This design comes from an exercise in tuning for small area on the open sky130 flow, not from production work.
The RTL was checked by simulation tests, not by an equivalence proof against the original design.
Some runs may be left out. An edit can pass the tests and still lose a function that they never use.
With no activity given, the tool overestimates toggling in this design, so its power and IR-drop figures are unreliable.

[flow/config.mk]
export PLATFORM = sky130hd
export DESIGN_NAME = sysArr
export DESIGN_NICKNAME = sysArr
export VERILOG_FILES = /design/flow/design.v
export SDC_FILE = /design/flow/constraint.sdc
export NUM_CORES = 8
export LEC_CHECK = 0
export CAP_MARGIN = 20
export CORE_MARGIN = 2
export CORE_UTILIZATION = 50
export SLEW_MARGIN = 20
[flow/constraint.sdc]
create_clock -name core_clock -period 6.0 [get_ports {clk}]
set_input_delay 1.2000 -clock core_clock [delete_from_list [all_inputs] [get_ports {clk}]]
set_output_delay 1.2000 -clock core_clock [all_outputs]
set_load 0.01 [all_outputs]
[flow/run.sh]
#!/bin/bash
# synth_recipe.tcl (not shown) runs the flow's synth.tcl, then flattens the netlist and writes it again
# the make line also repeats each setting of config.mk as NAME=value (left out here)
make -C /OpenROAD-flow-scripts/flow DESIGN_CONFIG=/design/flow/config.mk WORK_HOME=/design/flow/orfs CLKGATE_MAP_FILE= SYNTH_SCRIPT=/design/flow/synth_recipe.tcl finish
[flow/design.v]
module sysArr #(parameter COL = 16, bit_width = 8, acc_width = 16 ,data_width = 8 * COL,
   weight_width = 8 * COL, sum_width = 16 * COL)
(
    input clk,
    input active,
    input [data_width-1:0] datain,  
    input [weight_width-1:0] win,  
    input [sum_width-1:0] sumin,
    input [COL-1:0] wwrite,
    output wire [sum_width-1:0] maccout,
    output wire [COL-1:0] wwriteout,
    output wire [COL-1:0] activeout,
    output [data_width-1:0] dataout
);
    reg [2*COL-2:0] act_d;
    always @(posedge clk) act_d <= {act_d[2*COL-3:0], active};
    assign activeout = act_d[2*COL-2:COL-1];
    wire [11:0] s_now;
    reg [11:0] s_d [0:COL-2];
    genvar r, c, k;
    generate
        wire [11:0] tap [0:COL-1];
        for (r = 0; r < COL; r = r + 1) begin : row
            reg [7:0] dd [0:COL-2];    
            reg [7:0] dout;
            always @(posedge clk) begin
                dd[0] <= datain[8*r +: 8];
                if (act_d[COL-2+r]) dout <= dd[COL-2];
            end
            for (k = 1; k < COL-1; k = k + 1) begin : sh
                always @(posedge clk) dd[k] <= dd[k-1];
            end
            assign dataout[8*r +: 8] = dout;
            if (r == COL-1) begin : last
                assign tap[r] = {4'd0, datain[8*r +: 8]};
            end else begin : mid
                assign tap[r] = {4'd0, dd[COL-2-r]};
            end
        end
        wire [11:0] part [0:COL-1];
        assign part[0] = tap[0];
        for (r = 1; r < COL; r = r + 1) begin : acc
            assign part[r] = part[r-1] + tap[r];
        end
        assign s_now = part[COL-1];
        always @(posedge clk) s_d[0] <= s_now;
        for (k = 1; k < COL-1; k = k + 1) begin : sdl
            always @(posedge clk) s_d[k] <= s_d[k-1];
        end
        for (c = 0; c < COL; c = c + 1) begin : col
            reg [COL-1:0] wwr;         
            reg [7:0] w0;              
            reg [7:0] wd [0:COL-2];    
            reg [15:0] acc;
            wire [11:0] s = (c == 0) ? s_now : s_d[(c == 0) ? 0 : c-1];
            wire [15:0] prod = wd[COL-2] * s;
            always @(posedge clk) begin
                wwr <= {wwr[COL-2:0], wwrite[c]};
                if (wwrite[c] | wwr[0]) w0 <= win[8*c +: 8];
                wd[0] <= w0;
                if (act_d[COL-2+c]) acc <= prod;
            end
            for (k = 1; k < COL-1; k = k + 1) begin : sh
                always @(posedge clk) wd[k] <= wd[k-1];
            end
            assign wwriteout[c] = wwr[COL-1];
            assign maccout[16*c +: 16] = acc;
        end
    endgenerate
endmodule
Run 1, cells colored by class:
Fill, decap, tap and diode cells in gray.
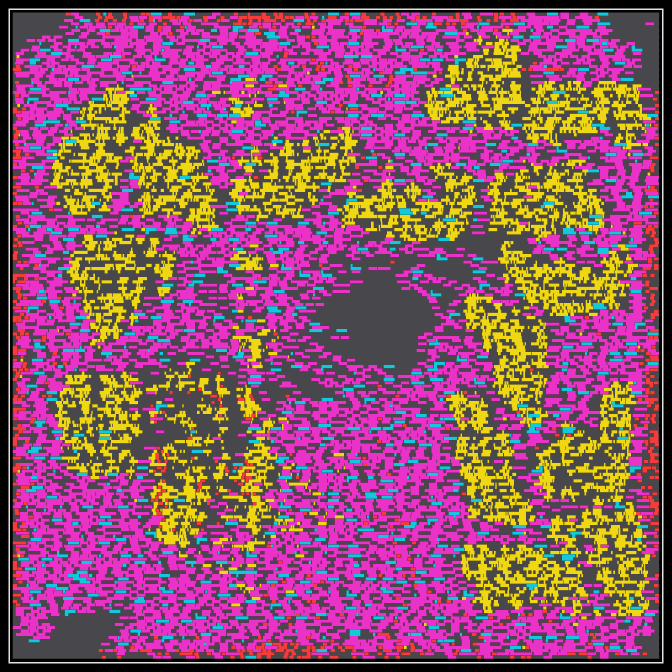
magenta -> sequential cells  # cells 4819
red -> remaining buffers and delay cells  # cells 797
cyan -> clock drivers and dummy loads  # cells 824
yellow -> remaining logic cells  # cells 4979
Rows: 198
area of the core: 0.290 mm²
fraction of area in registers: 58.7%
Util after Layout: 59.7%
finished layout cell area: 0.173 mm²

Run 1, port wiring:
Scale bar: 200 µm.
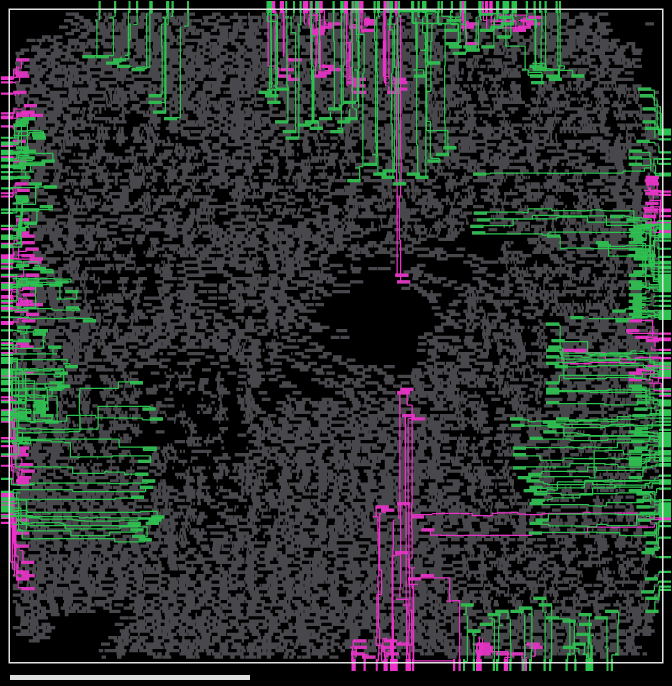
magenta -> `win`  # bits 128, direction input, edge 48 west, 34 north, 26 south, 20 east, end cells 128, wire 6230 µm
green -> `maccout`  # bits 256, direction output, edge 108 east, 70 west, 60 north, 18 south, end cells 256, wire 16100 µm

Run 1, signal wires on met2:
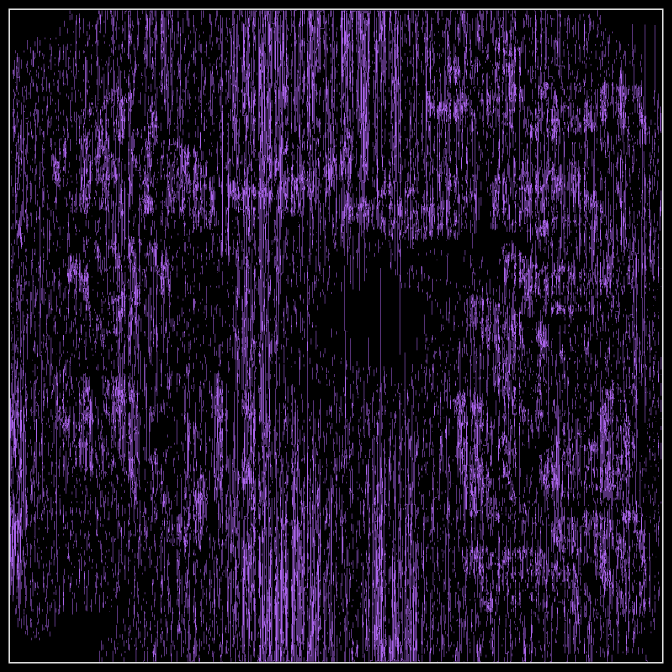
nets with wire on the layer = 10970
wire length on this layer = 135 mm
share of all routed wire = 50%
main direction = vertical
longest straight run = 220 µm

Run 1, routing congestion:
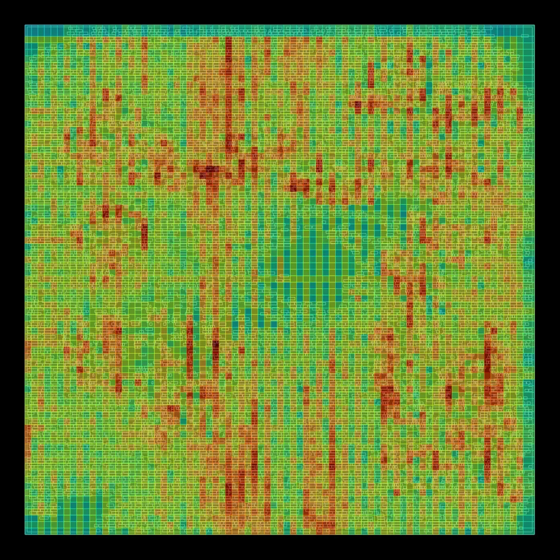
busiest grt layer: met2
total global-route track usage: 18.4%
met2 Use GR: 32.3%
Wirelength per Cell: 17.5 µm
met3 Track Usage GR: 2.65%

==> out/results.tsv, run 1 <==
stage	metric	value	unit
run_status	status	failed layout checks	
run_status	Fail Reasons	setup timing	
global_route	initial antenna violation count	19	
final_layout	Cell Count, Final, Fillers Out	15329	
setup_path	worst reg2reg path depth	31	
timing	crit path time final	8.85	ns
timing	Max-slew headroom	33.3	%
cts	clk buf depth	4	
setup_path	FF-to-FF End	col[0].acc[15]	
final_layout	area growth from synthesis to layout	19.1	%
logic_synthesis	Post-synth top flop	dfxtp_1	
setup_path	crit path kind	primary input to flip-flop	
timing	Final WS setup	-2.85	ns
cts	Worst-path clk slew	0.06	ns
timing	fin crit share	147	%
min_path	Worst Hold Class	flip-flop to flip-flop	
setup_path	Worst path slowest cell	fa_2	
cts	postcts setup bufs	14	
cts	TritonCTS clock tree	done	
final_layout	buffering overhead	4.48	%
detailed_routing	met3 routed WL	11400	µm
detailed_routing	vias per cell	4.46	
setup_path	critical path launch point type	primary input	
timing	final setup fails	13	
global_route	total global routing overflow	0	
floorplanning	Initial Util	50.1	%
final_layout	multi-input logic cell count	3853	
cts	clock sinks	4819	
logic_synthesis	Synth top area share	59.3	%
-- run 1: state kept, by name (all words and copies together), names as in the netlist --
signal    flops
col.wd     1920
col.wwr     256
act_d        31
col.w0      128
row.dout    128
col.acc     256
s_d         180
row.dd     1920
-- run 1: Yosys cell counts, drive strengths merged, types with 8 or more instances --
| library cell | count |
|---|---|
| dfxtp | 4307 |
| inv | 1126 |
| fa | 988 |
| nand2 | 824 |
| and2 | 711 |
| edfxtp | 512 |
| ha | 453 |
| xnor2 | 234 |
| clkbuf | 127 |
| nor2 | 114 |
| a21oi | 91 |
| o21ai | 73 |
| xor2 | 42 |
| nor2b | 39 |
| a21boi | 32 |
| buf | 32 |
| nand3 | 31 |
| a21o | 30 |
| nor3 | 25 |
| or2 | 23 |
| nand2b | 14 |
| or4 | 14 |
| o21bai | 12 |
| nor4 | 11 |
| a31oi | 10 |
| o311ai | 10 |
| o21a | 8 |
-- run 1: logic make-up after synthesis --
logic type                 after synthesis  share of synthesized area, %
muxes                                    3                        0.0206
xor gates and xnor gates               278                          1.70
AOI/OAI and AO/OA                      310                          1.35
buffers and inverters                 1285                          3.40
adders and majority gates             1441                          17.5
and+or+nand+nor                       1821                          6.20
DFF                                   4819                          69.8
## Run 2: what changed since run 1
--- a/flow/design.v
+++ b/flow/design.v
@@ -15,11 +15,13 @@
     reg [2*COL-2:0] act_d;
     always @(posedge clk) act_d <= {act_d[2*COL-3:0], active};
     assign activeout = act_d[2*COL-2:COL-1];
-    wire [11:0] s_now;
+    reg  [11:0] tr;
+    wire [7:0]  x15 = datain[8*(COL-1) +: 8];
+    wire [11:0] s_now = tr + {4'd0, x15};
     reg [11:0] s_d [0:COL-2];
     genvar r, c, k;
     generate
-        wire [11:0] tap [0:COL-1];
+        wire [11:0] tap [0:COL-2];
         for (r = 0; r < COL; r = r + 1) begin : row
             reg [7:0] dd [0:COL-2];    
             reg [7:0] dout;
@@ -31,18 +33,18 @@
                 always @(posedge clk) dd[k] <= dd[k-1];
             end
             assign dataout[8*r +: 8] = dout;
-            if (r == COL-1) begin : last
+            if (r == COL-2) begin : nx_in
                 assign tap[r] = {4'd0, datain[8*r +: 8]};
-            end else begin : mid
-                assign tap[r] = {4'd0, dd[COL-2-r]};
+            end else if (r < COL-2) begin : nx_reg
+                assign tap[r] = {4'd0, dd[COL-3-r]};
             end
         end
-        wire [11:0] part [0:COL-1];
+        wire [11:0] part [0:COL-2];
         assign part[0] = tap[0];
-        for (r = 1; r < COL; r = r + 1) begin : acc
+        for (r = 1; r < COL-1; r = r + 1) begin : psum
             assign part[r] = part[r-1] + tap[r];
         end
-        assign s_now = part[COL-1];
+        always @(posedge clk) tr <= part[COL-2];
         always @(posedge clk) s_d[0] <= s_now;
         for (k = 1; k < COL-1; k = k + 1) begin : sdl
             always @(posedge clk) s_d[k] <= s_d[k-1];
@@ -52,8 +54,12 @@
             reg [7:0] w0;              
             reg [7:0] wd [0:COL-2];    
             reg [15:0] acc;
-            wire [11:0] s = (c == 0) ? s_now : s_d[(c == 0) ? 0 : c-1];
-            wire [15:0] prod = wd[COL-2] * s;
+            wire [15:0] prod;
+            if (c == 0) begin : c0
+                assign prod = wd[COL-2] * tr + wd[COL-2] * x15;
+            end else begin : cn
+                assign prod = wd[COL-2] * s_d[c-1];
+            end
             always @(posedge clk) begin
                 wwr <= {wwr[COL-2:0], wwrite[c]};
                 if (wwrite[c] | wwr[0]) w0 <= win[8*c +: 8];
--- a/flow/config.mk
+++ b/flow/config.mk
@@ -8,4 +8,5 @@
 export CAP_MARGIN = 20
 export CORE_MARGIN = 2
 export CORE_UTILIZATION = 50
+export CTS_BUF_LIST = sky130_fd_sc_hd__clkbuf_4 sky130_fd_sc_hd__clkbuf_8
 export SLEW_MARGIN = 20
==> run 2 against run 1 <==
  * Now clean on timing, DRC and antenna
  * Fmax up 54%
  * Clock skew up 0.048 ns
  * Synthesized cell count up 3.5%
  * Wire length up 5.2%
  * Global-route usage up 0.53 points
  * Flip-flop and latch count up 12
  * Final cell count up 5.4%
  * Synthesized area up 2.3%
  * Via count up 6.3%
  * Critical endpoint is now tr[10]
  * Critical path type unchanged
  * Die area up 2.3%
==> out/results.tsv, run 2 <==
stage	metric	value	unit
detailed_routing	DR top layer	met5	
min_path	Worst Hold Class	flip-flop to flip-flop	
detailed_routing	vias per cell	4.50	
final_layout	area growth from synthesis to layout	18.6	%
setup_path	crit path kind	primary input to flip-flop	
logic_synthesis	Post-Synth XOR/XNOR Area	1.73	%
min_path	Hold EP	row[6].dd[12][6]	
logic_synthesis	Synth top area share	58.1	%
logic_synthesis	Syn Inst Count	10304	
timing	Max-slew headroom	32.2	%
global_route	busiest grt layer	met2	
cts	Worst-Skew Late Latency	1.21	ns
cts	clk buf depth	4	
logic_synthesis	most common cell in the netlist	dfxtp_1	
floorplanning	area of the core	0.297	mm²
final_layout	fraction of area in registers	57.7	%
floorplanning	IO Count	946	
final_layout	dominant class by area	sequential cells	
timing	Final WS setup	0.240	ns
logic_synthesis	post-synthesis compound-gate area fraction	1.92	%
global_route	total global routing overflow	0	
final_layout	Cell Count, Final, Fillers Out	16150	
run_status	status	no timing/DRC/antenna violations	
timing	crit path time final	5.76	ns
final_layout	buffering overhead	4.35	%
floorplanning	Initial Util	50.2	%
placed_design	port buffer count	689	
global_route	vias in the first global route	79232	
final_layout	multi-input logic cell count	4126	
detailed_routing	met3 routed WL	13600	µm
final_layout	biggest registers after layout	col.wd x1920, row.dd x1920	
floorplanning	full die area	0.302	mm²
timing	final setup fails	0	
logic_synthesis	synth cell count leaders	4319 x dfxtp_1, 1170 x inv_1, 1040 x fa_1	
logic_synthesis	largest family of logic cells by synthesized area	adder cells	
global_route	met3 Track Usage GR	3.83	%
setup_path	Setup crit end kind	flip-flop	
detailed_routing	Wirelength per Cell	17.5	µm
final_layout	Util after Layout	59.5	%
cts	postcts setup bufs	0	
logic_synthesis	mux share of post-synthesis cell area	0	%
setup_path	critical path launch point type	primary input	
floorplanning	Rows	200	
logic_synthesis	Post-synth top flop	dfxtp_1	
final_layout	Seq cells	4831	
setup_path	Data required, critical path	7.04	ns
global_route	total global-route track usage	19.0	%
cts	Worst-path clk slew	0.06	ns
setup_path	Worst path slowest cell	clkdlybuf4s50_1	
global_route	initial antenna violation count	31	
logic_synthesis	Post-Synth Simple-Gate Area	6.34	%
setup_path	worst reg2reg path depth	17	
setup_path	FF-to-FF End	col[0].acc[15]	
floorplanning	die height	550	µm
## run 2: cell count changes in the layout (fill, tap and decap cells not counted), sizes merged, moves of 22 or more
cell,delta
nor3,+22
a21boi,-26
a21oi,+34
ha,+37
inv,+52
clkbuf,+491
fa,+52
o21a,+43
## run 2: kinds of logic after synthesis
| family | after synthesis |
|---|---|
| flops | 4831 |
| simple gates | 1881 |
| fa+ha+maj | 1530 |
| buf+inv | 1347 |
| compound gates | 421 |
| xor+xnor | 294 |
## run 2: worst max path at each step
| stage | start | endpoint | slack [ns] |
|---|---|---|---|
| 2_1_floorplan | datain[114] | tr[10] | 0.01 |
| 3_3_place_gp | datain[114] | tr[10] | -0.84 |
| 3_5_place_dp | datain[114] | tr[10] | -0.91 |
| 4_1_cts | col[0].wd[14][2] | col[0].acc[15] | 0.27 |
| 5_1_grt | col[0].wd[14][3] | col[0].acc[15] | 0.02 |
| 6_report | datain[114] | tr[10] | 0.24 |
Run 2, signal wires on met2:
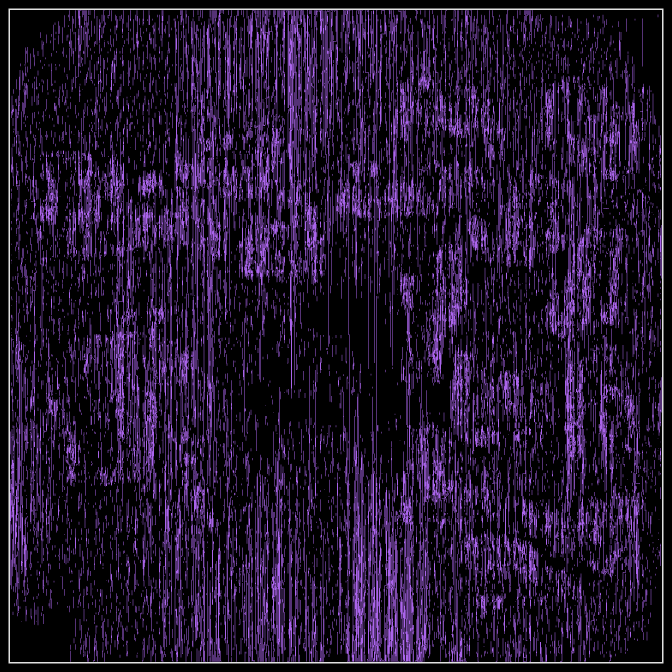
longest straight run = 224 µm
nets with wire on the layer = 11575
share of all routed wire = 50%
main direction = vertical
Vias: 72702
routed wire length: 283000 µm
met2 Use GR: 32.8%

Run 2, static IR drop:
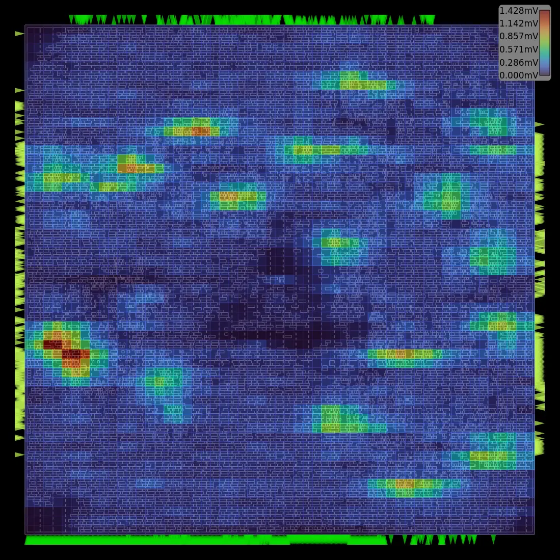

## Run 3: what changed since run 2
--- a/flow/config.mk
+++ b/flow/config.mk
@@ -8,5 +8,4 @@
 export CAP_MARGIN = 20
 export CORE_MARGIN = 2
 export CORE_UTILIZATION = 50
-export CTS_BUF_LIST = sky130_fd_sc_hd__clkbuf_4 sky130_fd_sc_hd__clkbuf_8
 export SLEW_MARGIN = 20
==> run 3 against run 2 <==
  * Register-to-register slack worse by 0.03 ns
  * Sequential share of layout area rose by 0.11 points
  * Cell area fell by 0.19%
  * First-iteration DRC count rose by 9.5%
  * Final cell count decreased by 2.9%
  * Clock skew fell by 0.022 ns
  * Synthesized cell count stayed put
  * Largest cell class unchanged
==> out/results.tsv, run 3 <==
stage	metric	value	unit
final_layout	Cell Count, Final, Fillers Out	15687	
logic_synthesis	most common cell in the netlist	dfxtp_1	
timing	fin crit share	97.0	%
logic_synthesis	Synth top area share	58.1	%
floorplanning	Initial Util	50.2	%
floorplanning	Rows	200	
global_route	total global routing overflow	0	
floorplanning	die height	550	µm
detailed_routing	met3 routed WL	13000	µm
setup_path	worst reg2reg path depth	19	
detailed_routing	vias per cell	4.53	
setup_path	Worst path slowest cell	clkdlybuf4s50_1	
global_route	vias in the first global route	76264	
run_status	status	no timing/DRC/antenna violations	
timing	Final WS setup	0.180	ns
detailed_routing	DR top layer	met5	
timing	final setup fails	0	
setup_path	FF-to-FF End	col[0].acc[15]	
min_path	Hold EP	col[0].wd[2][4]	
logic_synthesis	Post-synth top flop	dfxtp_1	
cts	Worst-path clk slew	0.06	ns
setup_path	Worst Setup SP	datain[113]	
global_route	busiest grt layer	met2	
cts	TritonCTS clock tree	done	
cts	clk buf depth	4	
final_layout	finished layout cell area	0.176	mm²
min_path	Worst Hold Class	flip-flop to flip-flop	
setup_path	Setup crit end kind	flip-flop	
[run 3: how the worst max path moves through the flow]
| stage | slack (ns) | end | cells past startpoint |
|---|---|---|---|
| after global routing | 0.02 | col[0].acc[15] | 17 |
| after detailed placement | -0.91 | tr[10] | 19 |
| after floorplan | 0.01 | tr[10] | 18 |
| after CTS | 0.09 | tr[10] | 19 |
| after global placement | -0.84 | tr[10] | 19 |
| final | 0.18 | tr[10] | 19 |
[run 3: final cells by class]
cell class	instances	share of cell area, %
antenna	11	0.0156
clock buffer	619	7.35
clock inverter	207	1.42
inverter	1170	2.49
multi-input combinational	4126	23.7
sequential	4831	57.8
tap	3939	2.80
timing repair buffer	784	4.36
[run 3: kinds of logic (layout without fill, tap and decap cells)]
kind of cell | after synthesis | after routing | share of synthesized area, %
other | 0 | 11 | 0
buffers and inverters | 1347 | 2780 | 3.48
flip-flops | 4831 | 4831 | 68.4
AO/OA/AOI/OAI | 421 | 421 | 1.92
XOR/XNOR | 294 | 294 | 1.73
adder cells (fa/ha/maj) | 1530 | 1530 | 18.1
AND/OR/NAND/NOR | 1881 | 1881 | 6.34
[run 3: repair_timing]
item                                    CTS  global route
setup buffers                             0             0
endpoints found under the setup margin    0             3
resized for setup                         0             2
Run 3, static IR drop:
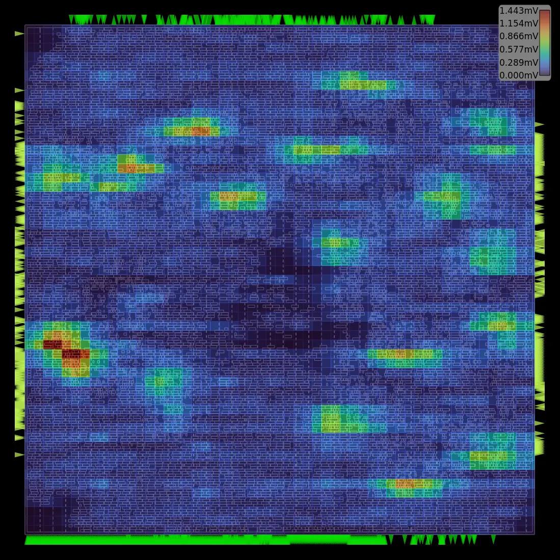

Run 3, signal wires on met2:
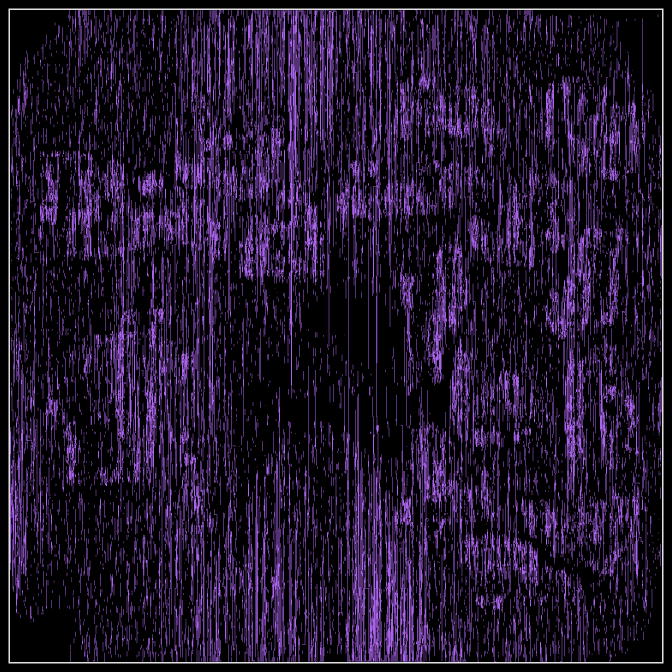
nets with wire on the layer = 11301
main direction = vertical
Vias: 71104
routed wire length: 280000 µm
met2 Use GR: 32.5%

## Run 4: what changed since run 3
==> flow/flow/run.sh (new file) <==
#!/bin/bash
# Standard ORFS flow with smaller port buffers and a clock tree without dummy loads.
set -euo pipefail
export BUFFER_PORTS_ARGS="-buffer_cell sky130_fd_sc_hd__buf_1"
export CTS_ARGS="-sink_clustering_enable -repair_clock_nets -dont_use_dummy_load"
bash standard.sh > standard.log 2>&1
==> flow/standard.sh (new file) <==
#!/bin/bash
# synth_recipe.tcl (not shown) runs the flow's synth.tcl, then flattens the netlist and writes it again
# the make line also repeats each setting of config.mk as NAME=value (left out here)
make -C /OpenROAD-flow-scripts/flow DESIGN_CONFIG=/design/flow/config.mk WORK_HOME=/design/flow/orfs CLKGATE_MAP_FILE= SYNTH_SCRIPT=/design/flow/synth_recipe.tcl "${@:-finish}"
removed: flow/run.sh
==> run 4 against run 3 <==
  * Highest routed layer unchanged
  * Worst hold slack worse by 0.0054 ns
  * Wire length decreased by 2.6%
  * Setup slack improved by 0.10 ns
  * Synthesized area did not move
==> out/results.tsv, run 4 <==
stage	metric	value	unit
run_status	status	no timing/DRC/antenna violations	
final_layout	multi-input combinational area share	25.0	%
floorplanning	Initial Util	50.2	%
timing	fin crit share	95.3	%
setup_path	FF-to-FF End	col[0].acc[15]	
logic_synthesis	Synth top area share	58.1	%
final_layout	Signal buffers	777	
detailed_routing	Wirelength per Cell	17.8	µm
cts	postcts setup bufs	0	
min_path	Hold EP	col[14].wd[5][0]	
detailed_routing	met3 routed WL	11900	µm
final_layout	buffering overhead	1.96	%
global_route	initial antenna violation count	27	
final_layout	dominant class by area	sequential cells	
setup_path	critical path launch point type	flip-flop	
detailed_routing	DR top layer	met5	
min_path	Worst Hold Class	flip-flop to flip-flop	
floorplanning	die height	550	µm
final_layout	multi-input logic cell count	4126	
cts	clk buf depth	4	
global_route	total global routing overflow	0	
cts	post-CTS sizing	0	
cts	Worst-path clk slew	0.06	ns
cts	Worst-Skew Late Latency	0.92	ns
setup_path	Worst Setup SP	tr[5]	
logic_synthesis	synth cell count leaders	4319 x dfxtp_1, 1170 x inv_1, 1040 x fa_1	
final_layout	Cell Count, Final, Fillers Out	15293	
cts	TritonCTS clock tree	done	
detailed_routing	vias per cell	4.59	
detailed_routing	Vias	70236	
setup_path	worst reg2reg path depth	19	
timing	final setup fails	0	
timing	crit path time final	5.72	ns
==> run 4: changes by cell type in the layout (fill, tap and decap cells not counted), moves of 10 or more <==
cell             before  now
buf_1                 0  689
bufinv_16            32    0
clkbuf_1             70    0
clkbuf_16           456  441
clkbuf_8             93    0
clkdlybuf4s50_1     688    0
clkinv_1             10    0
clkinv_16            18    0
clkinv_2             77    0
clkinv_4             12    0
clkinvlp_4           17    0
inv_4                14    0
inv_6                24    0
==> run 4: kinds of logic (layout without fill, tap and decap cells) <==
kind of cell	count (synthesis)	after routing	synth area share (%)
buf+inv	1347	2388	3.48
flops	4831	4831	68.4
fa+ha+maj	1530	1530	18.1
compound gates	421	421	1.92
other cells	0	9	0
simple gates	1881	1881	6.34
xor+xnor	294	294	1.73
Run 4, cells colored by class:
Fill, decap, tap and diode cells in gray.
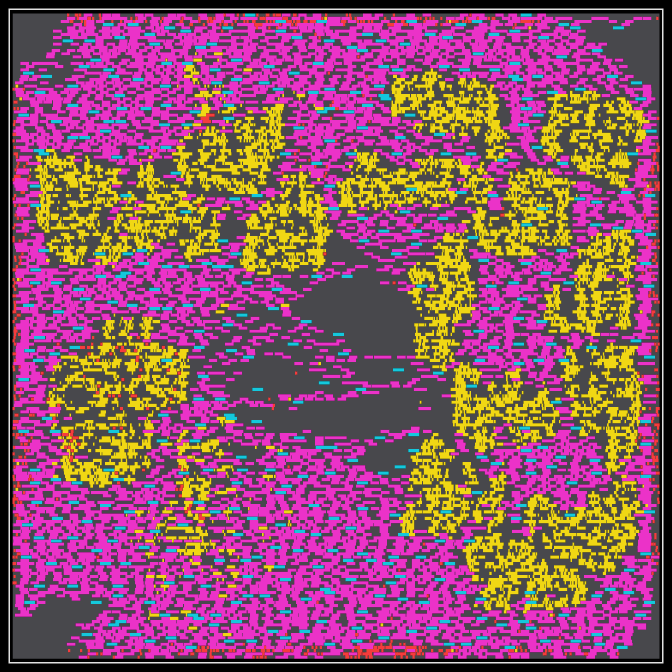
Util after Layout: 56.4%
area of the core: 0.297 mm²
finished layout cell area: 0.167 mm²

Run 4, routing congestion:
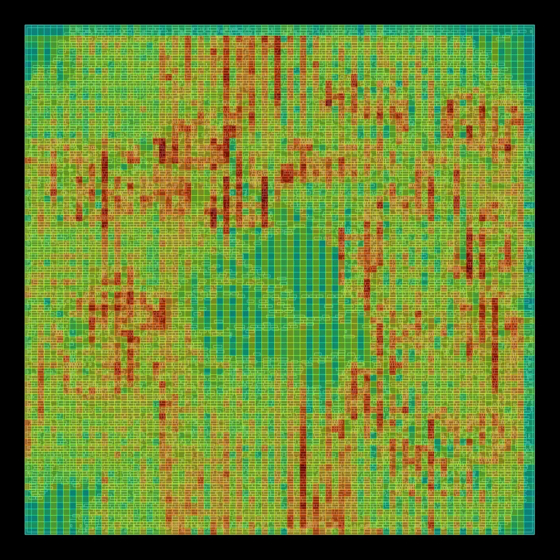
met2 Use GR: 31.2%
total global-route track usage: 18.2%
met3 Track Usage GR: 3.03%

## Run 5: what changed since run 4
==> flow/flow/run.sh (replaced) <==
#!/bin/bash
# Standard ORFS flow with smaller port buffers and a leaner clock tree.
set -euo pipefail
export BUFFER_PORTS_ARGS="-buffer_cell sky130_fd_sc_hd__buf_1"
export CTS_ARGS="-sink_clustering_enable -repair_clock_nets -dont_use_dummy_load -sink_clustering_size 20 -sink_clustering_max_diameter 50 -buf_list sky130_fd_sc_hd__clkbuf_8"
bash standard.sh > standard.log 2>&1
==> run 5 against run 4 <==
  * Still clean
  * Worst hold slack worse by 0.046 ns
  * First-iteration DRC count up 1.1%
  * Fmax up 0.27%
  * Clock skew up 0.020 ns
  * Global-route usage down 0.28 points
  * Non-clock buffer count unchanged
  * Wire length down 1.4%
  * Critical path type unchanged
==> out/results.tsv, run 5 <==
stage	metric	value	unit
floorplanning	Rows	200	
cts	Worst-Skew Late Latency	1.04	ns
floorplanning	area of the core	0.297	mm²
global_route	total global routing overflow	0	
cts	clk buf depth	4	
global_route	initial antenna violation count	27	
timing	Final WS setup	0.295	ns
setup_path	FF-to-FF End	col[0].acc[15]	
timing	crit path time final	5.71	ns
detailed_routing	met3 routed WL	11800	µm
logic_synthesis	Syn Inst Count	10304	
final_layout	Util after Layout	54.5	%
timing	fin crit share	95.1	%
setup_path	Setup crit end kind	flip-flop	
logic_synthesis	Post-Synth XOR/XNOR Area	1.73	%
floorplanning	die height	550	µm
detailed_routing	vias per cell	4.56	
floorplanning	IO Count	946	
setup_path	Worst path slowest cell	dfxtp_1	
detailed_routing	Vias	69501	
logic_synthesis	post-synthesis compound-gate area fraction	1.92	%
timing	Max-slew headroom	30.9	%
cts	postcts setup bufs	0	
setup_path	Data required, critical path	6.74	ns
logic_synthesis	most common cell in the netlist	dfxtp_1	
setup_path	critical path launch point type	flip-flop	
setup_path	crit path kind	flip-flop to flip-flop	
setup_path	worst reg2reg path depth	19	
logic_synthesis	Synth top area share	58.1	%
detailed_routing	routed wire length	269000	µm
timing	final setup fails	0	
run_status	status	no timing/DRC/antenna violations	
final_layout	finished layout cell area	0.161	mm²
min_path	Hold EP	row[7].dd[0][0]	
final_layout	biggest registers after layout	col.wd x1920, row.dd x1920	
global_route	busiest grt layer	met2	
logic_synthesis	synth cell count leaders	4319 x dfxtp_1, 1170 x inv_1, 1040 x fa_1	
floorplanning	full die area	0.302	mm²
global_route	met2 Use GR	30.7	%
global_route	vias in the first global route	73364	
cts	TritonCTS clock tree	done	
-- run 5: worst max-delay path by stage --
stage	end	slack, ns	cells past startpoint
2_1_floorplan	tr[10]	0.01	18
3_3_place_gp	tr[10]	-0.51	19
3_5_place_dp	tr[10]	-0.50	19
4_1_cts	col[0].acc[15]	0.14	17
5_1_grt	col[0].acc[15]	0.04	19
6_report	col[0].acc[15]	0.29	19
-- run 5: worst max-delay path, delay by kind of cell, from the launching register on --
family	cells	cell delay (ns)
xor gates and xnor gates	1	0.14
AOI/OAI and AO/OA	4	0.85
and+or+nand+nor	2	0.27
adders and majority gates	7	3.21
DFF	1	0.67
buffers and inverters	5	0.30
-- run 5: through the flow --
step                setup TNS, ns  hold slack, ns
finish                          0           0.204
global route                    0          0.0829
CTS                             0          0.0494
detailed placement          -3.18           0.312
global placement            -3.07           0.310
floorplan                       0           0.310
-- run 5: final cells by class --
cell class	instances	share of cell area (%)
diodes	18	0.0279
clock buffers	375	3.20
well taps	3939	3.05
multi-input cells	4126	25.9
inverters	1170	2.72
flip-flops and latches	4831	63.1
repair buffers	777	2.03
Run 5, routing congestion:
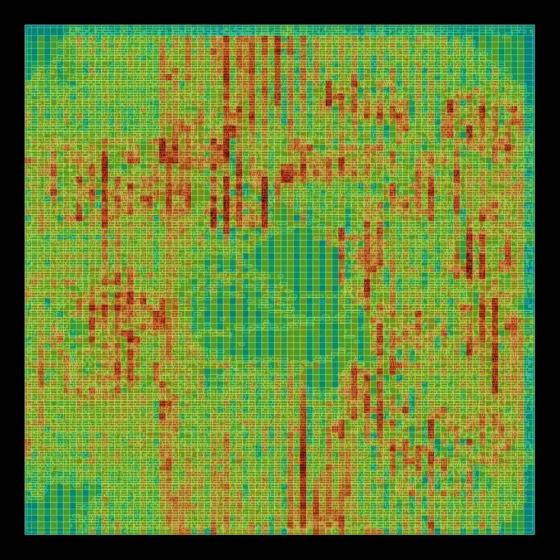
Wirelength per Cell: 17.6 µm
total global-route track usage: 17.9%

Run 5, signal wires on met2:
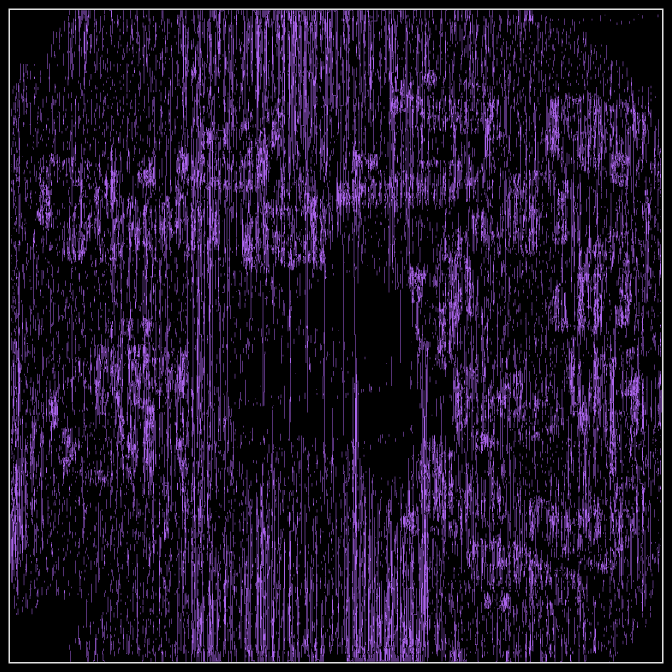
nets with wire on the layer = 11155
share of all routed wire = 49%

## Run 6: what changed since run 5
==> flow/flow/run.sh (replaced) <==
#!/bin/bash
# Standard ORFS flow with smaller port buffers and a leaner clock tree.
set -euo pipefail
export BUFFER_PORTS_ARGS="-buffer_cell sky130_fd_sc_hd__buf_1"
export CTS_ARGS="-sink_clustering_enable -repair_clock_nets -dont_use_dummy_load -sink_clustering_size 10 -sink_clustering_max_diameter 40 -buf_list sky130_fd_sc_hd__clkbuf_4"
bash standard.sh > standard.log 2>&1
==> run 6 against run 5 <==
  * Fmax about the same
  * Cell area is 1.3% higher
  * Setup slack better by 0.0016 ns
  * Wire length up 2.1%
  * Clock skew fell by 0.00050 ns
  * Critical path type unchanged
==> out/results.tsv, run 6 <==
stage	metric	value	unit
logic_synthesis	Synth top area share	58.1	%
detailed_routing	routed wire length	274000	µm
setup_path	Worst Setup SP	tr[5]	
placed_design	port buffer count	689	
floorplanning	IO Count	946	
global_route	vias in the first global route	77049	
final_layout	Util after Layout	55.2	%
global_route	total global-route track usage	18.4	%
floorplanning	area of the core	0.297	mm²
final_layout	area growth from synthesis to layout	9.91	%
setup_path	Buffers & Inverters on Critical Path	5	
min_path	Worst Hold Class	flip-flop to flip-flop	
floorplanning	Initial Util	50.2	%
cts	clk buf depth	4	
logic_synthesis	most common cell in the netlist	dfxtp_1	
min_path	Hold EP	col[2].wd[3][5]	
logic_synthesis	largest family of logic cells by synthesized area	adder cells	
final_layout	Cell Count, Final, Fillers Out	15739	
timing	fin crit share	95.1	%
detailed_routing	vias per cell	4.58	
cts	Worst-Skew Late Latency	1.45	ns
timing	final setup fails	0	
timing	Final WS setup	0.297	ns
floorplanning	full die area	0.302	mm²
logic_synthesis	Post-Synth Simple-Gate Area	6.34	%
cts	TritonCTS clock tree	done	
setup_path	Critical Path Stages	19	
timing	Final Hold Slack	0.223	ns
cts	Worst-path clk slew	0.09	ns
logic_synthesis	synth cell count leaders	4319 x dfxtp_1, 1170 x inv_1, 1040 x fa_1	
logic_synthesis	post-synthesis compound-gate area fraction	1.92	%
run_status	status	no timing/DRC/antenna violations	
setup_path	critical path launch point type	flip-flop	
final_layout	biggest registers after layout	col.wd x1920, row.dd x1920	
logic_synthesis	Post-Synth XOR/XNOR Area	1.73	%
detailed_routing	Wirelength per Cell	17.4	µm
setup_path	Setup crit end	col[0].acc[15]	
floorplanning	die height	550	µm
[run 6: cell count changes in the layout (fill, tap and decap cells not counted), sizes merged]
cell | before | now
clkbuf | 375 | 608
dlygate4sd3 | 0 | 270
[run 6: cells by family (layout without fill, tap and decap cells)]
| group | Yosys count | count (layout) |
|---|---|---|
| AO/OA/AOI/OAI | 421 | 421 |
| XOR/XNOR | 294 | 294 |
| adder cells (fa/ha/maj) | 1530 | 1530 |
| buffers and inverters | 1347 | 2825 |
| flip-flops | 4831 | 4831 |
| other | 0 | 18 |
| AND/OR/NAND/NOR | 1881 | 1881 |
[run 6: layout make-up]
| type | count | area, µm² |
|---|---|---|
| inverters | 1170 | 4390 |
| diodes | 18 | 45.0 |
| flip-flops and latches | 4831 | 102000 |
| clock buffers | 608 | 4560 |
| multi-input cells | 4126 | 41800 |
| repair buffers | 1047 | 5990 |
| fillers | 24441 | 133000 |
| well taps | 3939 | 4930 |
[run 6: what timing repair did]
item | CTS | global route
endpoints found under the setup margin | 0 | 4
endpoints found under the hold margin | 336 | 0
resized for setup | 0 | 4
hold buffers | 270 | 0
Run 6, cells colored by class:
Fill, decap, tap and diode cells in gray.
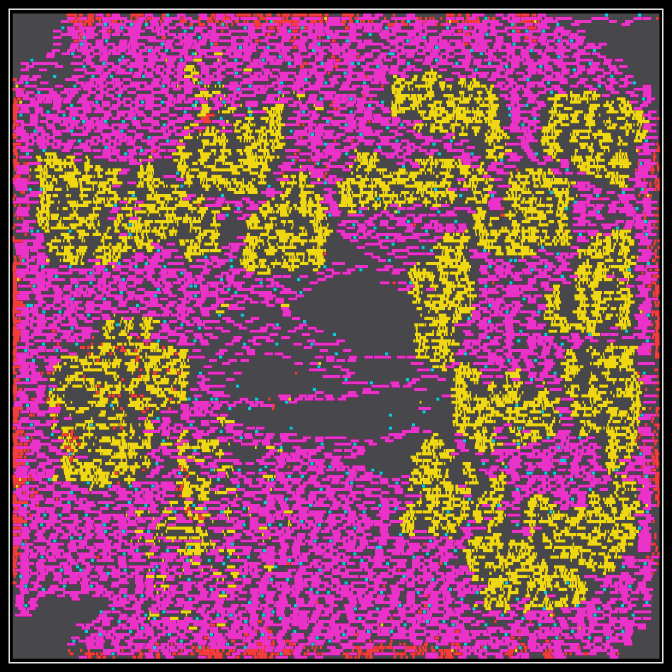
Rows: 200
finished layout cell area: 0.164 mm²

Run 6, port wiring:
Scale bar: 200 µm.
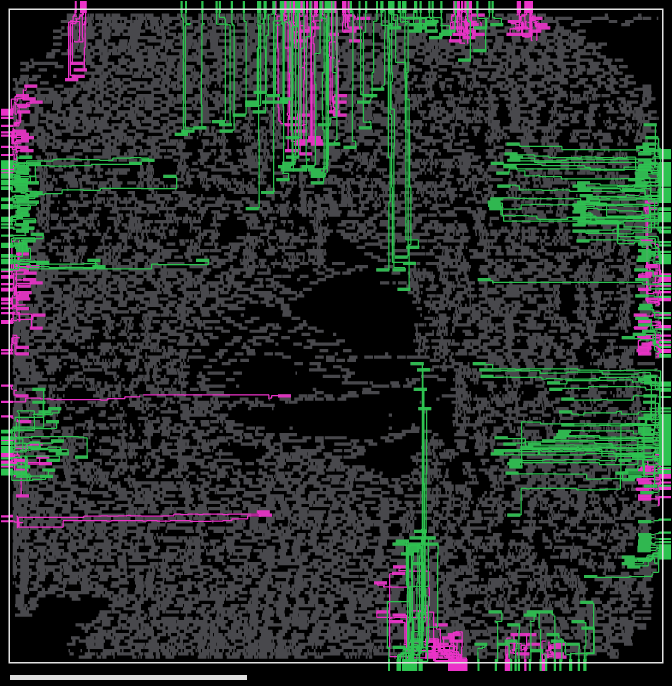
magenta -> `win`  # bits 128, direction input, edge 43 north, 39 west, 24 east, 22 south, end cells 128, wire 6900 µm
green -> `maccout`  # bits 256, direction output, edge 118 east, 56 north, 50 west, 32 south, end cells 256, wire 18200 µm

==> run 7: a larger rewrite; changed files in full <==
==> flow/design.v <==
module sysArr #(parameter COL = 16, bit_width = 8, acc_width = 16 ,data_width = 8 * COL,
   weight_width = 8 * COL, sum_width = 16 * COL)
(
    input clk,
    input active,
    input [data_width-1:0] datain,  
    input [weight_width-1:0] win,  
    input [sum_width-1:0] sumin,
    input [COL-1:0] wwrite,
    output wire [sum_width-1:0] maccout,
    output wire [COL-1:0] wwriteout,
    output wire [COL-1:0] activeout,
    output [data_width-1:0] dataout
);
    reg [2*COL-2:0] act_d;
    always @(posedge clk) act_d <= {act_d[2*COL-3:0], active};
    assign activeout = act_d[2*COL-2:COL-1];
    reg  [11:0] tr;
    wire [7:0]  x15 = datain[8*(COL-1) +: 8];
    wire [11:0] s_now = tr + {4'd0, x15};
    reg [11:0] s_d [0:COL-2];
    genvar r, c, k;
    generate
        wire [11:0] tap [0:COL-2];
        for (r = 0; r < COL; r = r + 1) begin : row
            reg [7:0] dd [0:COL-2];    
            reg [7:0] dout;
            always @(posedge clk) begin
                dd[0] <= datain[8*r +: 8];
                if (act_d[COL-2+r]) dout <= dd[COL-2];
            end
            for (k = 1; k < COL-1; k = k + 1) begin : sh
                always @(posedge clk) dd[k] <= dd[k-1];
            end
            assign dataout[8*r +: 8] = dout;
            if (r == COL-2) begin : nx_in
                assign tap[r] = {4'd0, datain[8*r +: 8]};
            end else if (r < COL-2) begin : nx_reg
                assign tap[r] = {4'd0, dd[COL-3-r]};
            end
        end
        wire [11:0] part [0:COL-2];
        assign part[0] = tap[0];
        for (r = 1; r < COL-1; r = r + 1) begin : psum
            assign part[r] = part[r-1] + tap[r];
        end
        always @(posedge clk) tr <= part[COL-2];
        always @(posedge clk) s_d[0] <= s_now;
        for (k = 1; k < COL-1; k = k + 1) begin : sdl
            always @(posedge clk) s_d[k] <= s_d[k-1];
        end
        for (c = 0; c < COL; c = c + 1) begin : col
            reg [COL-1:0] wwr;         
            reg [7:0] w0;              
            reg [7:0] wd [0:COL-2];    
            reg [15:0] acc;
            wire [15:0] prod;
            if (c == 0) begin : c0
                assign prod = wd[COL-2] * tr + wd[COL-2] * x15;
            end else begin : cn
                mul12x8 u_mul(.a(s_d[c-1]), .b(wd[COL-2]), .p(prod));
            end
            always @(posedge clk) begin
                wwr <= {wwr[COL-2:0], wwrite[c]};
                if (wwrite[c] | wwr[0]) w0 <= win[8*c +: 8];
                wd[0] <= w0;
                if (act_d[COL-2+c]) acc <= prod;
            end
            for (k = 1; k < COL-1; k = k + 1) begin : sh
                always @(posedge clk) wd[k] <= wd[k-1];
            end
            assign wwriteout[c] = wwr[COL-1];
            assign maccout[16*c +: 16] = acc;
        end
    endgenerate
endmodule
module mul12x8(input [11:0] a, input [7:0] b, output [15:0] p);
    wire n1 = (a[0] & b[2]) ^ (a[1] & b[1]) ^ (a[2] & b[0]);
    wire n2 = ((a[0] & b[2]) & (a[1] & b[1])) | ((a[2] & b[0]) & ((a[0] & b[2]) ^ (a[1] & b[1])));
    wire n3 = (a[0] & b[3]) ^ (a[1] & b[2]) ^ (a[2] & b[1]);
    wire n4 = ((a[0] & b[3]) & (a[1] & b[2])) | ((a[2] & b[1]) & ((a[0] & b[3]) ^ (a[1] & b[2])));
    wire n5 = (a[3] & b[0]) ^ n2 ^ n3;
    wire n6 = ((a[3] & b[0]) & n2) | (n3 & ((a[3] & b[0]) ^ n2));
    wire n7 = (a[0] & b[4]) ^ (a[1] & b[3]) ^ (a[2] & b[2]);
    wire n8 = ((a[0] & b[4]) & (a[1] & b[3])) | ((a[2] & b[2]) & ((a[0] & b[4]) ^ (a[1] & b[3])));
    wire n9 = (a[3] & b[1]) ^ (a[4] & b[0]) ^ n4;
    wire n10 = ((a[3] & b[1]) & (a[4] & b[0])) | (n4 & ((a[3] & b[1]) ^ (a[4] & b[0])));
    wire n11 = n7 ^ n9 ^ n6;
    wire n12 = (n7 & n9) | (n6 & (n7 ^ n9));
    wire n13 = (a[0] & b[5]) ^ (a[1] & b[4]) ^ (a[2] & b[3]);
    wire n14 = ((a[0] & b[5]) & (a[1] & b[4])) | ((a[2] & b[3]) & ((a[0] & b[5]) ^ (a[1] & b[4])));
    wire n15 = (a[3] & b[2]) ^ (a[4] & b[1]) ^ (a[5] & b[0]);
    wire n16 = ((a[3] & b[2]) & (a[4] & b[1])) | ((a[5] & b[0]) & ((a[3] & b[2]) ^ (a[4] & b[1])));
    wire n17 = n8 ^ n13 ^ n15;
    wire n18 = (n8 & n13) | (n15 & (n8 ^ n13));
    wire n19 = n10 ^ n17 ^ n12;
    wire n20 = (n10 & n17) | (n12 & (n10 ^ n17));
    wire n21 = (a[0] & b[6]) ^ (a[1] & b[5]) ^ (a[2] & b[4]);
    wire n22 = ((a[0] & b[6]) & (a[1] & b[5])) | ((a[2] & b[4]) & ((a[0] & b[6]) ^ (a[1] & b[5])));
    wire n23 = (a[3] & b[3]) ^ (a[4] & b[2]) ^ (a[5] & b[1]);
    wire n24 = ((a[3] & b[3]) & (a[4] & b[2])) | ((a[5] & b[1]) & ((a[3] & b[3]) ^ (a[4] & b[2])));
    wire n25 = (a[6] & b[0]) ^ n14 ^ n16;
    wire n26 = ((a[6] & b[0]) & n14) | (n16 & ((a[6] & b[0]) ^ n14));
    wire n27 = n21 ^ n23 ^ n18;
    wire n28 = (n21 & n23) | (n18 & (n21 ^ n23));
    wire n29 = n25 ^ n27 ^ n20;
    wire n30 = (n25 & n27) | (n20 & (n25 ^ n27));
    wire n31 = (a[0] & b[7]) ^ (a[1] & b[6]) ^ (a[2] & b[5]);
    wire n32 = ((a[0] & b[7]) & (a[1] & b[6])) | ((a[2] & b[5]) & ((a[0] & b[7]) ^ (a[1] & b[6])));
    wire n33 = (a[3] & b[4]) ^ (a[4] & b[3]) ^ (a[5] & b[2]);
    wire n34 = ((a[3] & b[4]) & (a[4] & b[3])) | ((a[5] & b[2]) & ((a[3] & b[4]) ^ (a[4] & b[3])));
    wire n35 = (a[6] & b[1]) ^ (a[7] & b[0]) ^ n22;
    wire n36 = ((a[6] & b[1]) & (a[7] & b[0])) | (n22 & ((a[6] & b[1]) ^ (a[7] & b[0])));
    wire n37 = n24 ^ n31 ^ n33;
    wire n38 = (n24 & n31) | (n33 & (n24 ^ n31));
    wire n39 = n35 ^ n26 ^ n37;
    wire n40 = (n35 & n26) | (n37 & (n35 ^ n26));
    wire n41 = n28 ^ n39 ^ n30;
    wire n42 = (n28 & n39) | (n30 & (n28 ^ n39));
    wire n43 = (a[1] & b[7]) ^ (a[2] & b[6]) ^ (a[3] & b[5]);
    wire n44 = ((a[1] & b[7]) & (a[2] & b[6])) | ((a[3] & b[5]) & ((a[1] & b[7]) ^ (a[2] & b[6])));
    wire n45 = (a[4] & b[4]) ^ (a[5] & b[3]) ^ (a[6] & b[2]);
    wire n46 = ((a[4] & b[4]) & (a[5] & b[3])) | ((a[6] & b[2]) & ((a[4] & b[4]) ^ (a[5] & b[3])));
    wire n47 = (a[7] & b[1]) ^ (a[8] & b[0]) ^ n32;
    wire n48 = ((a[7] & b[1]) & (a[8] & b[0])) | (n32 & ((a[7] & b[1]) ^ (a[8] & b[0])));
    wire n49 = n34 ^ n43 ^ n45;
    wire n50 = (n34 & n43) | (n45 & (n34 ^ n43));
    wire n51 = n36 ^ n47 ^ n38;
    wire n52 = (n36 & n47) | (n38 & (n36 ^ n47));
    wire n53 = n49 ^ n51 ^ n40;
    wire n54 = (n49 & n51) | (n40 & (n49 ^ n51));
    wire n55 = (a[2] & b[7]) ^ (a[3] & b[6]) ^ (a[4] & b[5]);
    wire n56 = ((a[2] & b[7]) & (a[3] & b[6])) | ((a[4] & b[5]) & ((a[2] & b[7]) ^ (a[3] & b[6])));
    wire n57 = (a[5] & b[4]) ^ (a[6] & b[3]) ^ (a[7] & b[2]);
    wire n58 = ((a[5] & b[4]) & (a[6] & b[3])) | ((a[7] & b[2]) & ((a[5] & b[4]) ^ (a[6] & b[3])));
    wire n59 = (a[8] & b[1]) ^ (a[9] & b[0]) ^ n44;
    wire n60 = ((a[8] & b[1]) & (a[9] & b[0])) | (n44 & ((a[8] & b[1]) ^ (a[9] & b[0])));
    wire n61 = n46 ^ n55 ^ n57;
    wire n62 = (n46 & n55) | (n57 & (n46 ^ n55));
    wire n63 = n48 ^ n59 ^ n50;
    wire n64 = (n48 & n59) | (n50 & (n48 ^ n59));
    wire n65 = n61 ^ n52 ^ n63;
    wire n66 = (n61 & n52) | (n63 & (n61 ^ n52));
    wire n67 = (a[3] & b[7]) ^ (a[4] & b[6]) ^ (a[5] & b[5]);
    wire n68 = ((a[3] & b[7]) & (a[4] & b[6])) | ((a[5] & b[5]) & ((a[3] & b[7]) ^ (a[4] & b[6])));
    wire n69 = (a[6] & b[4]) ^ (a[7] & b[3]) ^ (a[8] & b[2]);
    wire n70 = ((a[6] & b[4]) & (a[7] & b[3])) | ((a[8] & b[2]) & ((a[6] & b[4]) ^ (a[7] & b[3])));
    wire n71 = (a[9] & b[1]) ^ (a[10] & b[0]) ^ n56;
    wire n72 = ((a[9] & b[1]) & (a[10] & b[0])) | (n56 & ((a[9] & b[1]) ^ (a[10] & b[0])));
    wire n73 = n58 ^ n67 ^ n69;
    wire n74 = (n58 & n67) | (n69 & (n58 ^ n67));
    wire n75 = n60 ^ n71 ^ n62;
    wire n76 = (n60 & n71) | (n62 & (n60 ^ n71));
    wire n77 = n73 ^ n64 ^ n75;
    wire n78 = (n73 & n64) | (n75 & (n73 ^ n64));
    wire n79 = (a[4] & b[7]) ^ (a[5] & b[6]) ^ (a[6] & b[5]);
    wire n80 = ((a[4] & b[7]) & (a[5] & b[6])) | ((a[6] & b[5]) & ((a[4] & b[7]) ^ (a[5] & b[6])));
    wire n81 = (a[7] & b[4]) ^ (a[8] & b[3]) ^ (a[9] & b[2]);
    wire n82 = ((a[7] & b[4]) & (a[8] & b[3])) | ((a[9] & b[2]) & ((a[7] & b[4]) ^ (a[8] & b[3])));
    wire n83 = (a[10] & b[1]) ^ (a[11] & b[0]) ^ n68;
    wire n84 = ((a[10] & b[1]) & (a[11] & b[0])) | (n68 & ((a[10] & b[1]) ^ (a[11] & b[0])));
    wire n85 = n70 ^ n79 ^ n81;
    wire n86 = (n70 & n79) | (n81 & (n70 ^ n79));
    wire n87 = n72 ^ n83 ^ n74;
    wire n88 = (n72 & n83) | (n74 & (n72 ^ n83));
    wire n89 = n85 ^ n76 ^ n87;
    wire n90 = (n85 & n76) | (n87 & (n85 ^ n76));
    wire n91 = (a[5] & b[7]) ^ (a[6] & b[6]) ^ (a[7] & b[5]);
    wire n92 = ((a[5] & b[7]) & (a[6] & b[6])) | ((a[7] & b[5]) & ((a[5] & b[7]) ^ (a[6] & b[6])));
    wire n93 = (a[8] & b[4]) ^ (a[9] & b[3]) ^ (a[10] & b[2]);
    wire n94 = ((a[8] & b[4]) & (a[9] & b[3])) | ((a[10] & b[2]) & ((a[8] & b[4]) ^ (a[9] & b[3])));
    wire n95 = (a[11] & b[1]) ^ n80 ^ n82;
    wire n96 = ((a[11] & b[1]) & n80) | (n82 & ((a[11] & b[1]) ^ n80));
    wire n97 = n91 ^ n93 ^ n84;
    wire n98 = (n91 & n93) | (n84 & (n91 ^ n93));
    wire n99 = n86 ^ n95 ^ n97;
    wire n100 = (n86 & n95) | (n97 & (n86 ^ n95));
    wire n101 = n88 ^ n99 ^ n90;
    wire n102 = (n88 & n99) | (n90 & (n88 ^ n99));
    wire n103 = (a[6] & b[7]) ^ (a[7] & b[6]) ^ (a[8] & b[5]);
    wire n104 = ((a[6] & b[7]) & (a[7] & b[6])) | ((a[8] & b[5]) & ((a[6] & b[7]) ^ (a[7] & b[6])));
    wire n105 = (a[9] & b[4]) ^ (a[10] & b[3]) ^ (a[11] & b[2]);
    wire n106 = ((a[9] & b[4]) & (a[10] & b[3])) | ((a[11] & b[2]) & ((a[9] & b[4]) ^ (a[10] & b[3])));
    wire n107 = n92 ^ n94 ^ n103;
    wire n108 = (n92 & n94) | (n103 & (n92 ^ n94));
    wire n109 = n105 ^ n96 ^ n107;
    wire n110 = (n105 & n96) | (n107 & (n105 ^ n96));
    wire n111 = n98 ^ n109 ^ n100;
    wire n112 = (n98 & n109) | (n100 & (n98 ^ n109));
    wire n113 = (a[7] & b[7]) ^ (a[8] & b[6]) ^ (a[9] & b[5]);
    wire n114 = ((a[7] & b[7]) & (a[8] & b[6])) | ((a[9] & b[5]) & ((a[7] & b[7]) ^ (a[8] & b[6])));
    wire n115 = (a[10] & b[4]) ^ (a[11] & b[3]) ^ n104;
    wire n116 = ((a[10] & b[4]) & (a[11] & b[3])) | (n104 & ((a[10] & b[4]) ^ (a[11] & b[3])));
    wire n117 = n106 ^ n113 ^ n115;
    wire n118 = (n106 & n113) | (n115 & (n106 ^ n113));
    wire n119 = n108 ^ n117 ^ n110;
    wire n120 = (n108 & n117) | (n110 & (n108 ^ n117));
    wire n121 = (a[8] & b[7]) ^ (a[9] & b[6]) ^ (a[10] & b[5]);
    wire n122 = (a[11] & b[4]) ^ n114 ^ n121;
    wire n123 = n116 ^ n122 ^ n118;
    wire n124 = (a[0] & b[1]) ^ (a[1] & b[0]);
    wire n125 = (a[0] & b[1]) & (a[1] & b[0]);
    wire n126 = n1 ^ n125;
    wire n127 = n1 & n125;
    wire n128 = n5 ^ n127;
    wire n129 = n5 & n127;
    wire n130 = n11 ^ n129;
    wire n131 = n11 & n129;
    wire n132 = n19 ^ n131;
    wire n133 = n19 & n131;
    wire n134 = n29 ^ n133;
    wire n135 = n29 & n133;
    wire n136 = n41 ^ n135;
    wire n137 = n41 & n135;
    wire n138 = n53 ^ n42 ^ n137;
    wire n139 = (n53 & n42) | (n137 & (n53 ^ n42));
    wire n140 = n54 ^ n65 ^ n139;
    wire n141 = (n54 & n65) | (n139 & (n54 ^ n65));
    wire [5:0] ra = {n120, n112, n102, n101, n78, n66};
    wire [5:0] rb = {n123, n119, n111, 1'b0, n89, n77};
    wire [5:0] hi = ra + rb + n141;
    assign p = {hi, n140, n138, n136, n134, n132, n130, n128, n126, n124, (a[0] & b[0])};
endmodule
==> flow/flow/run.sh <==
#!/bin/bash
# Standard ORFS flow with smaller port buffers and a leaner clock tree.
set -euo pipefail
export BUFFER_PORTS_ARGS="-buffer_cell sky130_fd_sc_hd__buf_1"
export CTS_ARGS="-sink_clustering_enable -repair_clock_nets -dont_use_dummy_load -sink_clustering_size 20 -sink_clustering_max_diameter 50 -buf_list sky130_fd_sc_hd__clkbuf_8"
bash standard.sh > standard.log 2>&1
==> run 7 against run 6 <==
  * Cell area is 4.5% lower
  * Critical path depth is 3 lower
  * Wire length is 6.3% lower
  * Core utilization is 0.32 points lower
  * Via count is 11% lower
  * Sequential share of layout area is 2.9 points higher
  * Synthesized area is 3.8% lower
  * Worst hold slack worse by 0.0037 ns
  * Critical endpoint is now col[6].acc[12]
==> out/results.tsv, run 7 <==
stage	metric	value	unit
final_layout	area growth from synthesis to layout	9.11	%
logic_synthesis	synth cell count leaders	4319 x dfxtp_1, 1175 x fa_1, 1157 x inv_1	
floorplanning	Tap Count	3762	
detailed_routing	vias per cell	4.46	
global_route	total global routing overflow	0	
floorplanning	die height	539	µm
final_layout	Non-clk invs	1157	
global_route	vias in the first global route	68692	
setup_path	critical path launch point type	flip-flop	
run_status	status	no timing/DRC/antenna violations	
final_layout	clk tree area frac	3.30	%
cts	CTS Hold Bufs	0	
detailed_routing	Vias	63938	
final_layout	Cell Count, Final, Fillers Out	14325	
setup_path	FF-to-FF End	col[6].acc[12]	
floorplanning	full die area	0.291	mm²
setup_path	cell family with most CP delay	adder cells	
floorplanning	Initial Util	50.3	%
setup_path	Worst path slowest cell	dfxtp_1	
final_layout	Layout clock buffers	375	
cts	post-CTS sizing	0	
final_layout	multi-input logic area	0.0362	mm²
final_layout	Filler cells	23232	
final_layout	biggest registers after layout	col.wd x1920, row.dd x1920	
logic_synthesis	Synth top area share	60.4	%
logic_synthesis	Post-synth top flop	dfxtp_1	
## run 7: cell count changes after synthesis, sizes merged, moves of 35 or more
cell   before   now
a21oi     125    38
and2      727   439
fa       1040  1175
ha        490   235
nand2     818  1087
nor2      101    15
nor2b      49    14
nor3       47     1
o21a       51     9
o21ai      73    10
xnor2     238   173
## run 7: kinds of logic after synthesis
group	synth area share, %
xor+xnor	1.24
mux	0.00699
buf+inv	3.64
flops	71.1
fa+ha+maj	18.5
simple gates	5.00
compound gates	0.553
## run 7: worst max-delay path by stage
stage                endpoint  slack (ns)              from
5_1_grt        col[3].acc[14]        0.04  col[3].wd[14][2]
4_1_cts        col[6].acc[13]        0.20  col[6].wd[14][1]
3_5_place_dp   col[0].acc[15]       -0.55       datain[122]
2_1_floorplan  col[0].acc[15]        0.22       datain[122]
3_3_place_gp            tr[8]       -0.60       datain[114]
6_report       col[6].acc[12]        0.27  col[6].wd[14][1]
## run 7: routing by layer
layer | up-vias | GRT usage, %
li1 | 30275 | -
met2 | 1459 | 30.9
met3 | 464 | 3.23
met4 | 10 | 5.46
met1 | 31730 | 23.0
met5 | - | 0
Run 7, cells colored by class:
Fill, decap, tap and diode cells in gray.
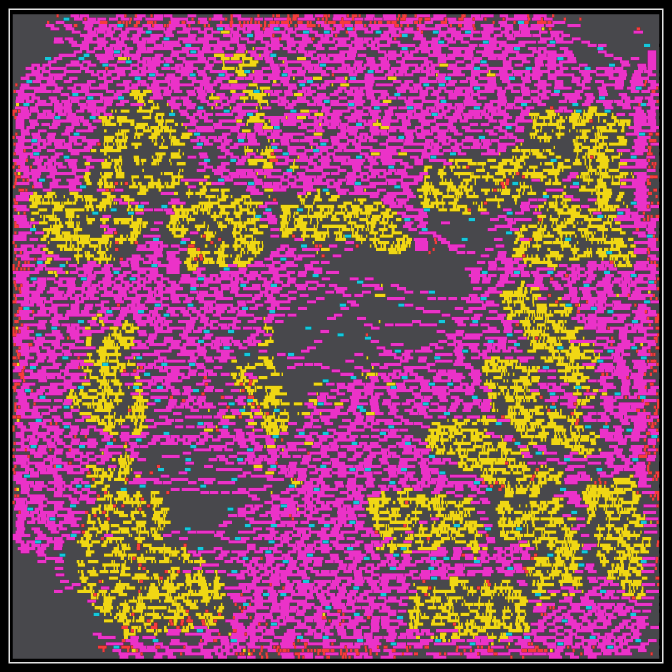
yellow -> remaining logic cells  # cells 4474
magenta -> sequential cells  # cells 4831
cyan -> clock-net drivers  # cells 375
red -> remaining buffers and delay cells  # cells 870
Rows: 196
fraction of area in registers: 65.2%
area of the core: 0.285 mm²
Util after Layout: 54.8%

Run 7, port wiring:
Scale bar: 200 µm.
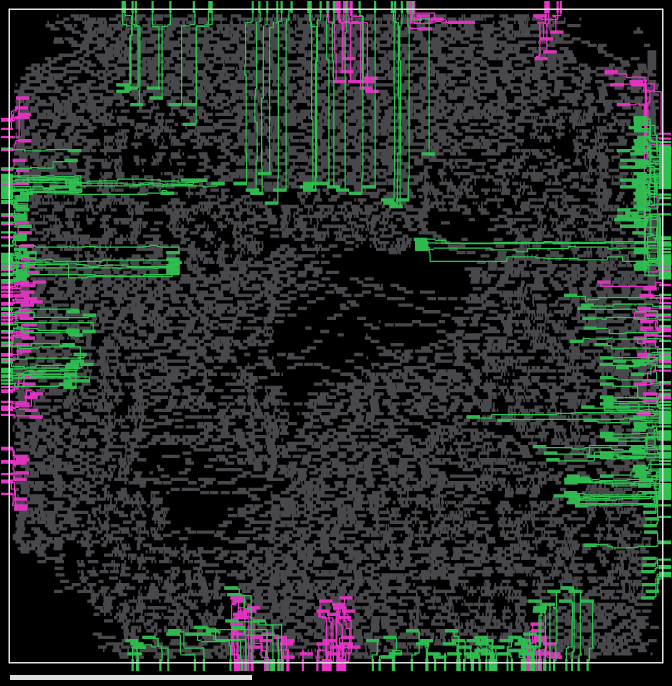
port buffer count: 689
IO Count: 946

## Run 8: what changed since run 7
==> flow/flow/run.sh (replaced) <==
#!/bin/bash
# Standard ORFS flow, with three changes:
#  - after the standard synthesis, flow/faflip.py removes the inverters that
#    Yosys' full-adder extraction leaves between adder cells (a full adder is
#    self-dual, so flipping an adder's polarity removes them); registers are
#    untouched;
#  - ports are buffered with buf_1;
#  - the clock tree has no dummy loads, clkbuf_8 buffers and larger clusters.
set -euo pipefail
export BUFFER_PORTS_ARGS="-buffer_cell sky130_fd_sc_hd__buf_1"
export CTS_ARGS="-sink_clustering_enable -repair_clock_nets -dont_use_dummy_load -sink_clustering_size 20 -sink_clustering_max_diameter 50 -buf_list sky130_fd_sc_hd__clkbuf_8"
bash standard.sh synth > synth.log 2>&1
R=orfs/results/sky130hd/sysArr/base
cp $R/1_2_yosys.v $R/1_2_yosys.orig.v
python3 flow/faflip.py $R/1_2_yosys.orig.v $R/1_2_yosys.v > faflip.log 2>&1
rm -f $R/1_synth.odb $R/1_synth.sdc
bash standard.sh > standard.log 2>&1
==> flow/flow/faflip.py (new file) <==
#!/usr/bin/env python3
"""Remove inverters around full-adder cells in a flat gate-level netlist.

A full adder is self-dual: FA(~a,~b,~c) = (~sum, ~cout).  Yosys' extract_fa
leaves many inverters between adder cells.  This pass removes every
inverter (each net becomes a signal plus a polarity), chooses for each
adder whether to flip its polarity so that as few signals as possible are
needed in both polarities (local search), and puts back one inverter per
signal that still needs its complement.  Registers are never touched.

usage: faflip2.py in.v out.v [seed]"""
import re, sys, random
from collections import defaultdict

INV = "sky130_fd_sc_hd__inv_1"
INV_TYPES = {"sky130_fd_sc_hd__inv_1", "sky130_fd_sc_hd__inv_2", "sky130_fd_sc_hd__clkinv_1"}
FA_TYPES = {"sky130_fd_sc_hd__fa_1", "sky130_fd_sc_hd__fa_2", "sky130_fd_sc_hd__fa_4"}
OUT_PINS = {"X", "Y", "Q", "Q_N", "SUM", "COUT", "HI", "LO"}
FA_IN = ("A", "B", "CIN")
# gates whose output polarity can be swapped by changing the cell type
SWAP = {}
for a, b in (("and2_1", "nand2_1"), ("or2_1", "nor2_1"), ("xor2_1", "xnor2_1"),
             ("a21o_1", "a21oi_1"), ("o21a_1", "o21ai_1"), ("and3_1", "nand3_1"),
             ("or3_1", "nor3_1"), ("and2_0", "nand2_1"), ("or2_0", "nor2_1")):
    SWAP["sky130_fd_sc_hd__" + a] = "sky130_fd_sc_hd__" + b
    SWAP.setdefault("sky130_fd_sc_hd__" + b, "sky130_fd_sc_hd__" + a)
FA_OUT = ("SUM", "COUT")

src = open(sys.argv[1]).read()
seed = int(sys.argv[3]) if len(sys.argv) > 3 else 1
inst_re = re.compile(r'^(\s*)(sky130_fd_sc_hd__\w+)\s+(\S+)\s*\((.*?)\);\n', re.S | re.M)
pin_re = re.compile(r'\.(\w+)\((.*?)\)\s*(?:,|$)', re.S)

cells = {}
order = []
ms = list(inst_re.finditer(src))
for m in ms:
    typ, name, body = m.group(2), m.group(3), m.group(4)
    pins = {p: n.strip() for p, n in pin_re.findall(body)}
    cells[name] = [typ, pins]
    order.append(name)
head, tail = src[:ms[0].start()], src[ms[-1].end():]

driver = {}
for c, (t, pins) in cells.items():
    for p, n in pins.items():
        if p in OUT_PINS: driver[n] = (c, p)

# canonical signal of each net: follow inverter chains back to a non-inverter
def canon(n):
    pol = 0
    seen = 0
    while True:
        d = driver.get(n)
        if d and cells[d[0]][0] in INV_TYPES and seen < 100:
            n = cells[d[0]][1]["A"]; pol ^= 1; seen += 1
        else:
            return n, pol
invs = [c for c in cells if cells[c][0] in INV_TYPES]
ninv0 = len(invs)
# sinks of each canonical signal: (cell, pin, polarity wanted relative to signal)
sig_sinks = defaultdict(list)
# also nets that are module outputs/ports driven through an inverter: keep as sinks
port_nets = set(re.findall(r'\boutput\s+(?:\[[^\]]*\]\s*)?([^;]+);', head))
outs = set()
for decl in port_nets:
    for x in decl.split(','):
        outs.add(x.strip())
for c, (t, pins) in cells.items():
    if t in INV_TYPES: continue
    for p, n in pins.items():
        if p in OUT_PINS: continue
        s, pol = canon(n)
        sig_sinks[s].append((c, p, pol))
# inverter outputs that are (parts of) ports or feed assigns: keep those inverters
keep_inv = set()
for c in invs:
    y = cells[c][1]["Y"]
    base = y.split('[')[0].strip()
    if base in outs or y in outs:
        keep_inv.add(c)
if re.search(r'\bassign\b', tail) or re.search(r'\bassign\b', head):
    # nets used in assigns: keep inverters driving them
    txt = head + tail
    for c in invs:
        if re.search(re.escape(cells[c][1]["Y"]) + r'\b', txt.split('endmodule')[0][len(head):] if False else ''):
            keep_inv.add(c)
for c in keep_inv:
    s, pol = canon(cells[c][1]["A"])
    sig_sinks[s].append((c, "A", pol))

fas = [c for c in cells if cells[c][0] in FA_TYPES]
fa_idx = {c: i for i, c in enumerate(fas)}
flip = [0] * len(fas)
# signal driven by FA output -> FA index
sig_drv_fa = {}
for c in fas:
    for p in FA_OUT:
        sig_drv_fa[cells[c][1][p]] = fa_idx[c]
def sink_pol(c, p, pol):
    i = fa_idx.get(c)
    if i is not None and p in FA_IN:
        return pol ^ flip[i]
    return pol
def drv_pol(s):
    i = sig_drv_fa.get(s)
    return flip[i] if i is not None else 0
def swappable(s):
    d = driver.get(s)
    return d is not None and cells[d[0]][0] in SWAP
AREA = {"and2_1": 6.256, "nand2_1": 3.754, "or2_1": 6.256, "nor2_1": 3.754,
        "xor2_1": 8.758, "xnor2_1": 8.758, "a21o_1": 7.507, "a21oi_1": 5.005,
        "o21a_1": 7.507, "o21ai_1": 5.005, "and3_1": 6.256, "nand3_1": 5.005,
        "or3_1": 6.256, "nor3_1": 5.005, "and2_0": 6.256}
def area(t): return AREA.get(t.split("__")[-1], 6.0)
INV_A = 3.754
def swap_choice(s, lst):
    """(cost, polarity the swappable driver should give)"""
    t = cells[driver[s][0]][0]
    a = {0: area(t), 1: area(SWAP[t])}
    ps = set(sink_pol(c, p, pol) for c, p, pol in lst)
    if len(ps) == 1:
        q = ps.pop(); return a[q], q
    q = 0 if a[0] <= a[1] else 1
    return a[q] + (INV_A if ps else 0), q
def cost(s):
    lst = sig_sinks.get(s, ())
    if swappable(s):
        return swap_choice(s, lst)[0]
    dp = drv_pol(s)
    for c, p, pol in lst:
        if sink_pol(c, p, pol) != dp: return INV_A
    return 0
# signals touched by each FA
touch = []
for c in fas:
    ss = set(cells[c][1][p] for p in FA_OUT)
    for p in FA_IN:
        ss.add(canon(cells[c][1][p])[0])
    touch.append(list(ss))
allsig = set(sig_sinks) | set(sig_drv_fa)
total = sum(cost(s) for s in allsig)
sys.stderr.write(f"faflip2: inverters {ninv0}, signals needing a complement {total}\n")
import sys as _s
_s.setrecursionlimit(1000000)
par = list(range(len(fas))); rel = [0] * len(fas)
def find(x):
    if par[x] == x: return x, 0
    r, p = find(par[x]); par[x] = r; rel[x] ^= p; return r, rel[x]
for c in fas:
    for p in FA_IN:
        s_, pol = canon(cells[c][1][p])
        u = sig_drv_fa.get(s_)
        if u is None: continue
        v = fa_idx[c]
        ru, pu = find(u); rv, pv = find(v)
        if ru != rv:
            par[ru] = rv; rel[ru] = pu ^ pv ^ pol
groups = defaultdict(list)
for i in range(len(fas)):
    r, p = find(i)
    groups[r].append((i, p))
for r, mem in groups.items():
    best_c = None
    for base in (0, 1):
        for i, p in mem: flip[i] = base ^ p
        sigs = set()
        for i, p in mem: sigs.update(touch[i])
        cst = sum(cost(x) for x in sigs)
        if best_c is None or cst < best_c[0]: best_c = (cst, base)
    for i, p in mem: flip[i] = best_c[1] ^ p
best_flip = flip[:]
total = sum(cost(x) for x in allsig)
best = total
rng = random.Random(seed)
T = 0.5
for it in range(300000):
    i = rng.randrange(len(fas))
    before = sum(cost(x) for x in touch[i])
    flip[i] ^= 1
    after = sum(cost(x) for x in touch[i])
    d = after - before
    if d <= 0 or rng.random() < pow(2.718, -d / (T * INV_A)):
        total += d
        if total < best:
            best = total; best_flip = flip[:]
    else:
        flip[i] ^= 1
    T = max(0.02, T * 0.99998)
flip[:] = best_flip
total = sum(cost(s) for s in allsig)
sys.stderr.write(f"faflip2: after search {total}\n")

# rebuild: delete all inverters except kept ones, re-add one per signal needing it
for c in invs:
    if c not in keep_inv: del cells[c]
new_nets = []
k = [0]
def fresh(prefix):
    k[0] += 1
    n = f"_faflip_{prefix}{k[0]}_"
    return n
# FA outputs: flipped FA drives a new net carrying ~signal
sig_net = {}    # signal -> {pol: net}
for s in allsig:
    sig_net[s] = {}
for c in fas:
    i = fa_idx[c]
    for p in FA_OUT:
        s = cells[c][1][p]
        if flip[i]:
            nn = fresh("n"); new_nets.append(nn)
            cells[c][1][p] = nn
            sig_net[s][1] = nn
        else:
            sig_net[s][0] = s
for s in allsig:
    if s not in sig_drv_fa:
        if swappable(s) and swap_choice(s, sig_sinks.get(s, ()))[1] == 1:
            d = driver[s]
            cells[d[0]][0] = SWAP[cells[d[0]][0]]
            nn = fresh("n"); new_nets.append(nn)
            del cells[d[0]][1][d[1]]
            # inverting cells name their output Y, the others X
            cells[d[0]][1]["Y" if d[1] == "X" else "X"] = nn
            sig_net[s][1] = nn
        else:
            sig_net[s][0] = s
def net_for(s, want):
    d = sig_net[s]
    if want in d: return d[want]
    have = next(iter(d))
    if want == 0:
        y = s  # the signal's own name is free (its driver was flipped)
    else:
        y = fresh("n"); new_nets.append(y)
    ic = fresh("i")
    cells[ic] = [INV, {"A": d[have], "Y": y}]
    order.append(ic)
    d[want] = y
    return y
for s, lst in sig_sinks.items():
    for c, p, pol in lst:
        if c not in cells: continue
        want = sink_pol(c, p, pol)
        cells[c][1][p] = net_for(s, want)
ninv1 = sum(1 for c in cells if cells[c][0] in INV_TYPES)
sys.stderr.write(f"faflip2: inverters {ninv0} -> {ninv1}\n")

wires = "".join(f"  wire {n};\n" for n in new_nets)
m = re.search(r'\n(\s*wire\b[^\n]*\n)', head)
head2 = head[:m.end()] + wires + head[m.end():] if m else head
out = [head2]
for c in order:
    if c not in cells: continue
    t, pins = cells[c]
    body = ",\n".join(f"    .{p}({n}{' ' if n.startswith(chr(92)) else ''})" for p, n in pins.items())
    out.append(f"  {t} {c}{' ' if c.startswith(chr(92)) else ''} (\n{body}\n  );\n")
out.append(tail)
open(sys.argv[2], "w").write("".join(out))
--- a/flow/config.mk
+++ b/flow/config.mk
@@ -7,5 +7,5 @@
 export LEC_CHECK = 0
 export CAP_MARGIN = 20
 export CORE_MARGIN = 2
-export CORE_UTILIZATION = 50
+export CORE_UTILIZATION = 75
 export SLEW_MARGIN = 20
==> run 8 against run 7 <==
  * Still clean on timing, DRC and antenna
  * Synthesized area is 2.7% lower
  * Critical endpoint is now col[3].acc[15]
  * Sequential share of layout area is 2.7 points higher
  * Largest cell class unchanged
==> out/results.tsv, run 8 <==
stage	metric	value	unit
run_status	status	no timing/DRC/antenna violations	
setup_path	cell family with most CP delay	adder cells	
floorplanning	IO Count	946	
placed_design	port buffer count	689	
cts	postcts setup bufs	0	
final_layout	buffering overhead	2.68	%
timing	Final Hold Slack	0.228	ns
cts	Worst-path clk slew	0.11	ns
global_route	initial antenna violation count	23	
final_layout	biggest registers after layout	col.wd x1920, row.dd x1920	
global_route	total global routing overflow	0	
logic_synthesis	Syn Inst Count	8684	
final_layout	area growth from synthesis to layout	7.65	%
floorplanning	full die area	0.189	mm²
final_layout	Util after Layout	81.1	%
setup_path	Data required, critical path	6.80	ns
cts	TritonCTS clock tree	done	
final_layout	Filler cells	9349	
final_layout	Non-clk invs	336	
global_route	total global-route track usage	28.1	%
cts	Worst-Skew Late Latency	1.05	ns
floorplanning	die height	435	µm
timing	final setup fails	0	
timing	crit path time final	5.82	ns
setup_path	crit path kind	flip-flop to flip-flop	
setup_path	Buffers & Inverters on Critical Path	3	
final_layout	Signal buffers	880	
min_path	Worst Hold Class	primary input to flip-flop	
setup_path	Worst path slowest cell	fa_1	
==> run 8: final timing paths <==
path,cells after the start,startpoint,to
setup / recovery,18,s_d[2][0],col[3].acc[15]
hold / removal,1,datain[36],row[4].dd[0][4]
setup reg to reg,18,s_d[2][0],col[3].acc[15]
hold reg to reg,0,row[1].dd[3][1],row[1].dd[4][1]
==> run 8: worst reg2reg max path, stage by stage, from the launching register on <==
cell	delay, ns
dfxtp_2	0.48
nand2_1	0.20
fa_1	0.51
fa_1	0.49
fa_1	0.45
fa_1	0.40
fa_1	0.41
fa_1	0.47
inv_1	0.09
ha_1	0.17
inv_1	0.07
fa_1	0.41
fa_1	0.42
fa_1	0.38
inv_1	0.14
a21o_1	0.19
a31o_2	0.17
a21oi_1	0.08
xnor2_1	0.13
==> run 8: per-layer routing <==
metal | GRT usage (%) | share of wire, %
met2 | 47.8 | 50
met5 | 0 | 0.028
met1 | 34.3 | 37
met3 | 5.07 | 6.4
met4 | 15.2 | 5.9
Run 8, static IR drop:
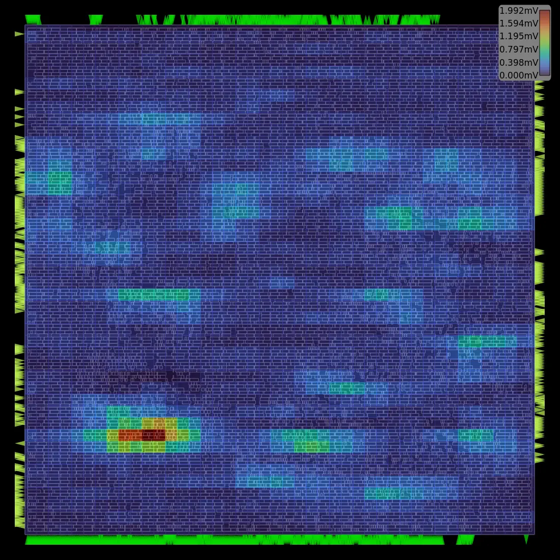

Run 8, routing congestion:
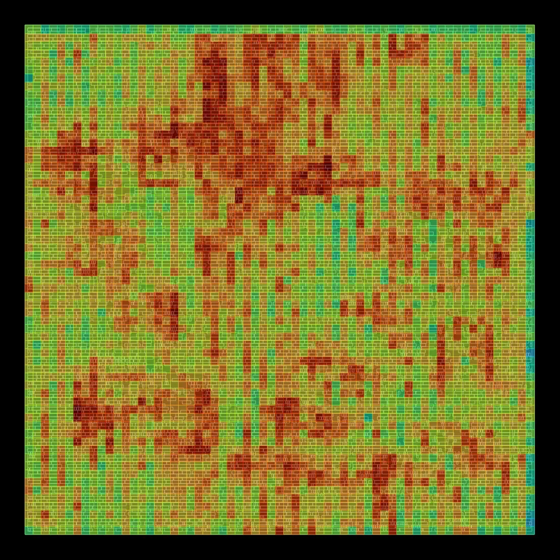
met2 Use GR: 47.8%
Wirelength per Cell: 21.4 µm
met3 Track Usage GR: 5.07%

## Run 9: what changed since run 8
--- a/flow/config.mk
+++ b/flow/config.mk
@@ -7,5 +7,5 @@
 export LEC_CHECK = 0
 export CAP_MARGIN = 20
 export CORE_MARGIN = 2
-export CORE_UTILIZATION = 75
+export CORE_UTILIZATION = 50
 export SLEW_MARGIN = 20
==> run 9 against run 8 <==
  * Still clean
  * Non-clock buffer count increased by 28
  * Setup slack improved by 0.10 ns
  * First-iteration DRC count is 23% lower
  * Flip-flop and latch count unchanged
  * Die area is 49% higher
==> out/results.tsv, run 9 <==
stage	metric	value	unit
setup_path	Worst path slowest cell	dfxtp_1	
run_status	status	no timing/DRC/antenna violations	
timing	setup TNS	0	ns
cts	Worst-path clk slew	0.11	ns
cts	postcts setup bufs	0	
cts	clk buf depth	4	
final_layout	area growth from synthesis to layout	9.42	%
setup_path	Critical Path Stages	19	
timing	final setup fails	0	
cts	TritonCTS clock tree	done	
min_path	Hold Crit Depth	1	
setup_path	Setup crit end kind	flip-flop	
setup_path	critical path launch point type	flip-flop	
cts	Worst-Skew Late Latency	1.08	ns
floorplanning	Rows	193	
setup_path	cell family with most CP delay	adder cells	
floorplanning	die height	532	µm
global_route	initial antenna violation count	47	
cts	clock sinks	4831	
floorplanning	IO Count	946	
detailed_routing	Wirelength per Cell	18.9	µm
setup_path	Worst Setup SP	s_d[1][0]	
timing	Max-slew headroom	24.7	%
setup_path	worst r2r src	s_d[1][0]	
setup_path	FF-to-FF End	col[2].acc[15]	
logic_synthesis	Syn Inst Count	8684	
floorplanning	area of the core	0.277	mm²
min_path	Hold EP	row[13].dd[0][3]	
setup_path	Setup crit end	col[2].acc[15]	
global_route	total global routing overflow	0	
floorplanning	Initial Util	50.3	%
setup_path	worst reg2reg path depth	19	
detailed_routing	vias per cell	4.54	
global_route	vias in the first global route	65409	
setup_path	crit path kind	flip-flop to flip-flop	
setup_path	Buffers & Inverters on Critical Path	4	
floorplanning	full die area	0.283	mm²
min_path	Worst Hold Class	primary input to flip-flop	
==> run 9: repair_timing <==
action                     in CTS  in global routing
setup endpoints to repair       0                  8
hold buffers                    0                  0
resized for setup               0                  8
==> run 9: layer usage <==
layer,global-route usage (%),share of wire [%],vias up
met1,24.3,43,30437
met3,3.29,5.3,454
met4,6.07,3.5,12
met5,0,0.031,-
li1,-,-,28671
met2,30.1,48,1547
==> run 9: through the flow <==
step | cells | hold WS, ns | setup WS [ns] | instance area [µm²]
2_1_floorplan | 8684 | 0.310 | 0.181 | 139000
3_3_place_gp | 13097 | 0.310 | -0.257 | 147000
3_5_place_dp | 13097 | 0.312 | -0.271 | 147000
4_1_cts | 13463 | 0.0694 | 0.143 | 152000
5_1_grt | 13470 | 0.0868 | 0.00535 | 152000
6_report | 13476 | 0.214 | 0.281 | 152000
==> run 9: layout make-up <==
cell class	instances	area [µm²]
fill	22422	124000
tap	3705	4640
sequential	4831	102000
antenna	13	32.5
multi-input combinational	3317	35400
timing repair buffer	908	4260
clock buffer	366	5040
inverter	336	1260
Run 9, routing congestion:
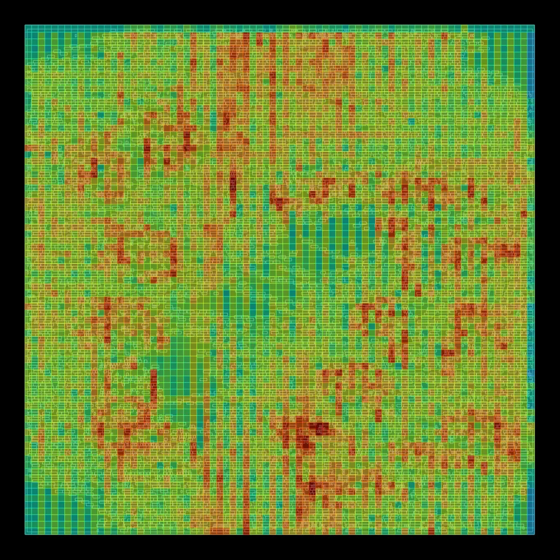
Util after Layout: 55.1%
met3 Track Usage GR: 3.29%
total global-route track usage: 18.2%

Run 9, signal wires on met2:
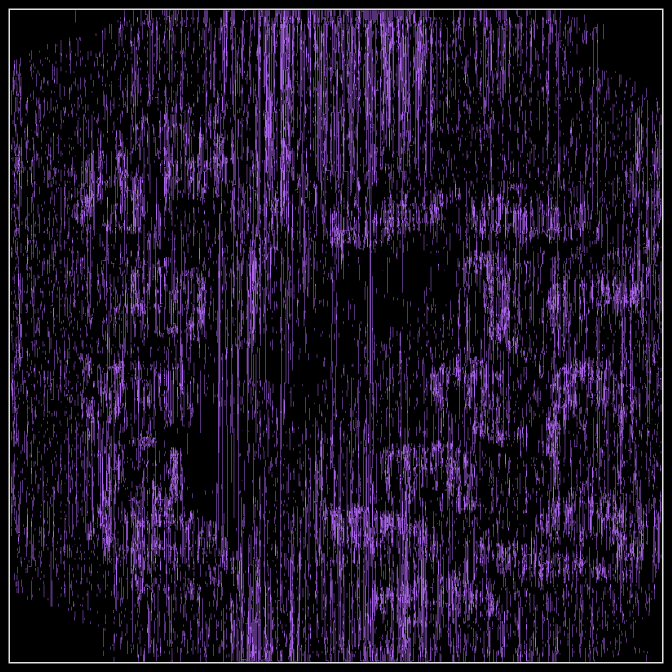
routed wire length: 254000 µm
Vias: 61121
met2 Use GR: 30.1%

## Run 10: what changed since run 9
--- a/flow/config.mk
+++ b/flow/config.mk
@@ -7,5 +7,5 @@
 export LEC_CHECK = 0
 export CAP_MARGIN = 20
 export CORE_MARGIN = 2
-export CORE_UTILIZATION = 50
+export CORE_UTILIZATION = 65
 export SLEW_MARGIN = 20
==> run 10 against run 9 <==
  * Global-route usage increased by 4.4 points
  * Cell area decreased by 1.1%
  * Final cell count down 7.0%
  * Die area is 23% lower
  * Largest cell class unchanged
==> out/results.tsv, run 10 <==
stage	metric	value	unit
run_status	status	no timing/DRC/antenna violations	
cts	postcts setup bufs	0	
final_layout	Reg area	0.102	mm²
placed_design	port buffer count	689	
global_route	total global routing overflow	0	
cts	Worst-Skew Late Latency	1.05	ns
global_route	total global-route track usage	22.6	%
final_layout	dominant class by area	sequential cells	
timing	Final Hold Slack	0.206	ns
global_route	vias in the first global route	64622	
cts	Worst-path clk slew	0.11	ns
detailed_routing	vias per cell	4.88	
placed_design	Inst Count DP	12185	
detailed_routing	routed wire length	240000	µm
final_layout	Filler cells	13989	
min_path	Worst Hold Class	flip-flop to flip-flop	
setup_path	Worst path slowest cell	fa_1	
final_layout	Layout clock buffers	341	
final_layout	multi-input combinational area share	23.5	%
floorplanning	Tap Count	2821	
final_layout	multi-input logic area	0.0354	mm²
cts	clock sinks	4831	
logic_synthesis	Syn Inst Count	8684	
cts	post-CTS sizing	0	
final_layout	Non-clk invs	336	
final_layout	n_diodes	12	
final_layout	Seq cells	4831	
timing	Max-slew headroom	28.7	%
final_layout	multi-input logic cell count	3317	
setup_path	Worst Setup SP	col[4].wd[14][1]	
final_layout	area growth from synthesis to layout	8.23	%
detailed_routing	Vias	61148	
floorplanning	die height	467	µm
setup_path	crit path kind	flip-flop to flip-flop	
setup_path	worst r2r src	col[4].wd[14][1]	
final_layout	Cell Count, Final, Fillers Out	12538	
cts	clk buf depth	4	
floorplanning	IO Count	946	
cts	TritonCTS clock tree	done	
floorplanning	full die area	0.218	mm²
detailed_routing	Wirelength per Cell	19.1	µm
min_path	hold path start	row[15].dd[0][5]	
final_layout	biggest registers after layout	col.wd x1920, row.dd x1920	
timing	crit path time final	5.71	ns
timing	fin crit share	95.1	%
final_layout	buffering overhead	2.68	%
final_layout	Signal buffers	880	
==> run 10: worst max-delay path: cells and delay by family, from the launching register on <==
kind	cells	cell delay, ns
fa+ha+maj	10	4.29
compound gates	3	0.37
flops	1	0.35
buf+inv	3	0.23
xor+xnor	1	0.13
simple gates	1	0.08
==> run 10: metrics by stage <==
step	worst slack, ns	util (%)	area [µm²]	setup TNS [ns]
3_3_place_gp	-0.359	68.7	146000	-1.90
5_1_grt	0.0143	71.0	151000	0
2_1_floorplan	0.181	-	139000	0
4_1_cts	0.166	71.0	151000	0
6_report	0.294	71.0	151000	0
3_5_place_dp	-0.333	68.7	146000	-1.80
==> run 10: layer usage <==
layer  global-route usage [%]  wire length (µm)  up-vias
met5                        0                52        -
met3                     3.99             13100      463
met2                     37.2            116000     1695
li1                         -                 -    28580
met4                     8.03              8350        8
met1                     30.5            103000    30402
==> run 10: final timing paths <==
| kind | end | depth (start not counted) |
|---|---|---|
| max | col[4].acc[15] | 18 |
| min | row[15].dd[1][5] | 0 |
| max reg2reg | col[4].acc[15] | 18 |
| min reg2reg | row[15].dd[1][5] | 0 |
Run 10, port wiring:
Scale bar: 100 µm.
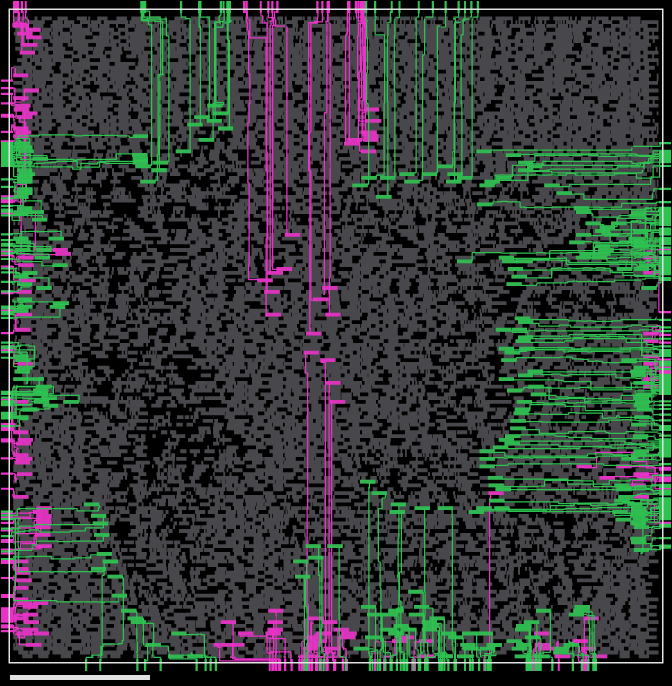
green -> `maccout`  # bits 256, direction output, edge 111 east, 63 south, 59 west, 23 north, end cells 256, wire 15300 µm
magenta -> `win`  # bits 128, direction input, edge 52 west, 37 south, 24 north, 15 east, end cells 128, wire 6500 µm

Run 10, cells colored by class:
Fill, decap, tap and diode cells in gray.
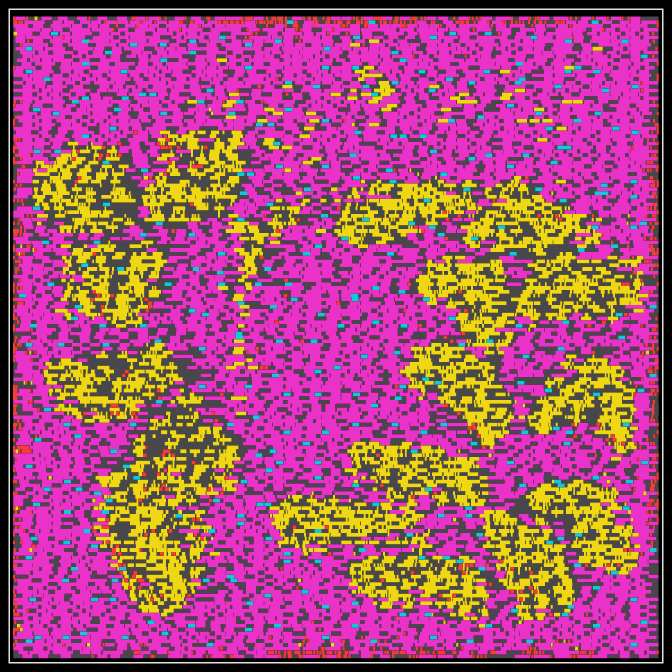
area of the core: 0.213 mm²
finished layout cell area: 0.151 mm²
fraction of area in registers: 67.5%
Rows: 169
Util after Layout: 71.0%

## Run 11: what changed since run 10
--- a/flow/config.mk
+++ b/flow/config.mk
@@ -5,7 +5,7 @@
 export SDC_FILE = /design/flow/constraint.sdc
 export NUM_CORES = 8
 export LEC_CHECK = 0
-export CAP_MARGIN = 20
+export CAP_MARGIN = 5
 export CORE_MARGIN = 2
 export CORE_UTILIZATION = 65
-export SLEW_MARGIN = 20
+export SLEW_MARGIN = 5
==> run 11 against run 10 <==
  * Setup slack lost 0.052 ns
  * Synthesized area is the same
  * Clock-buffer cell count grew 2
  * Via count is essentially flat
  * Core utilization is essentially flat
  * Flip-flop and latch count is the same
  * Non-clock buffer count grew 8
  * Critical path type unchanged
  * Highest routed layer unchanged
==> out/results.tsv, run 11 <==
stage	metric	value	unit
run_status	status	no timing/DRC/antenna violations	
setup_path	Critical Path Stages	15	
setup_path	Buffers & Inverters on Critical Path	2	
final_layout	multi-input combinational area share	23.5	%
cts	postcts setup bufs	0	
cts	Worst-path clk slew	0.11	ns
floorplanning	die height	467	µm
final_layout	multi-input logic area	0.0354	mm²
floorplanning	Rows	169	
final_layout	multi-input logic cell count	3317	
final_layout	dominant class by area	sequential cells	
floorplanning	IO Count	946	
global_route	vias in the first global route	64680	
final_layout	Signal buffers	888	
final_layout	biggest registers after layout	col.wd x1920, row.dd x1920	
setup_path	critical path launch point type	flip-flop	
final_layout	finished layout cell area	0.151	mm²
timing	Max-slew headroom	23.2	%
setup_path	reg-to-reg slack, setup	0.24	ns
setup_path	worst reg2reg path depth	15	
timing	final setup fails	0	
final_layout	fraction of area in registers	67.5	%
timing	fin crit share	96.0	%
setup_path	Data required, critical path	6.67	ns
global_route	total global routing overflow	0	
placed_design	RD Place Congestion	0.901	
final_layout	clk tree area frac	3.13	%
setup_path	Setup crit end	col[0].acc[15]	
cts	Worst-Skew Late Latency	1.04	ns
placed_design	placed cell areas	0.146	mm²
final_layout	Reg area	0.102	mm²
cts	clk buf depth	4	
setup_path	Worst Setup SP	col[0].wd[14][4]	
cts	TritonCTS clock tree	done	
floorplanning	Tap Count	2821	
setup_path	cell family with most CP delay	adder cells	
placed_design	port buffer count	689	
setup_path	worst r2r src	col[0].wd[14][4]	
floorplanning	area of the core	0.213	mm²
setup_path	Worst path slowest cell	dfxtp_1	
min_path	Hold EP	row[8].dd[0][6]	
final_layout	Seq cells	4831	
setup_path	Setup crit end kind	flip-flop	
final_layout	n_diodes	7	
min_path	Worst Hold Class	primary input to flip-flop	
final_layout	Layout clock buffers	343	
final_layout	area growth from synthesis to layout	8.27	%
cts	clock sinks	4831	
min_path	hold path start	datain[70]	
timing	crit path time final	5.76	ns
setup_path	FF-to-FF End	col[0].acc[15]	
floorplanning	full die area	0.218	mm²
global_route	initial antenna violation count	24	
==> run 11: metrics by stage <==
| step | setup WS [ns] | TNS [ns] | std cells | util [%] |
|---|---|---|---|---|
| floorplan | 0.181 | 0 | 8684 | - |
| global placement | -0.363 | -1.97 | 12193 | 68.8 |
| detailed placement | -0.346 | -1.87 | 12193 | 68.8 |
| CTS | 0.0710 | 0 | 12536 | 71.0 |
| global route | 0.00553 | 0 | 12543 | 71.0 |
| finish | 0.242 | 0 | 12543 | 71.0 |
==> run 11: per-layer routing <==
layer | global-route usage [%] | part of all wire (%) | vias up
met1 | 30.5 | 43 | 30424
met3 | 3.85 | 5.4 | 435
met4 | 8.60 | 3.8 | 2
li1 | - | - | 28606
met5 | 0 | 0.0054 | -
met2 | 36.7 | 48 | 1720
==> run 11: repair_timing <==
| action | CTS | global route |
|---|---|---|
| hold buffers | 0 | 0 |
| setup endpoints to repair | 0 | 6 |
| gates resized for setup | 0 | 6 |
Run 11, signal wires on met2:
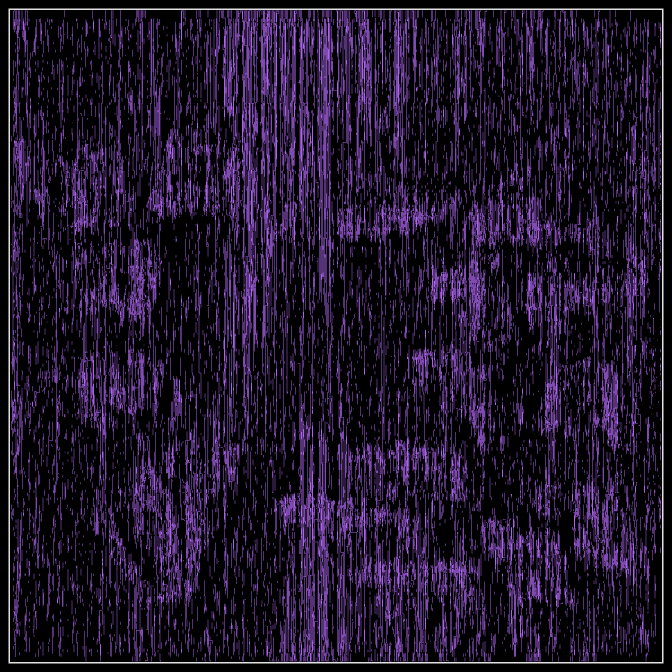
wire length on this layer = 115 mm
longest straight run = 191 µm
main direction = vertical
routed wire length: 240000 µm
Vias: 61187
met2 Use GR: 36.7%

Run 11, routing congestion:
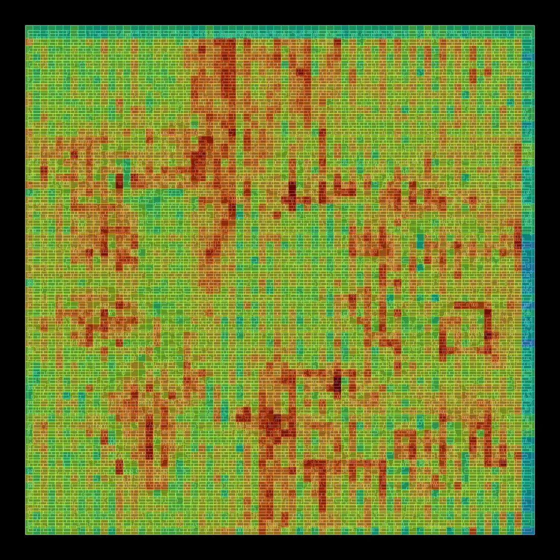
Util after Layout: 71.0%
Wirelength per Cell: 19.1 µm
total global-route track usage: 22.5%
met1 usage: 30.5%

## Run 12: what changed since run 11
--- a/flow/flow/run.sh
+++ b/flow/flow/run.sh
@@ -8,7 +8,7 @@
 #  - the clock tree has no dummy loads, clkbuf_8 buffers and larger clusters.
 set -euo pipefail
 export BUFFER_PORTS_ARGS="-buffer_cell sky130_fd_sc_hd__buf_1"
-export CTS_ARGS="-sink_clustering_enable -repair_clock_nets -dont_use_dummy_load -sink_clustering_size 20 -sink_clustering_max_diameter 50 -buf_list sky130_fd_sc_hd__clkbuf_8"
+export CTS_ARGS="-sink_clustering_enable -repair_clock_nets -dont_use_dummy_load -sink_clustering_size 30 -sink_clustering_max_diameter 60 -buf_list sky130_fd_sc_hd__clkbuf_16"
 bash standard.sh synth > synth.log 2>&1
 R=orfs/results/sky130hd/sysArr/base
 cp $R/1_2_yosys.v $R/1_2_yosys.orig.v
--- a/flow/config.mk
+++ b/flow/config.mk
@@ -5,7 +5,7 @@
 export SDC_FILE = /design/flow/constraint.sdc
 export NUM_CORES = 8
 export LEC_CHECK = 0
-export CAP_MARGIN = 5
+export CAP_MARGIN = 20
 export CORE_MARGIN = 2
 export CORE_UTILIZATION = 65
-export SLEW_MARGIN = 5
+export SLEW_MARGIN = 20
==> run 12 against run 11 <==
  * Worst hold slack improved by 0.037 ns
  * Setup slack improved by 0.018 ns
  * Flip-flop and latch count did not move
  * Still clean on timing, DRC and antenna
  * Global-route usage rose by 0.20 points
==> out/results.tsv, run 12 <==
stage	metric	value	unit
timing	setup TNS	0	ns
setup_path	Data required, critical path	6.53	ns
cts	Worst-Skew Late Latency	0.87	ns
timing	Final Hold Slack	0.258	ns
min_path	Hold Crit Depth	0	
cts	Worst-path clk slew	0.10	ns
min_path	Worst Hold Class	flip-flop to flip-flop	
detailed_routing	M1 WL	104000	µm
final_layout	Filler cells	13862	
timing	fin crit share	95.7	%
cts	clock sinks	4831	
floorplanning	full die area	0.218	mm²
detailed_routing	Wirelength per Cell	19.5	µm
placed_design	Inst Count DP	12190	
setup_path	worst reg2reg path depth	15	
final_layout	Cell Count, Final, Fillers Out	12410	
cts	clk buf depth	3	
placed_design	pre-CTS setup slack	-0.381	ns
run_status	status	no timing/DRC/antenna violations	
final_layout	biggest registers after layout	col.wd x1920, row.dd x1920	
detailed_routing	vias per cell	4.87	
detailed_routing	met2 routed WL	118000	µm
detailed_routing	DRT Pass-1 Iters	8	
cts	TritonCTS clock tree	done	
setup_path	Setup crit end kind	flip-flop	
global_route	initial antenna violation count	19	
detailed_routing	DR top layer	met5	
floorplanning	die height	467	µm
setup_path	crit path kind	flip-flop to flip-flop	
global_route	total global-route track usage	22.7	%
timing	Max-slew headroom	24.8	%
cts	postcts setup bufs	0	
timing	Final WS setup	0.260	ns
timing	crit path time final	5.74	ns
final_layout	area growth from synthesis to layout	8.65	%
cts	post-CTS sizing	0	
detailed_routing	routed wire length	242000	µm
setup_path	Worst path slowest cell	dfxtp_1	
placed_design	port buffer count	689	
setup_path	critical path launch point type	flip-flop	
cts	CTS Hold Bufs	0	
placed_design	detailed placer's ending HPWL	178000	µm
floorplanning	Rows	169	
timing	final setup fails	0	
placed_design	placed cell areas	0.146	mm²
## run 12: worst max-delay path, delay by kind of cell, from the launching register on
family | cells | cell delay, ns
fa+ha+maj | 7 | 3.40
flops | 1 | 0.72
compound gates | 3 | 0.66
buf+inv | 2 | 0.32
simple gates | 2 | 0.18
xor+xnor | 1 | 0.14
## run 12: metal layers
metal	vias up	global-route usage (%)
li1	28364	-
met1	30153	31.1
met2	1619	37.7
met3	354	3.62
met4	2	6.84
met5	-	0
## run 12: final cells by class
class	count	area (µm²)	area share, %
Multi-Input combinational cell	3317	35400	23.4
Tap cell	2821	3530	2.33
Antenna cell	10	25.0	0.0165
Clock buffer	210	5260	3.47
Sequential cell	4831	102000	67.3
Inverter	336	1260	0.833
Timing Repair Buffer	885	4080	2.70
## run 12: path summary, 6_finish.rpt
kind	start	endpoint	slack, ns
worst min register to register	col[13].wd[10][5]	col[13].wd[11][5]	0.26
worst min-delay path	col[13].wd[10][5]	col[13].wd[11][5]	0.26
worst max register to register	col[0].wd[14][4]	col[0].acc[15]	0.26
worst max-delay path	col[0].wd[14][4]	col[0].acc[15]	0.26
Run 12, cells colored by class:
Fill, decap, tap and diode cells in gray.
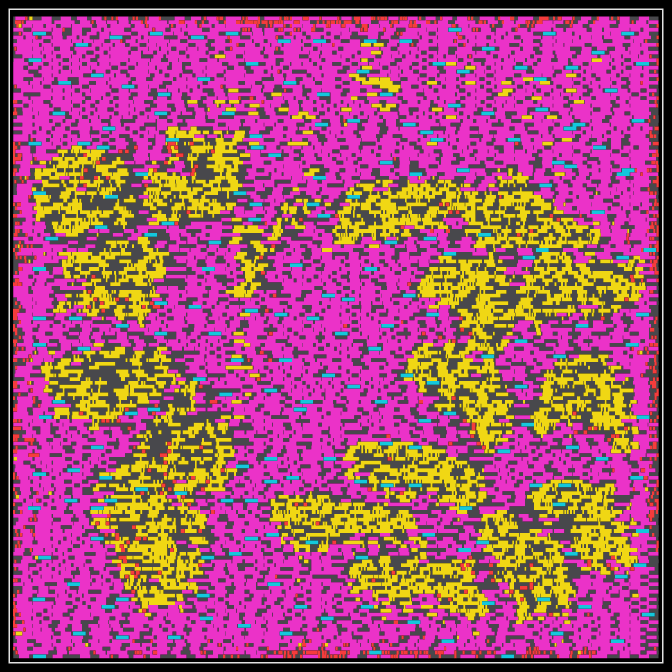
finished layout cell area: 0.151 mm²
Util after Layout: 71.3%
fraction of area in registers: 67.3%

Run 12, flops by top-level scope:
Other sequential cells in the stronger gray, the rest of the logic in the fainter gray.
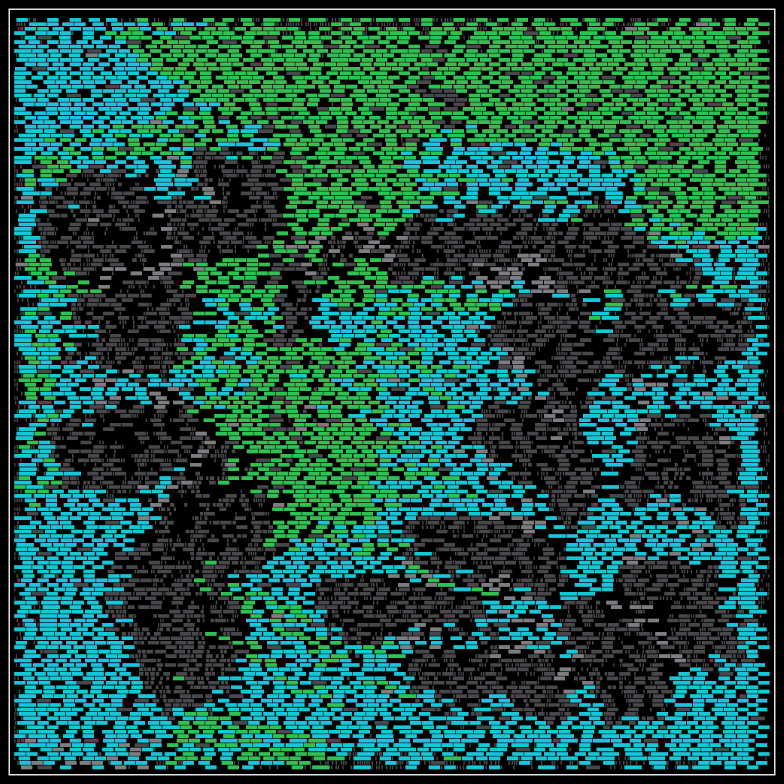
green -> `row`  # placed flops 2048
cyan -> `col`  # placed flops 2560, where widely spread
not colored = 223


==> notes/layouts.md <==
Pictures saved along the way, in no particular order.

Routing congestion.
shot_01.png
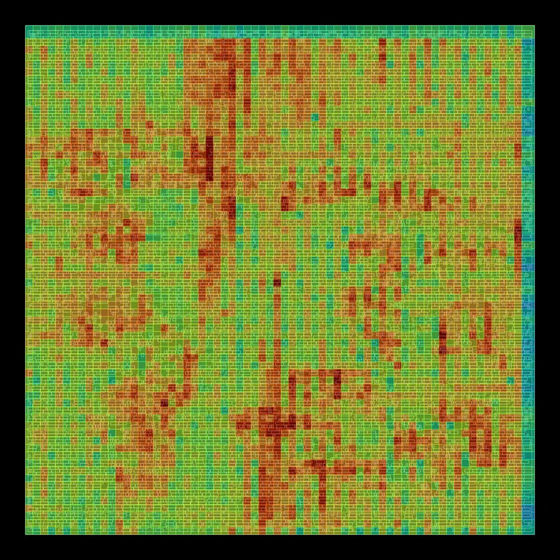
shot_02.png
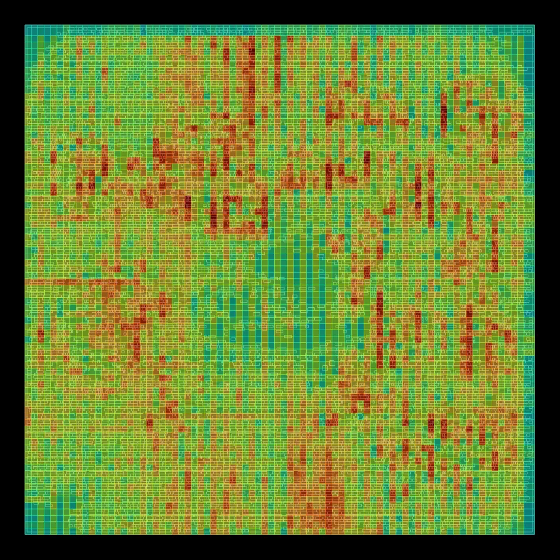
shot_03.png
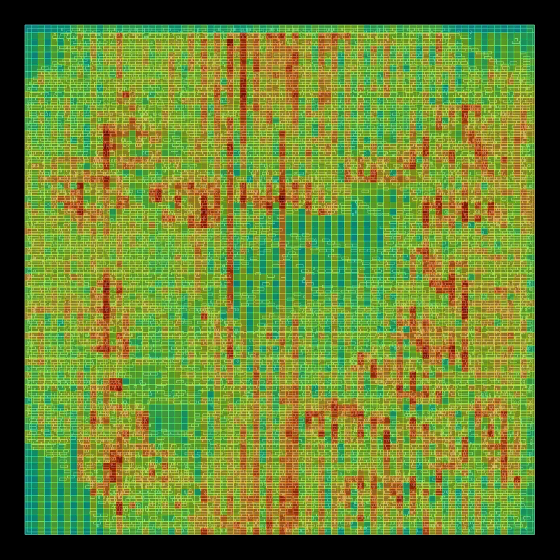
| picture | from |
|---|---|
| shot_02.png | run 2 |
| shot_01.png | run 12 |
| shot_03.png | run 7 |
The one with the highest utilization is shot_01.png.
The one with the highest track usage is shot_01.png.

## afterwards: timing with drivers on the ports
Ports are ideal in the flow. The routed layouts listed here were re-timed in OpenROAD.
Step 1, drivers: a clkbuf_16 drives clk and a buf_2 each remaining input, both assumed.
Step 2, shift: input delay + t, output delay - t, t = (earliest + latest rising clock arrival at the registers) / 2. This alone moves slack from input paths to output paths.
a / b / c = ideal / step 1 / step 2; a / b = the first two.
run | t (ns) | slack for setup (ns) | worst setup path at the end | cell pins on the clock port's net
run 1 | 1.013 | -2.847 / -2.810 / -3.779 | input to register | 1
run 2 | 1.248 | 0.240 / 0.310 / -0.938 | input to register | 1
run 3 | 1.018 | 0.180 / 0.248 / -0.771 | input to register | 1
run 4 | 0.972 | 0.279 / 0.279 / -0.519 | input to register | 1
run 5 | 1.088 | 0.295 / 0.295 / -0.526 | input to register | 1
run 6 | 1.474 | 0.297 / 0.297 / -1.081 | input to register | 1
run 7 | 1.092 | 0.268 / 0.268 / -0.531 | input to register | 1
run 8 | 1.084 | 0.177 / 0.177 / -0.341 | input to register | 1
run 9 | 1.105 | 0.281 / 0.281 / -0.323 | input to register | 1
run 10 | 1.075 | 0.294 / 0.294 / -0.330 | input to register | 1
run 11 | 1.075 | 0.242 / 0.242 / -0.421 | input to register | 1
run 12 | 0.923 | 0.260 / 0.260 / -0.446 | input to register | 1
With both steps, setup timing fails in 11 of these runs, where it was met with ideal ports. The setup slack of run 6, which loses most, moves by 0.000 ns with the drivers and by -1.378 ns with both steps.
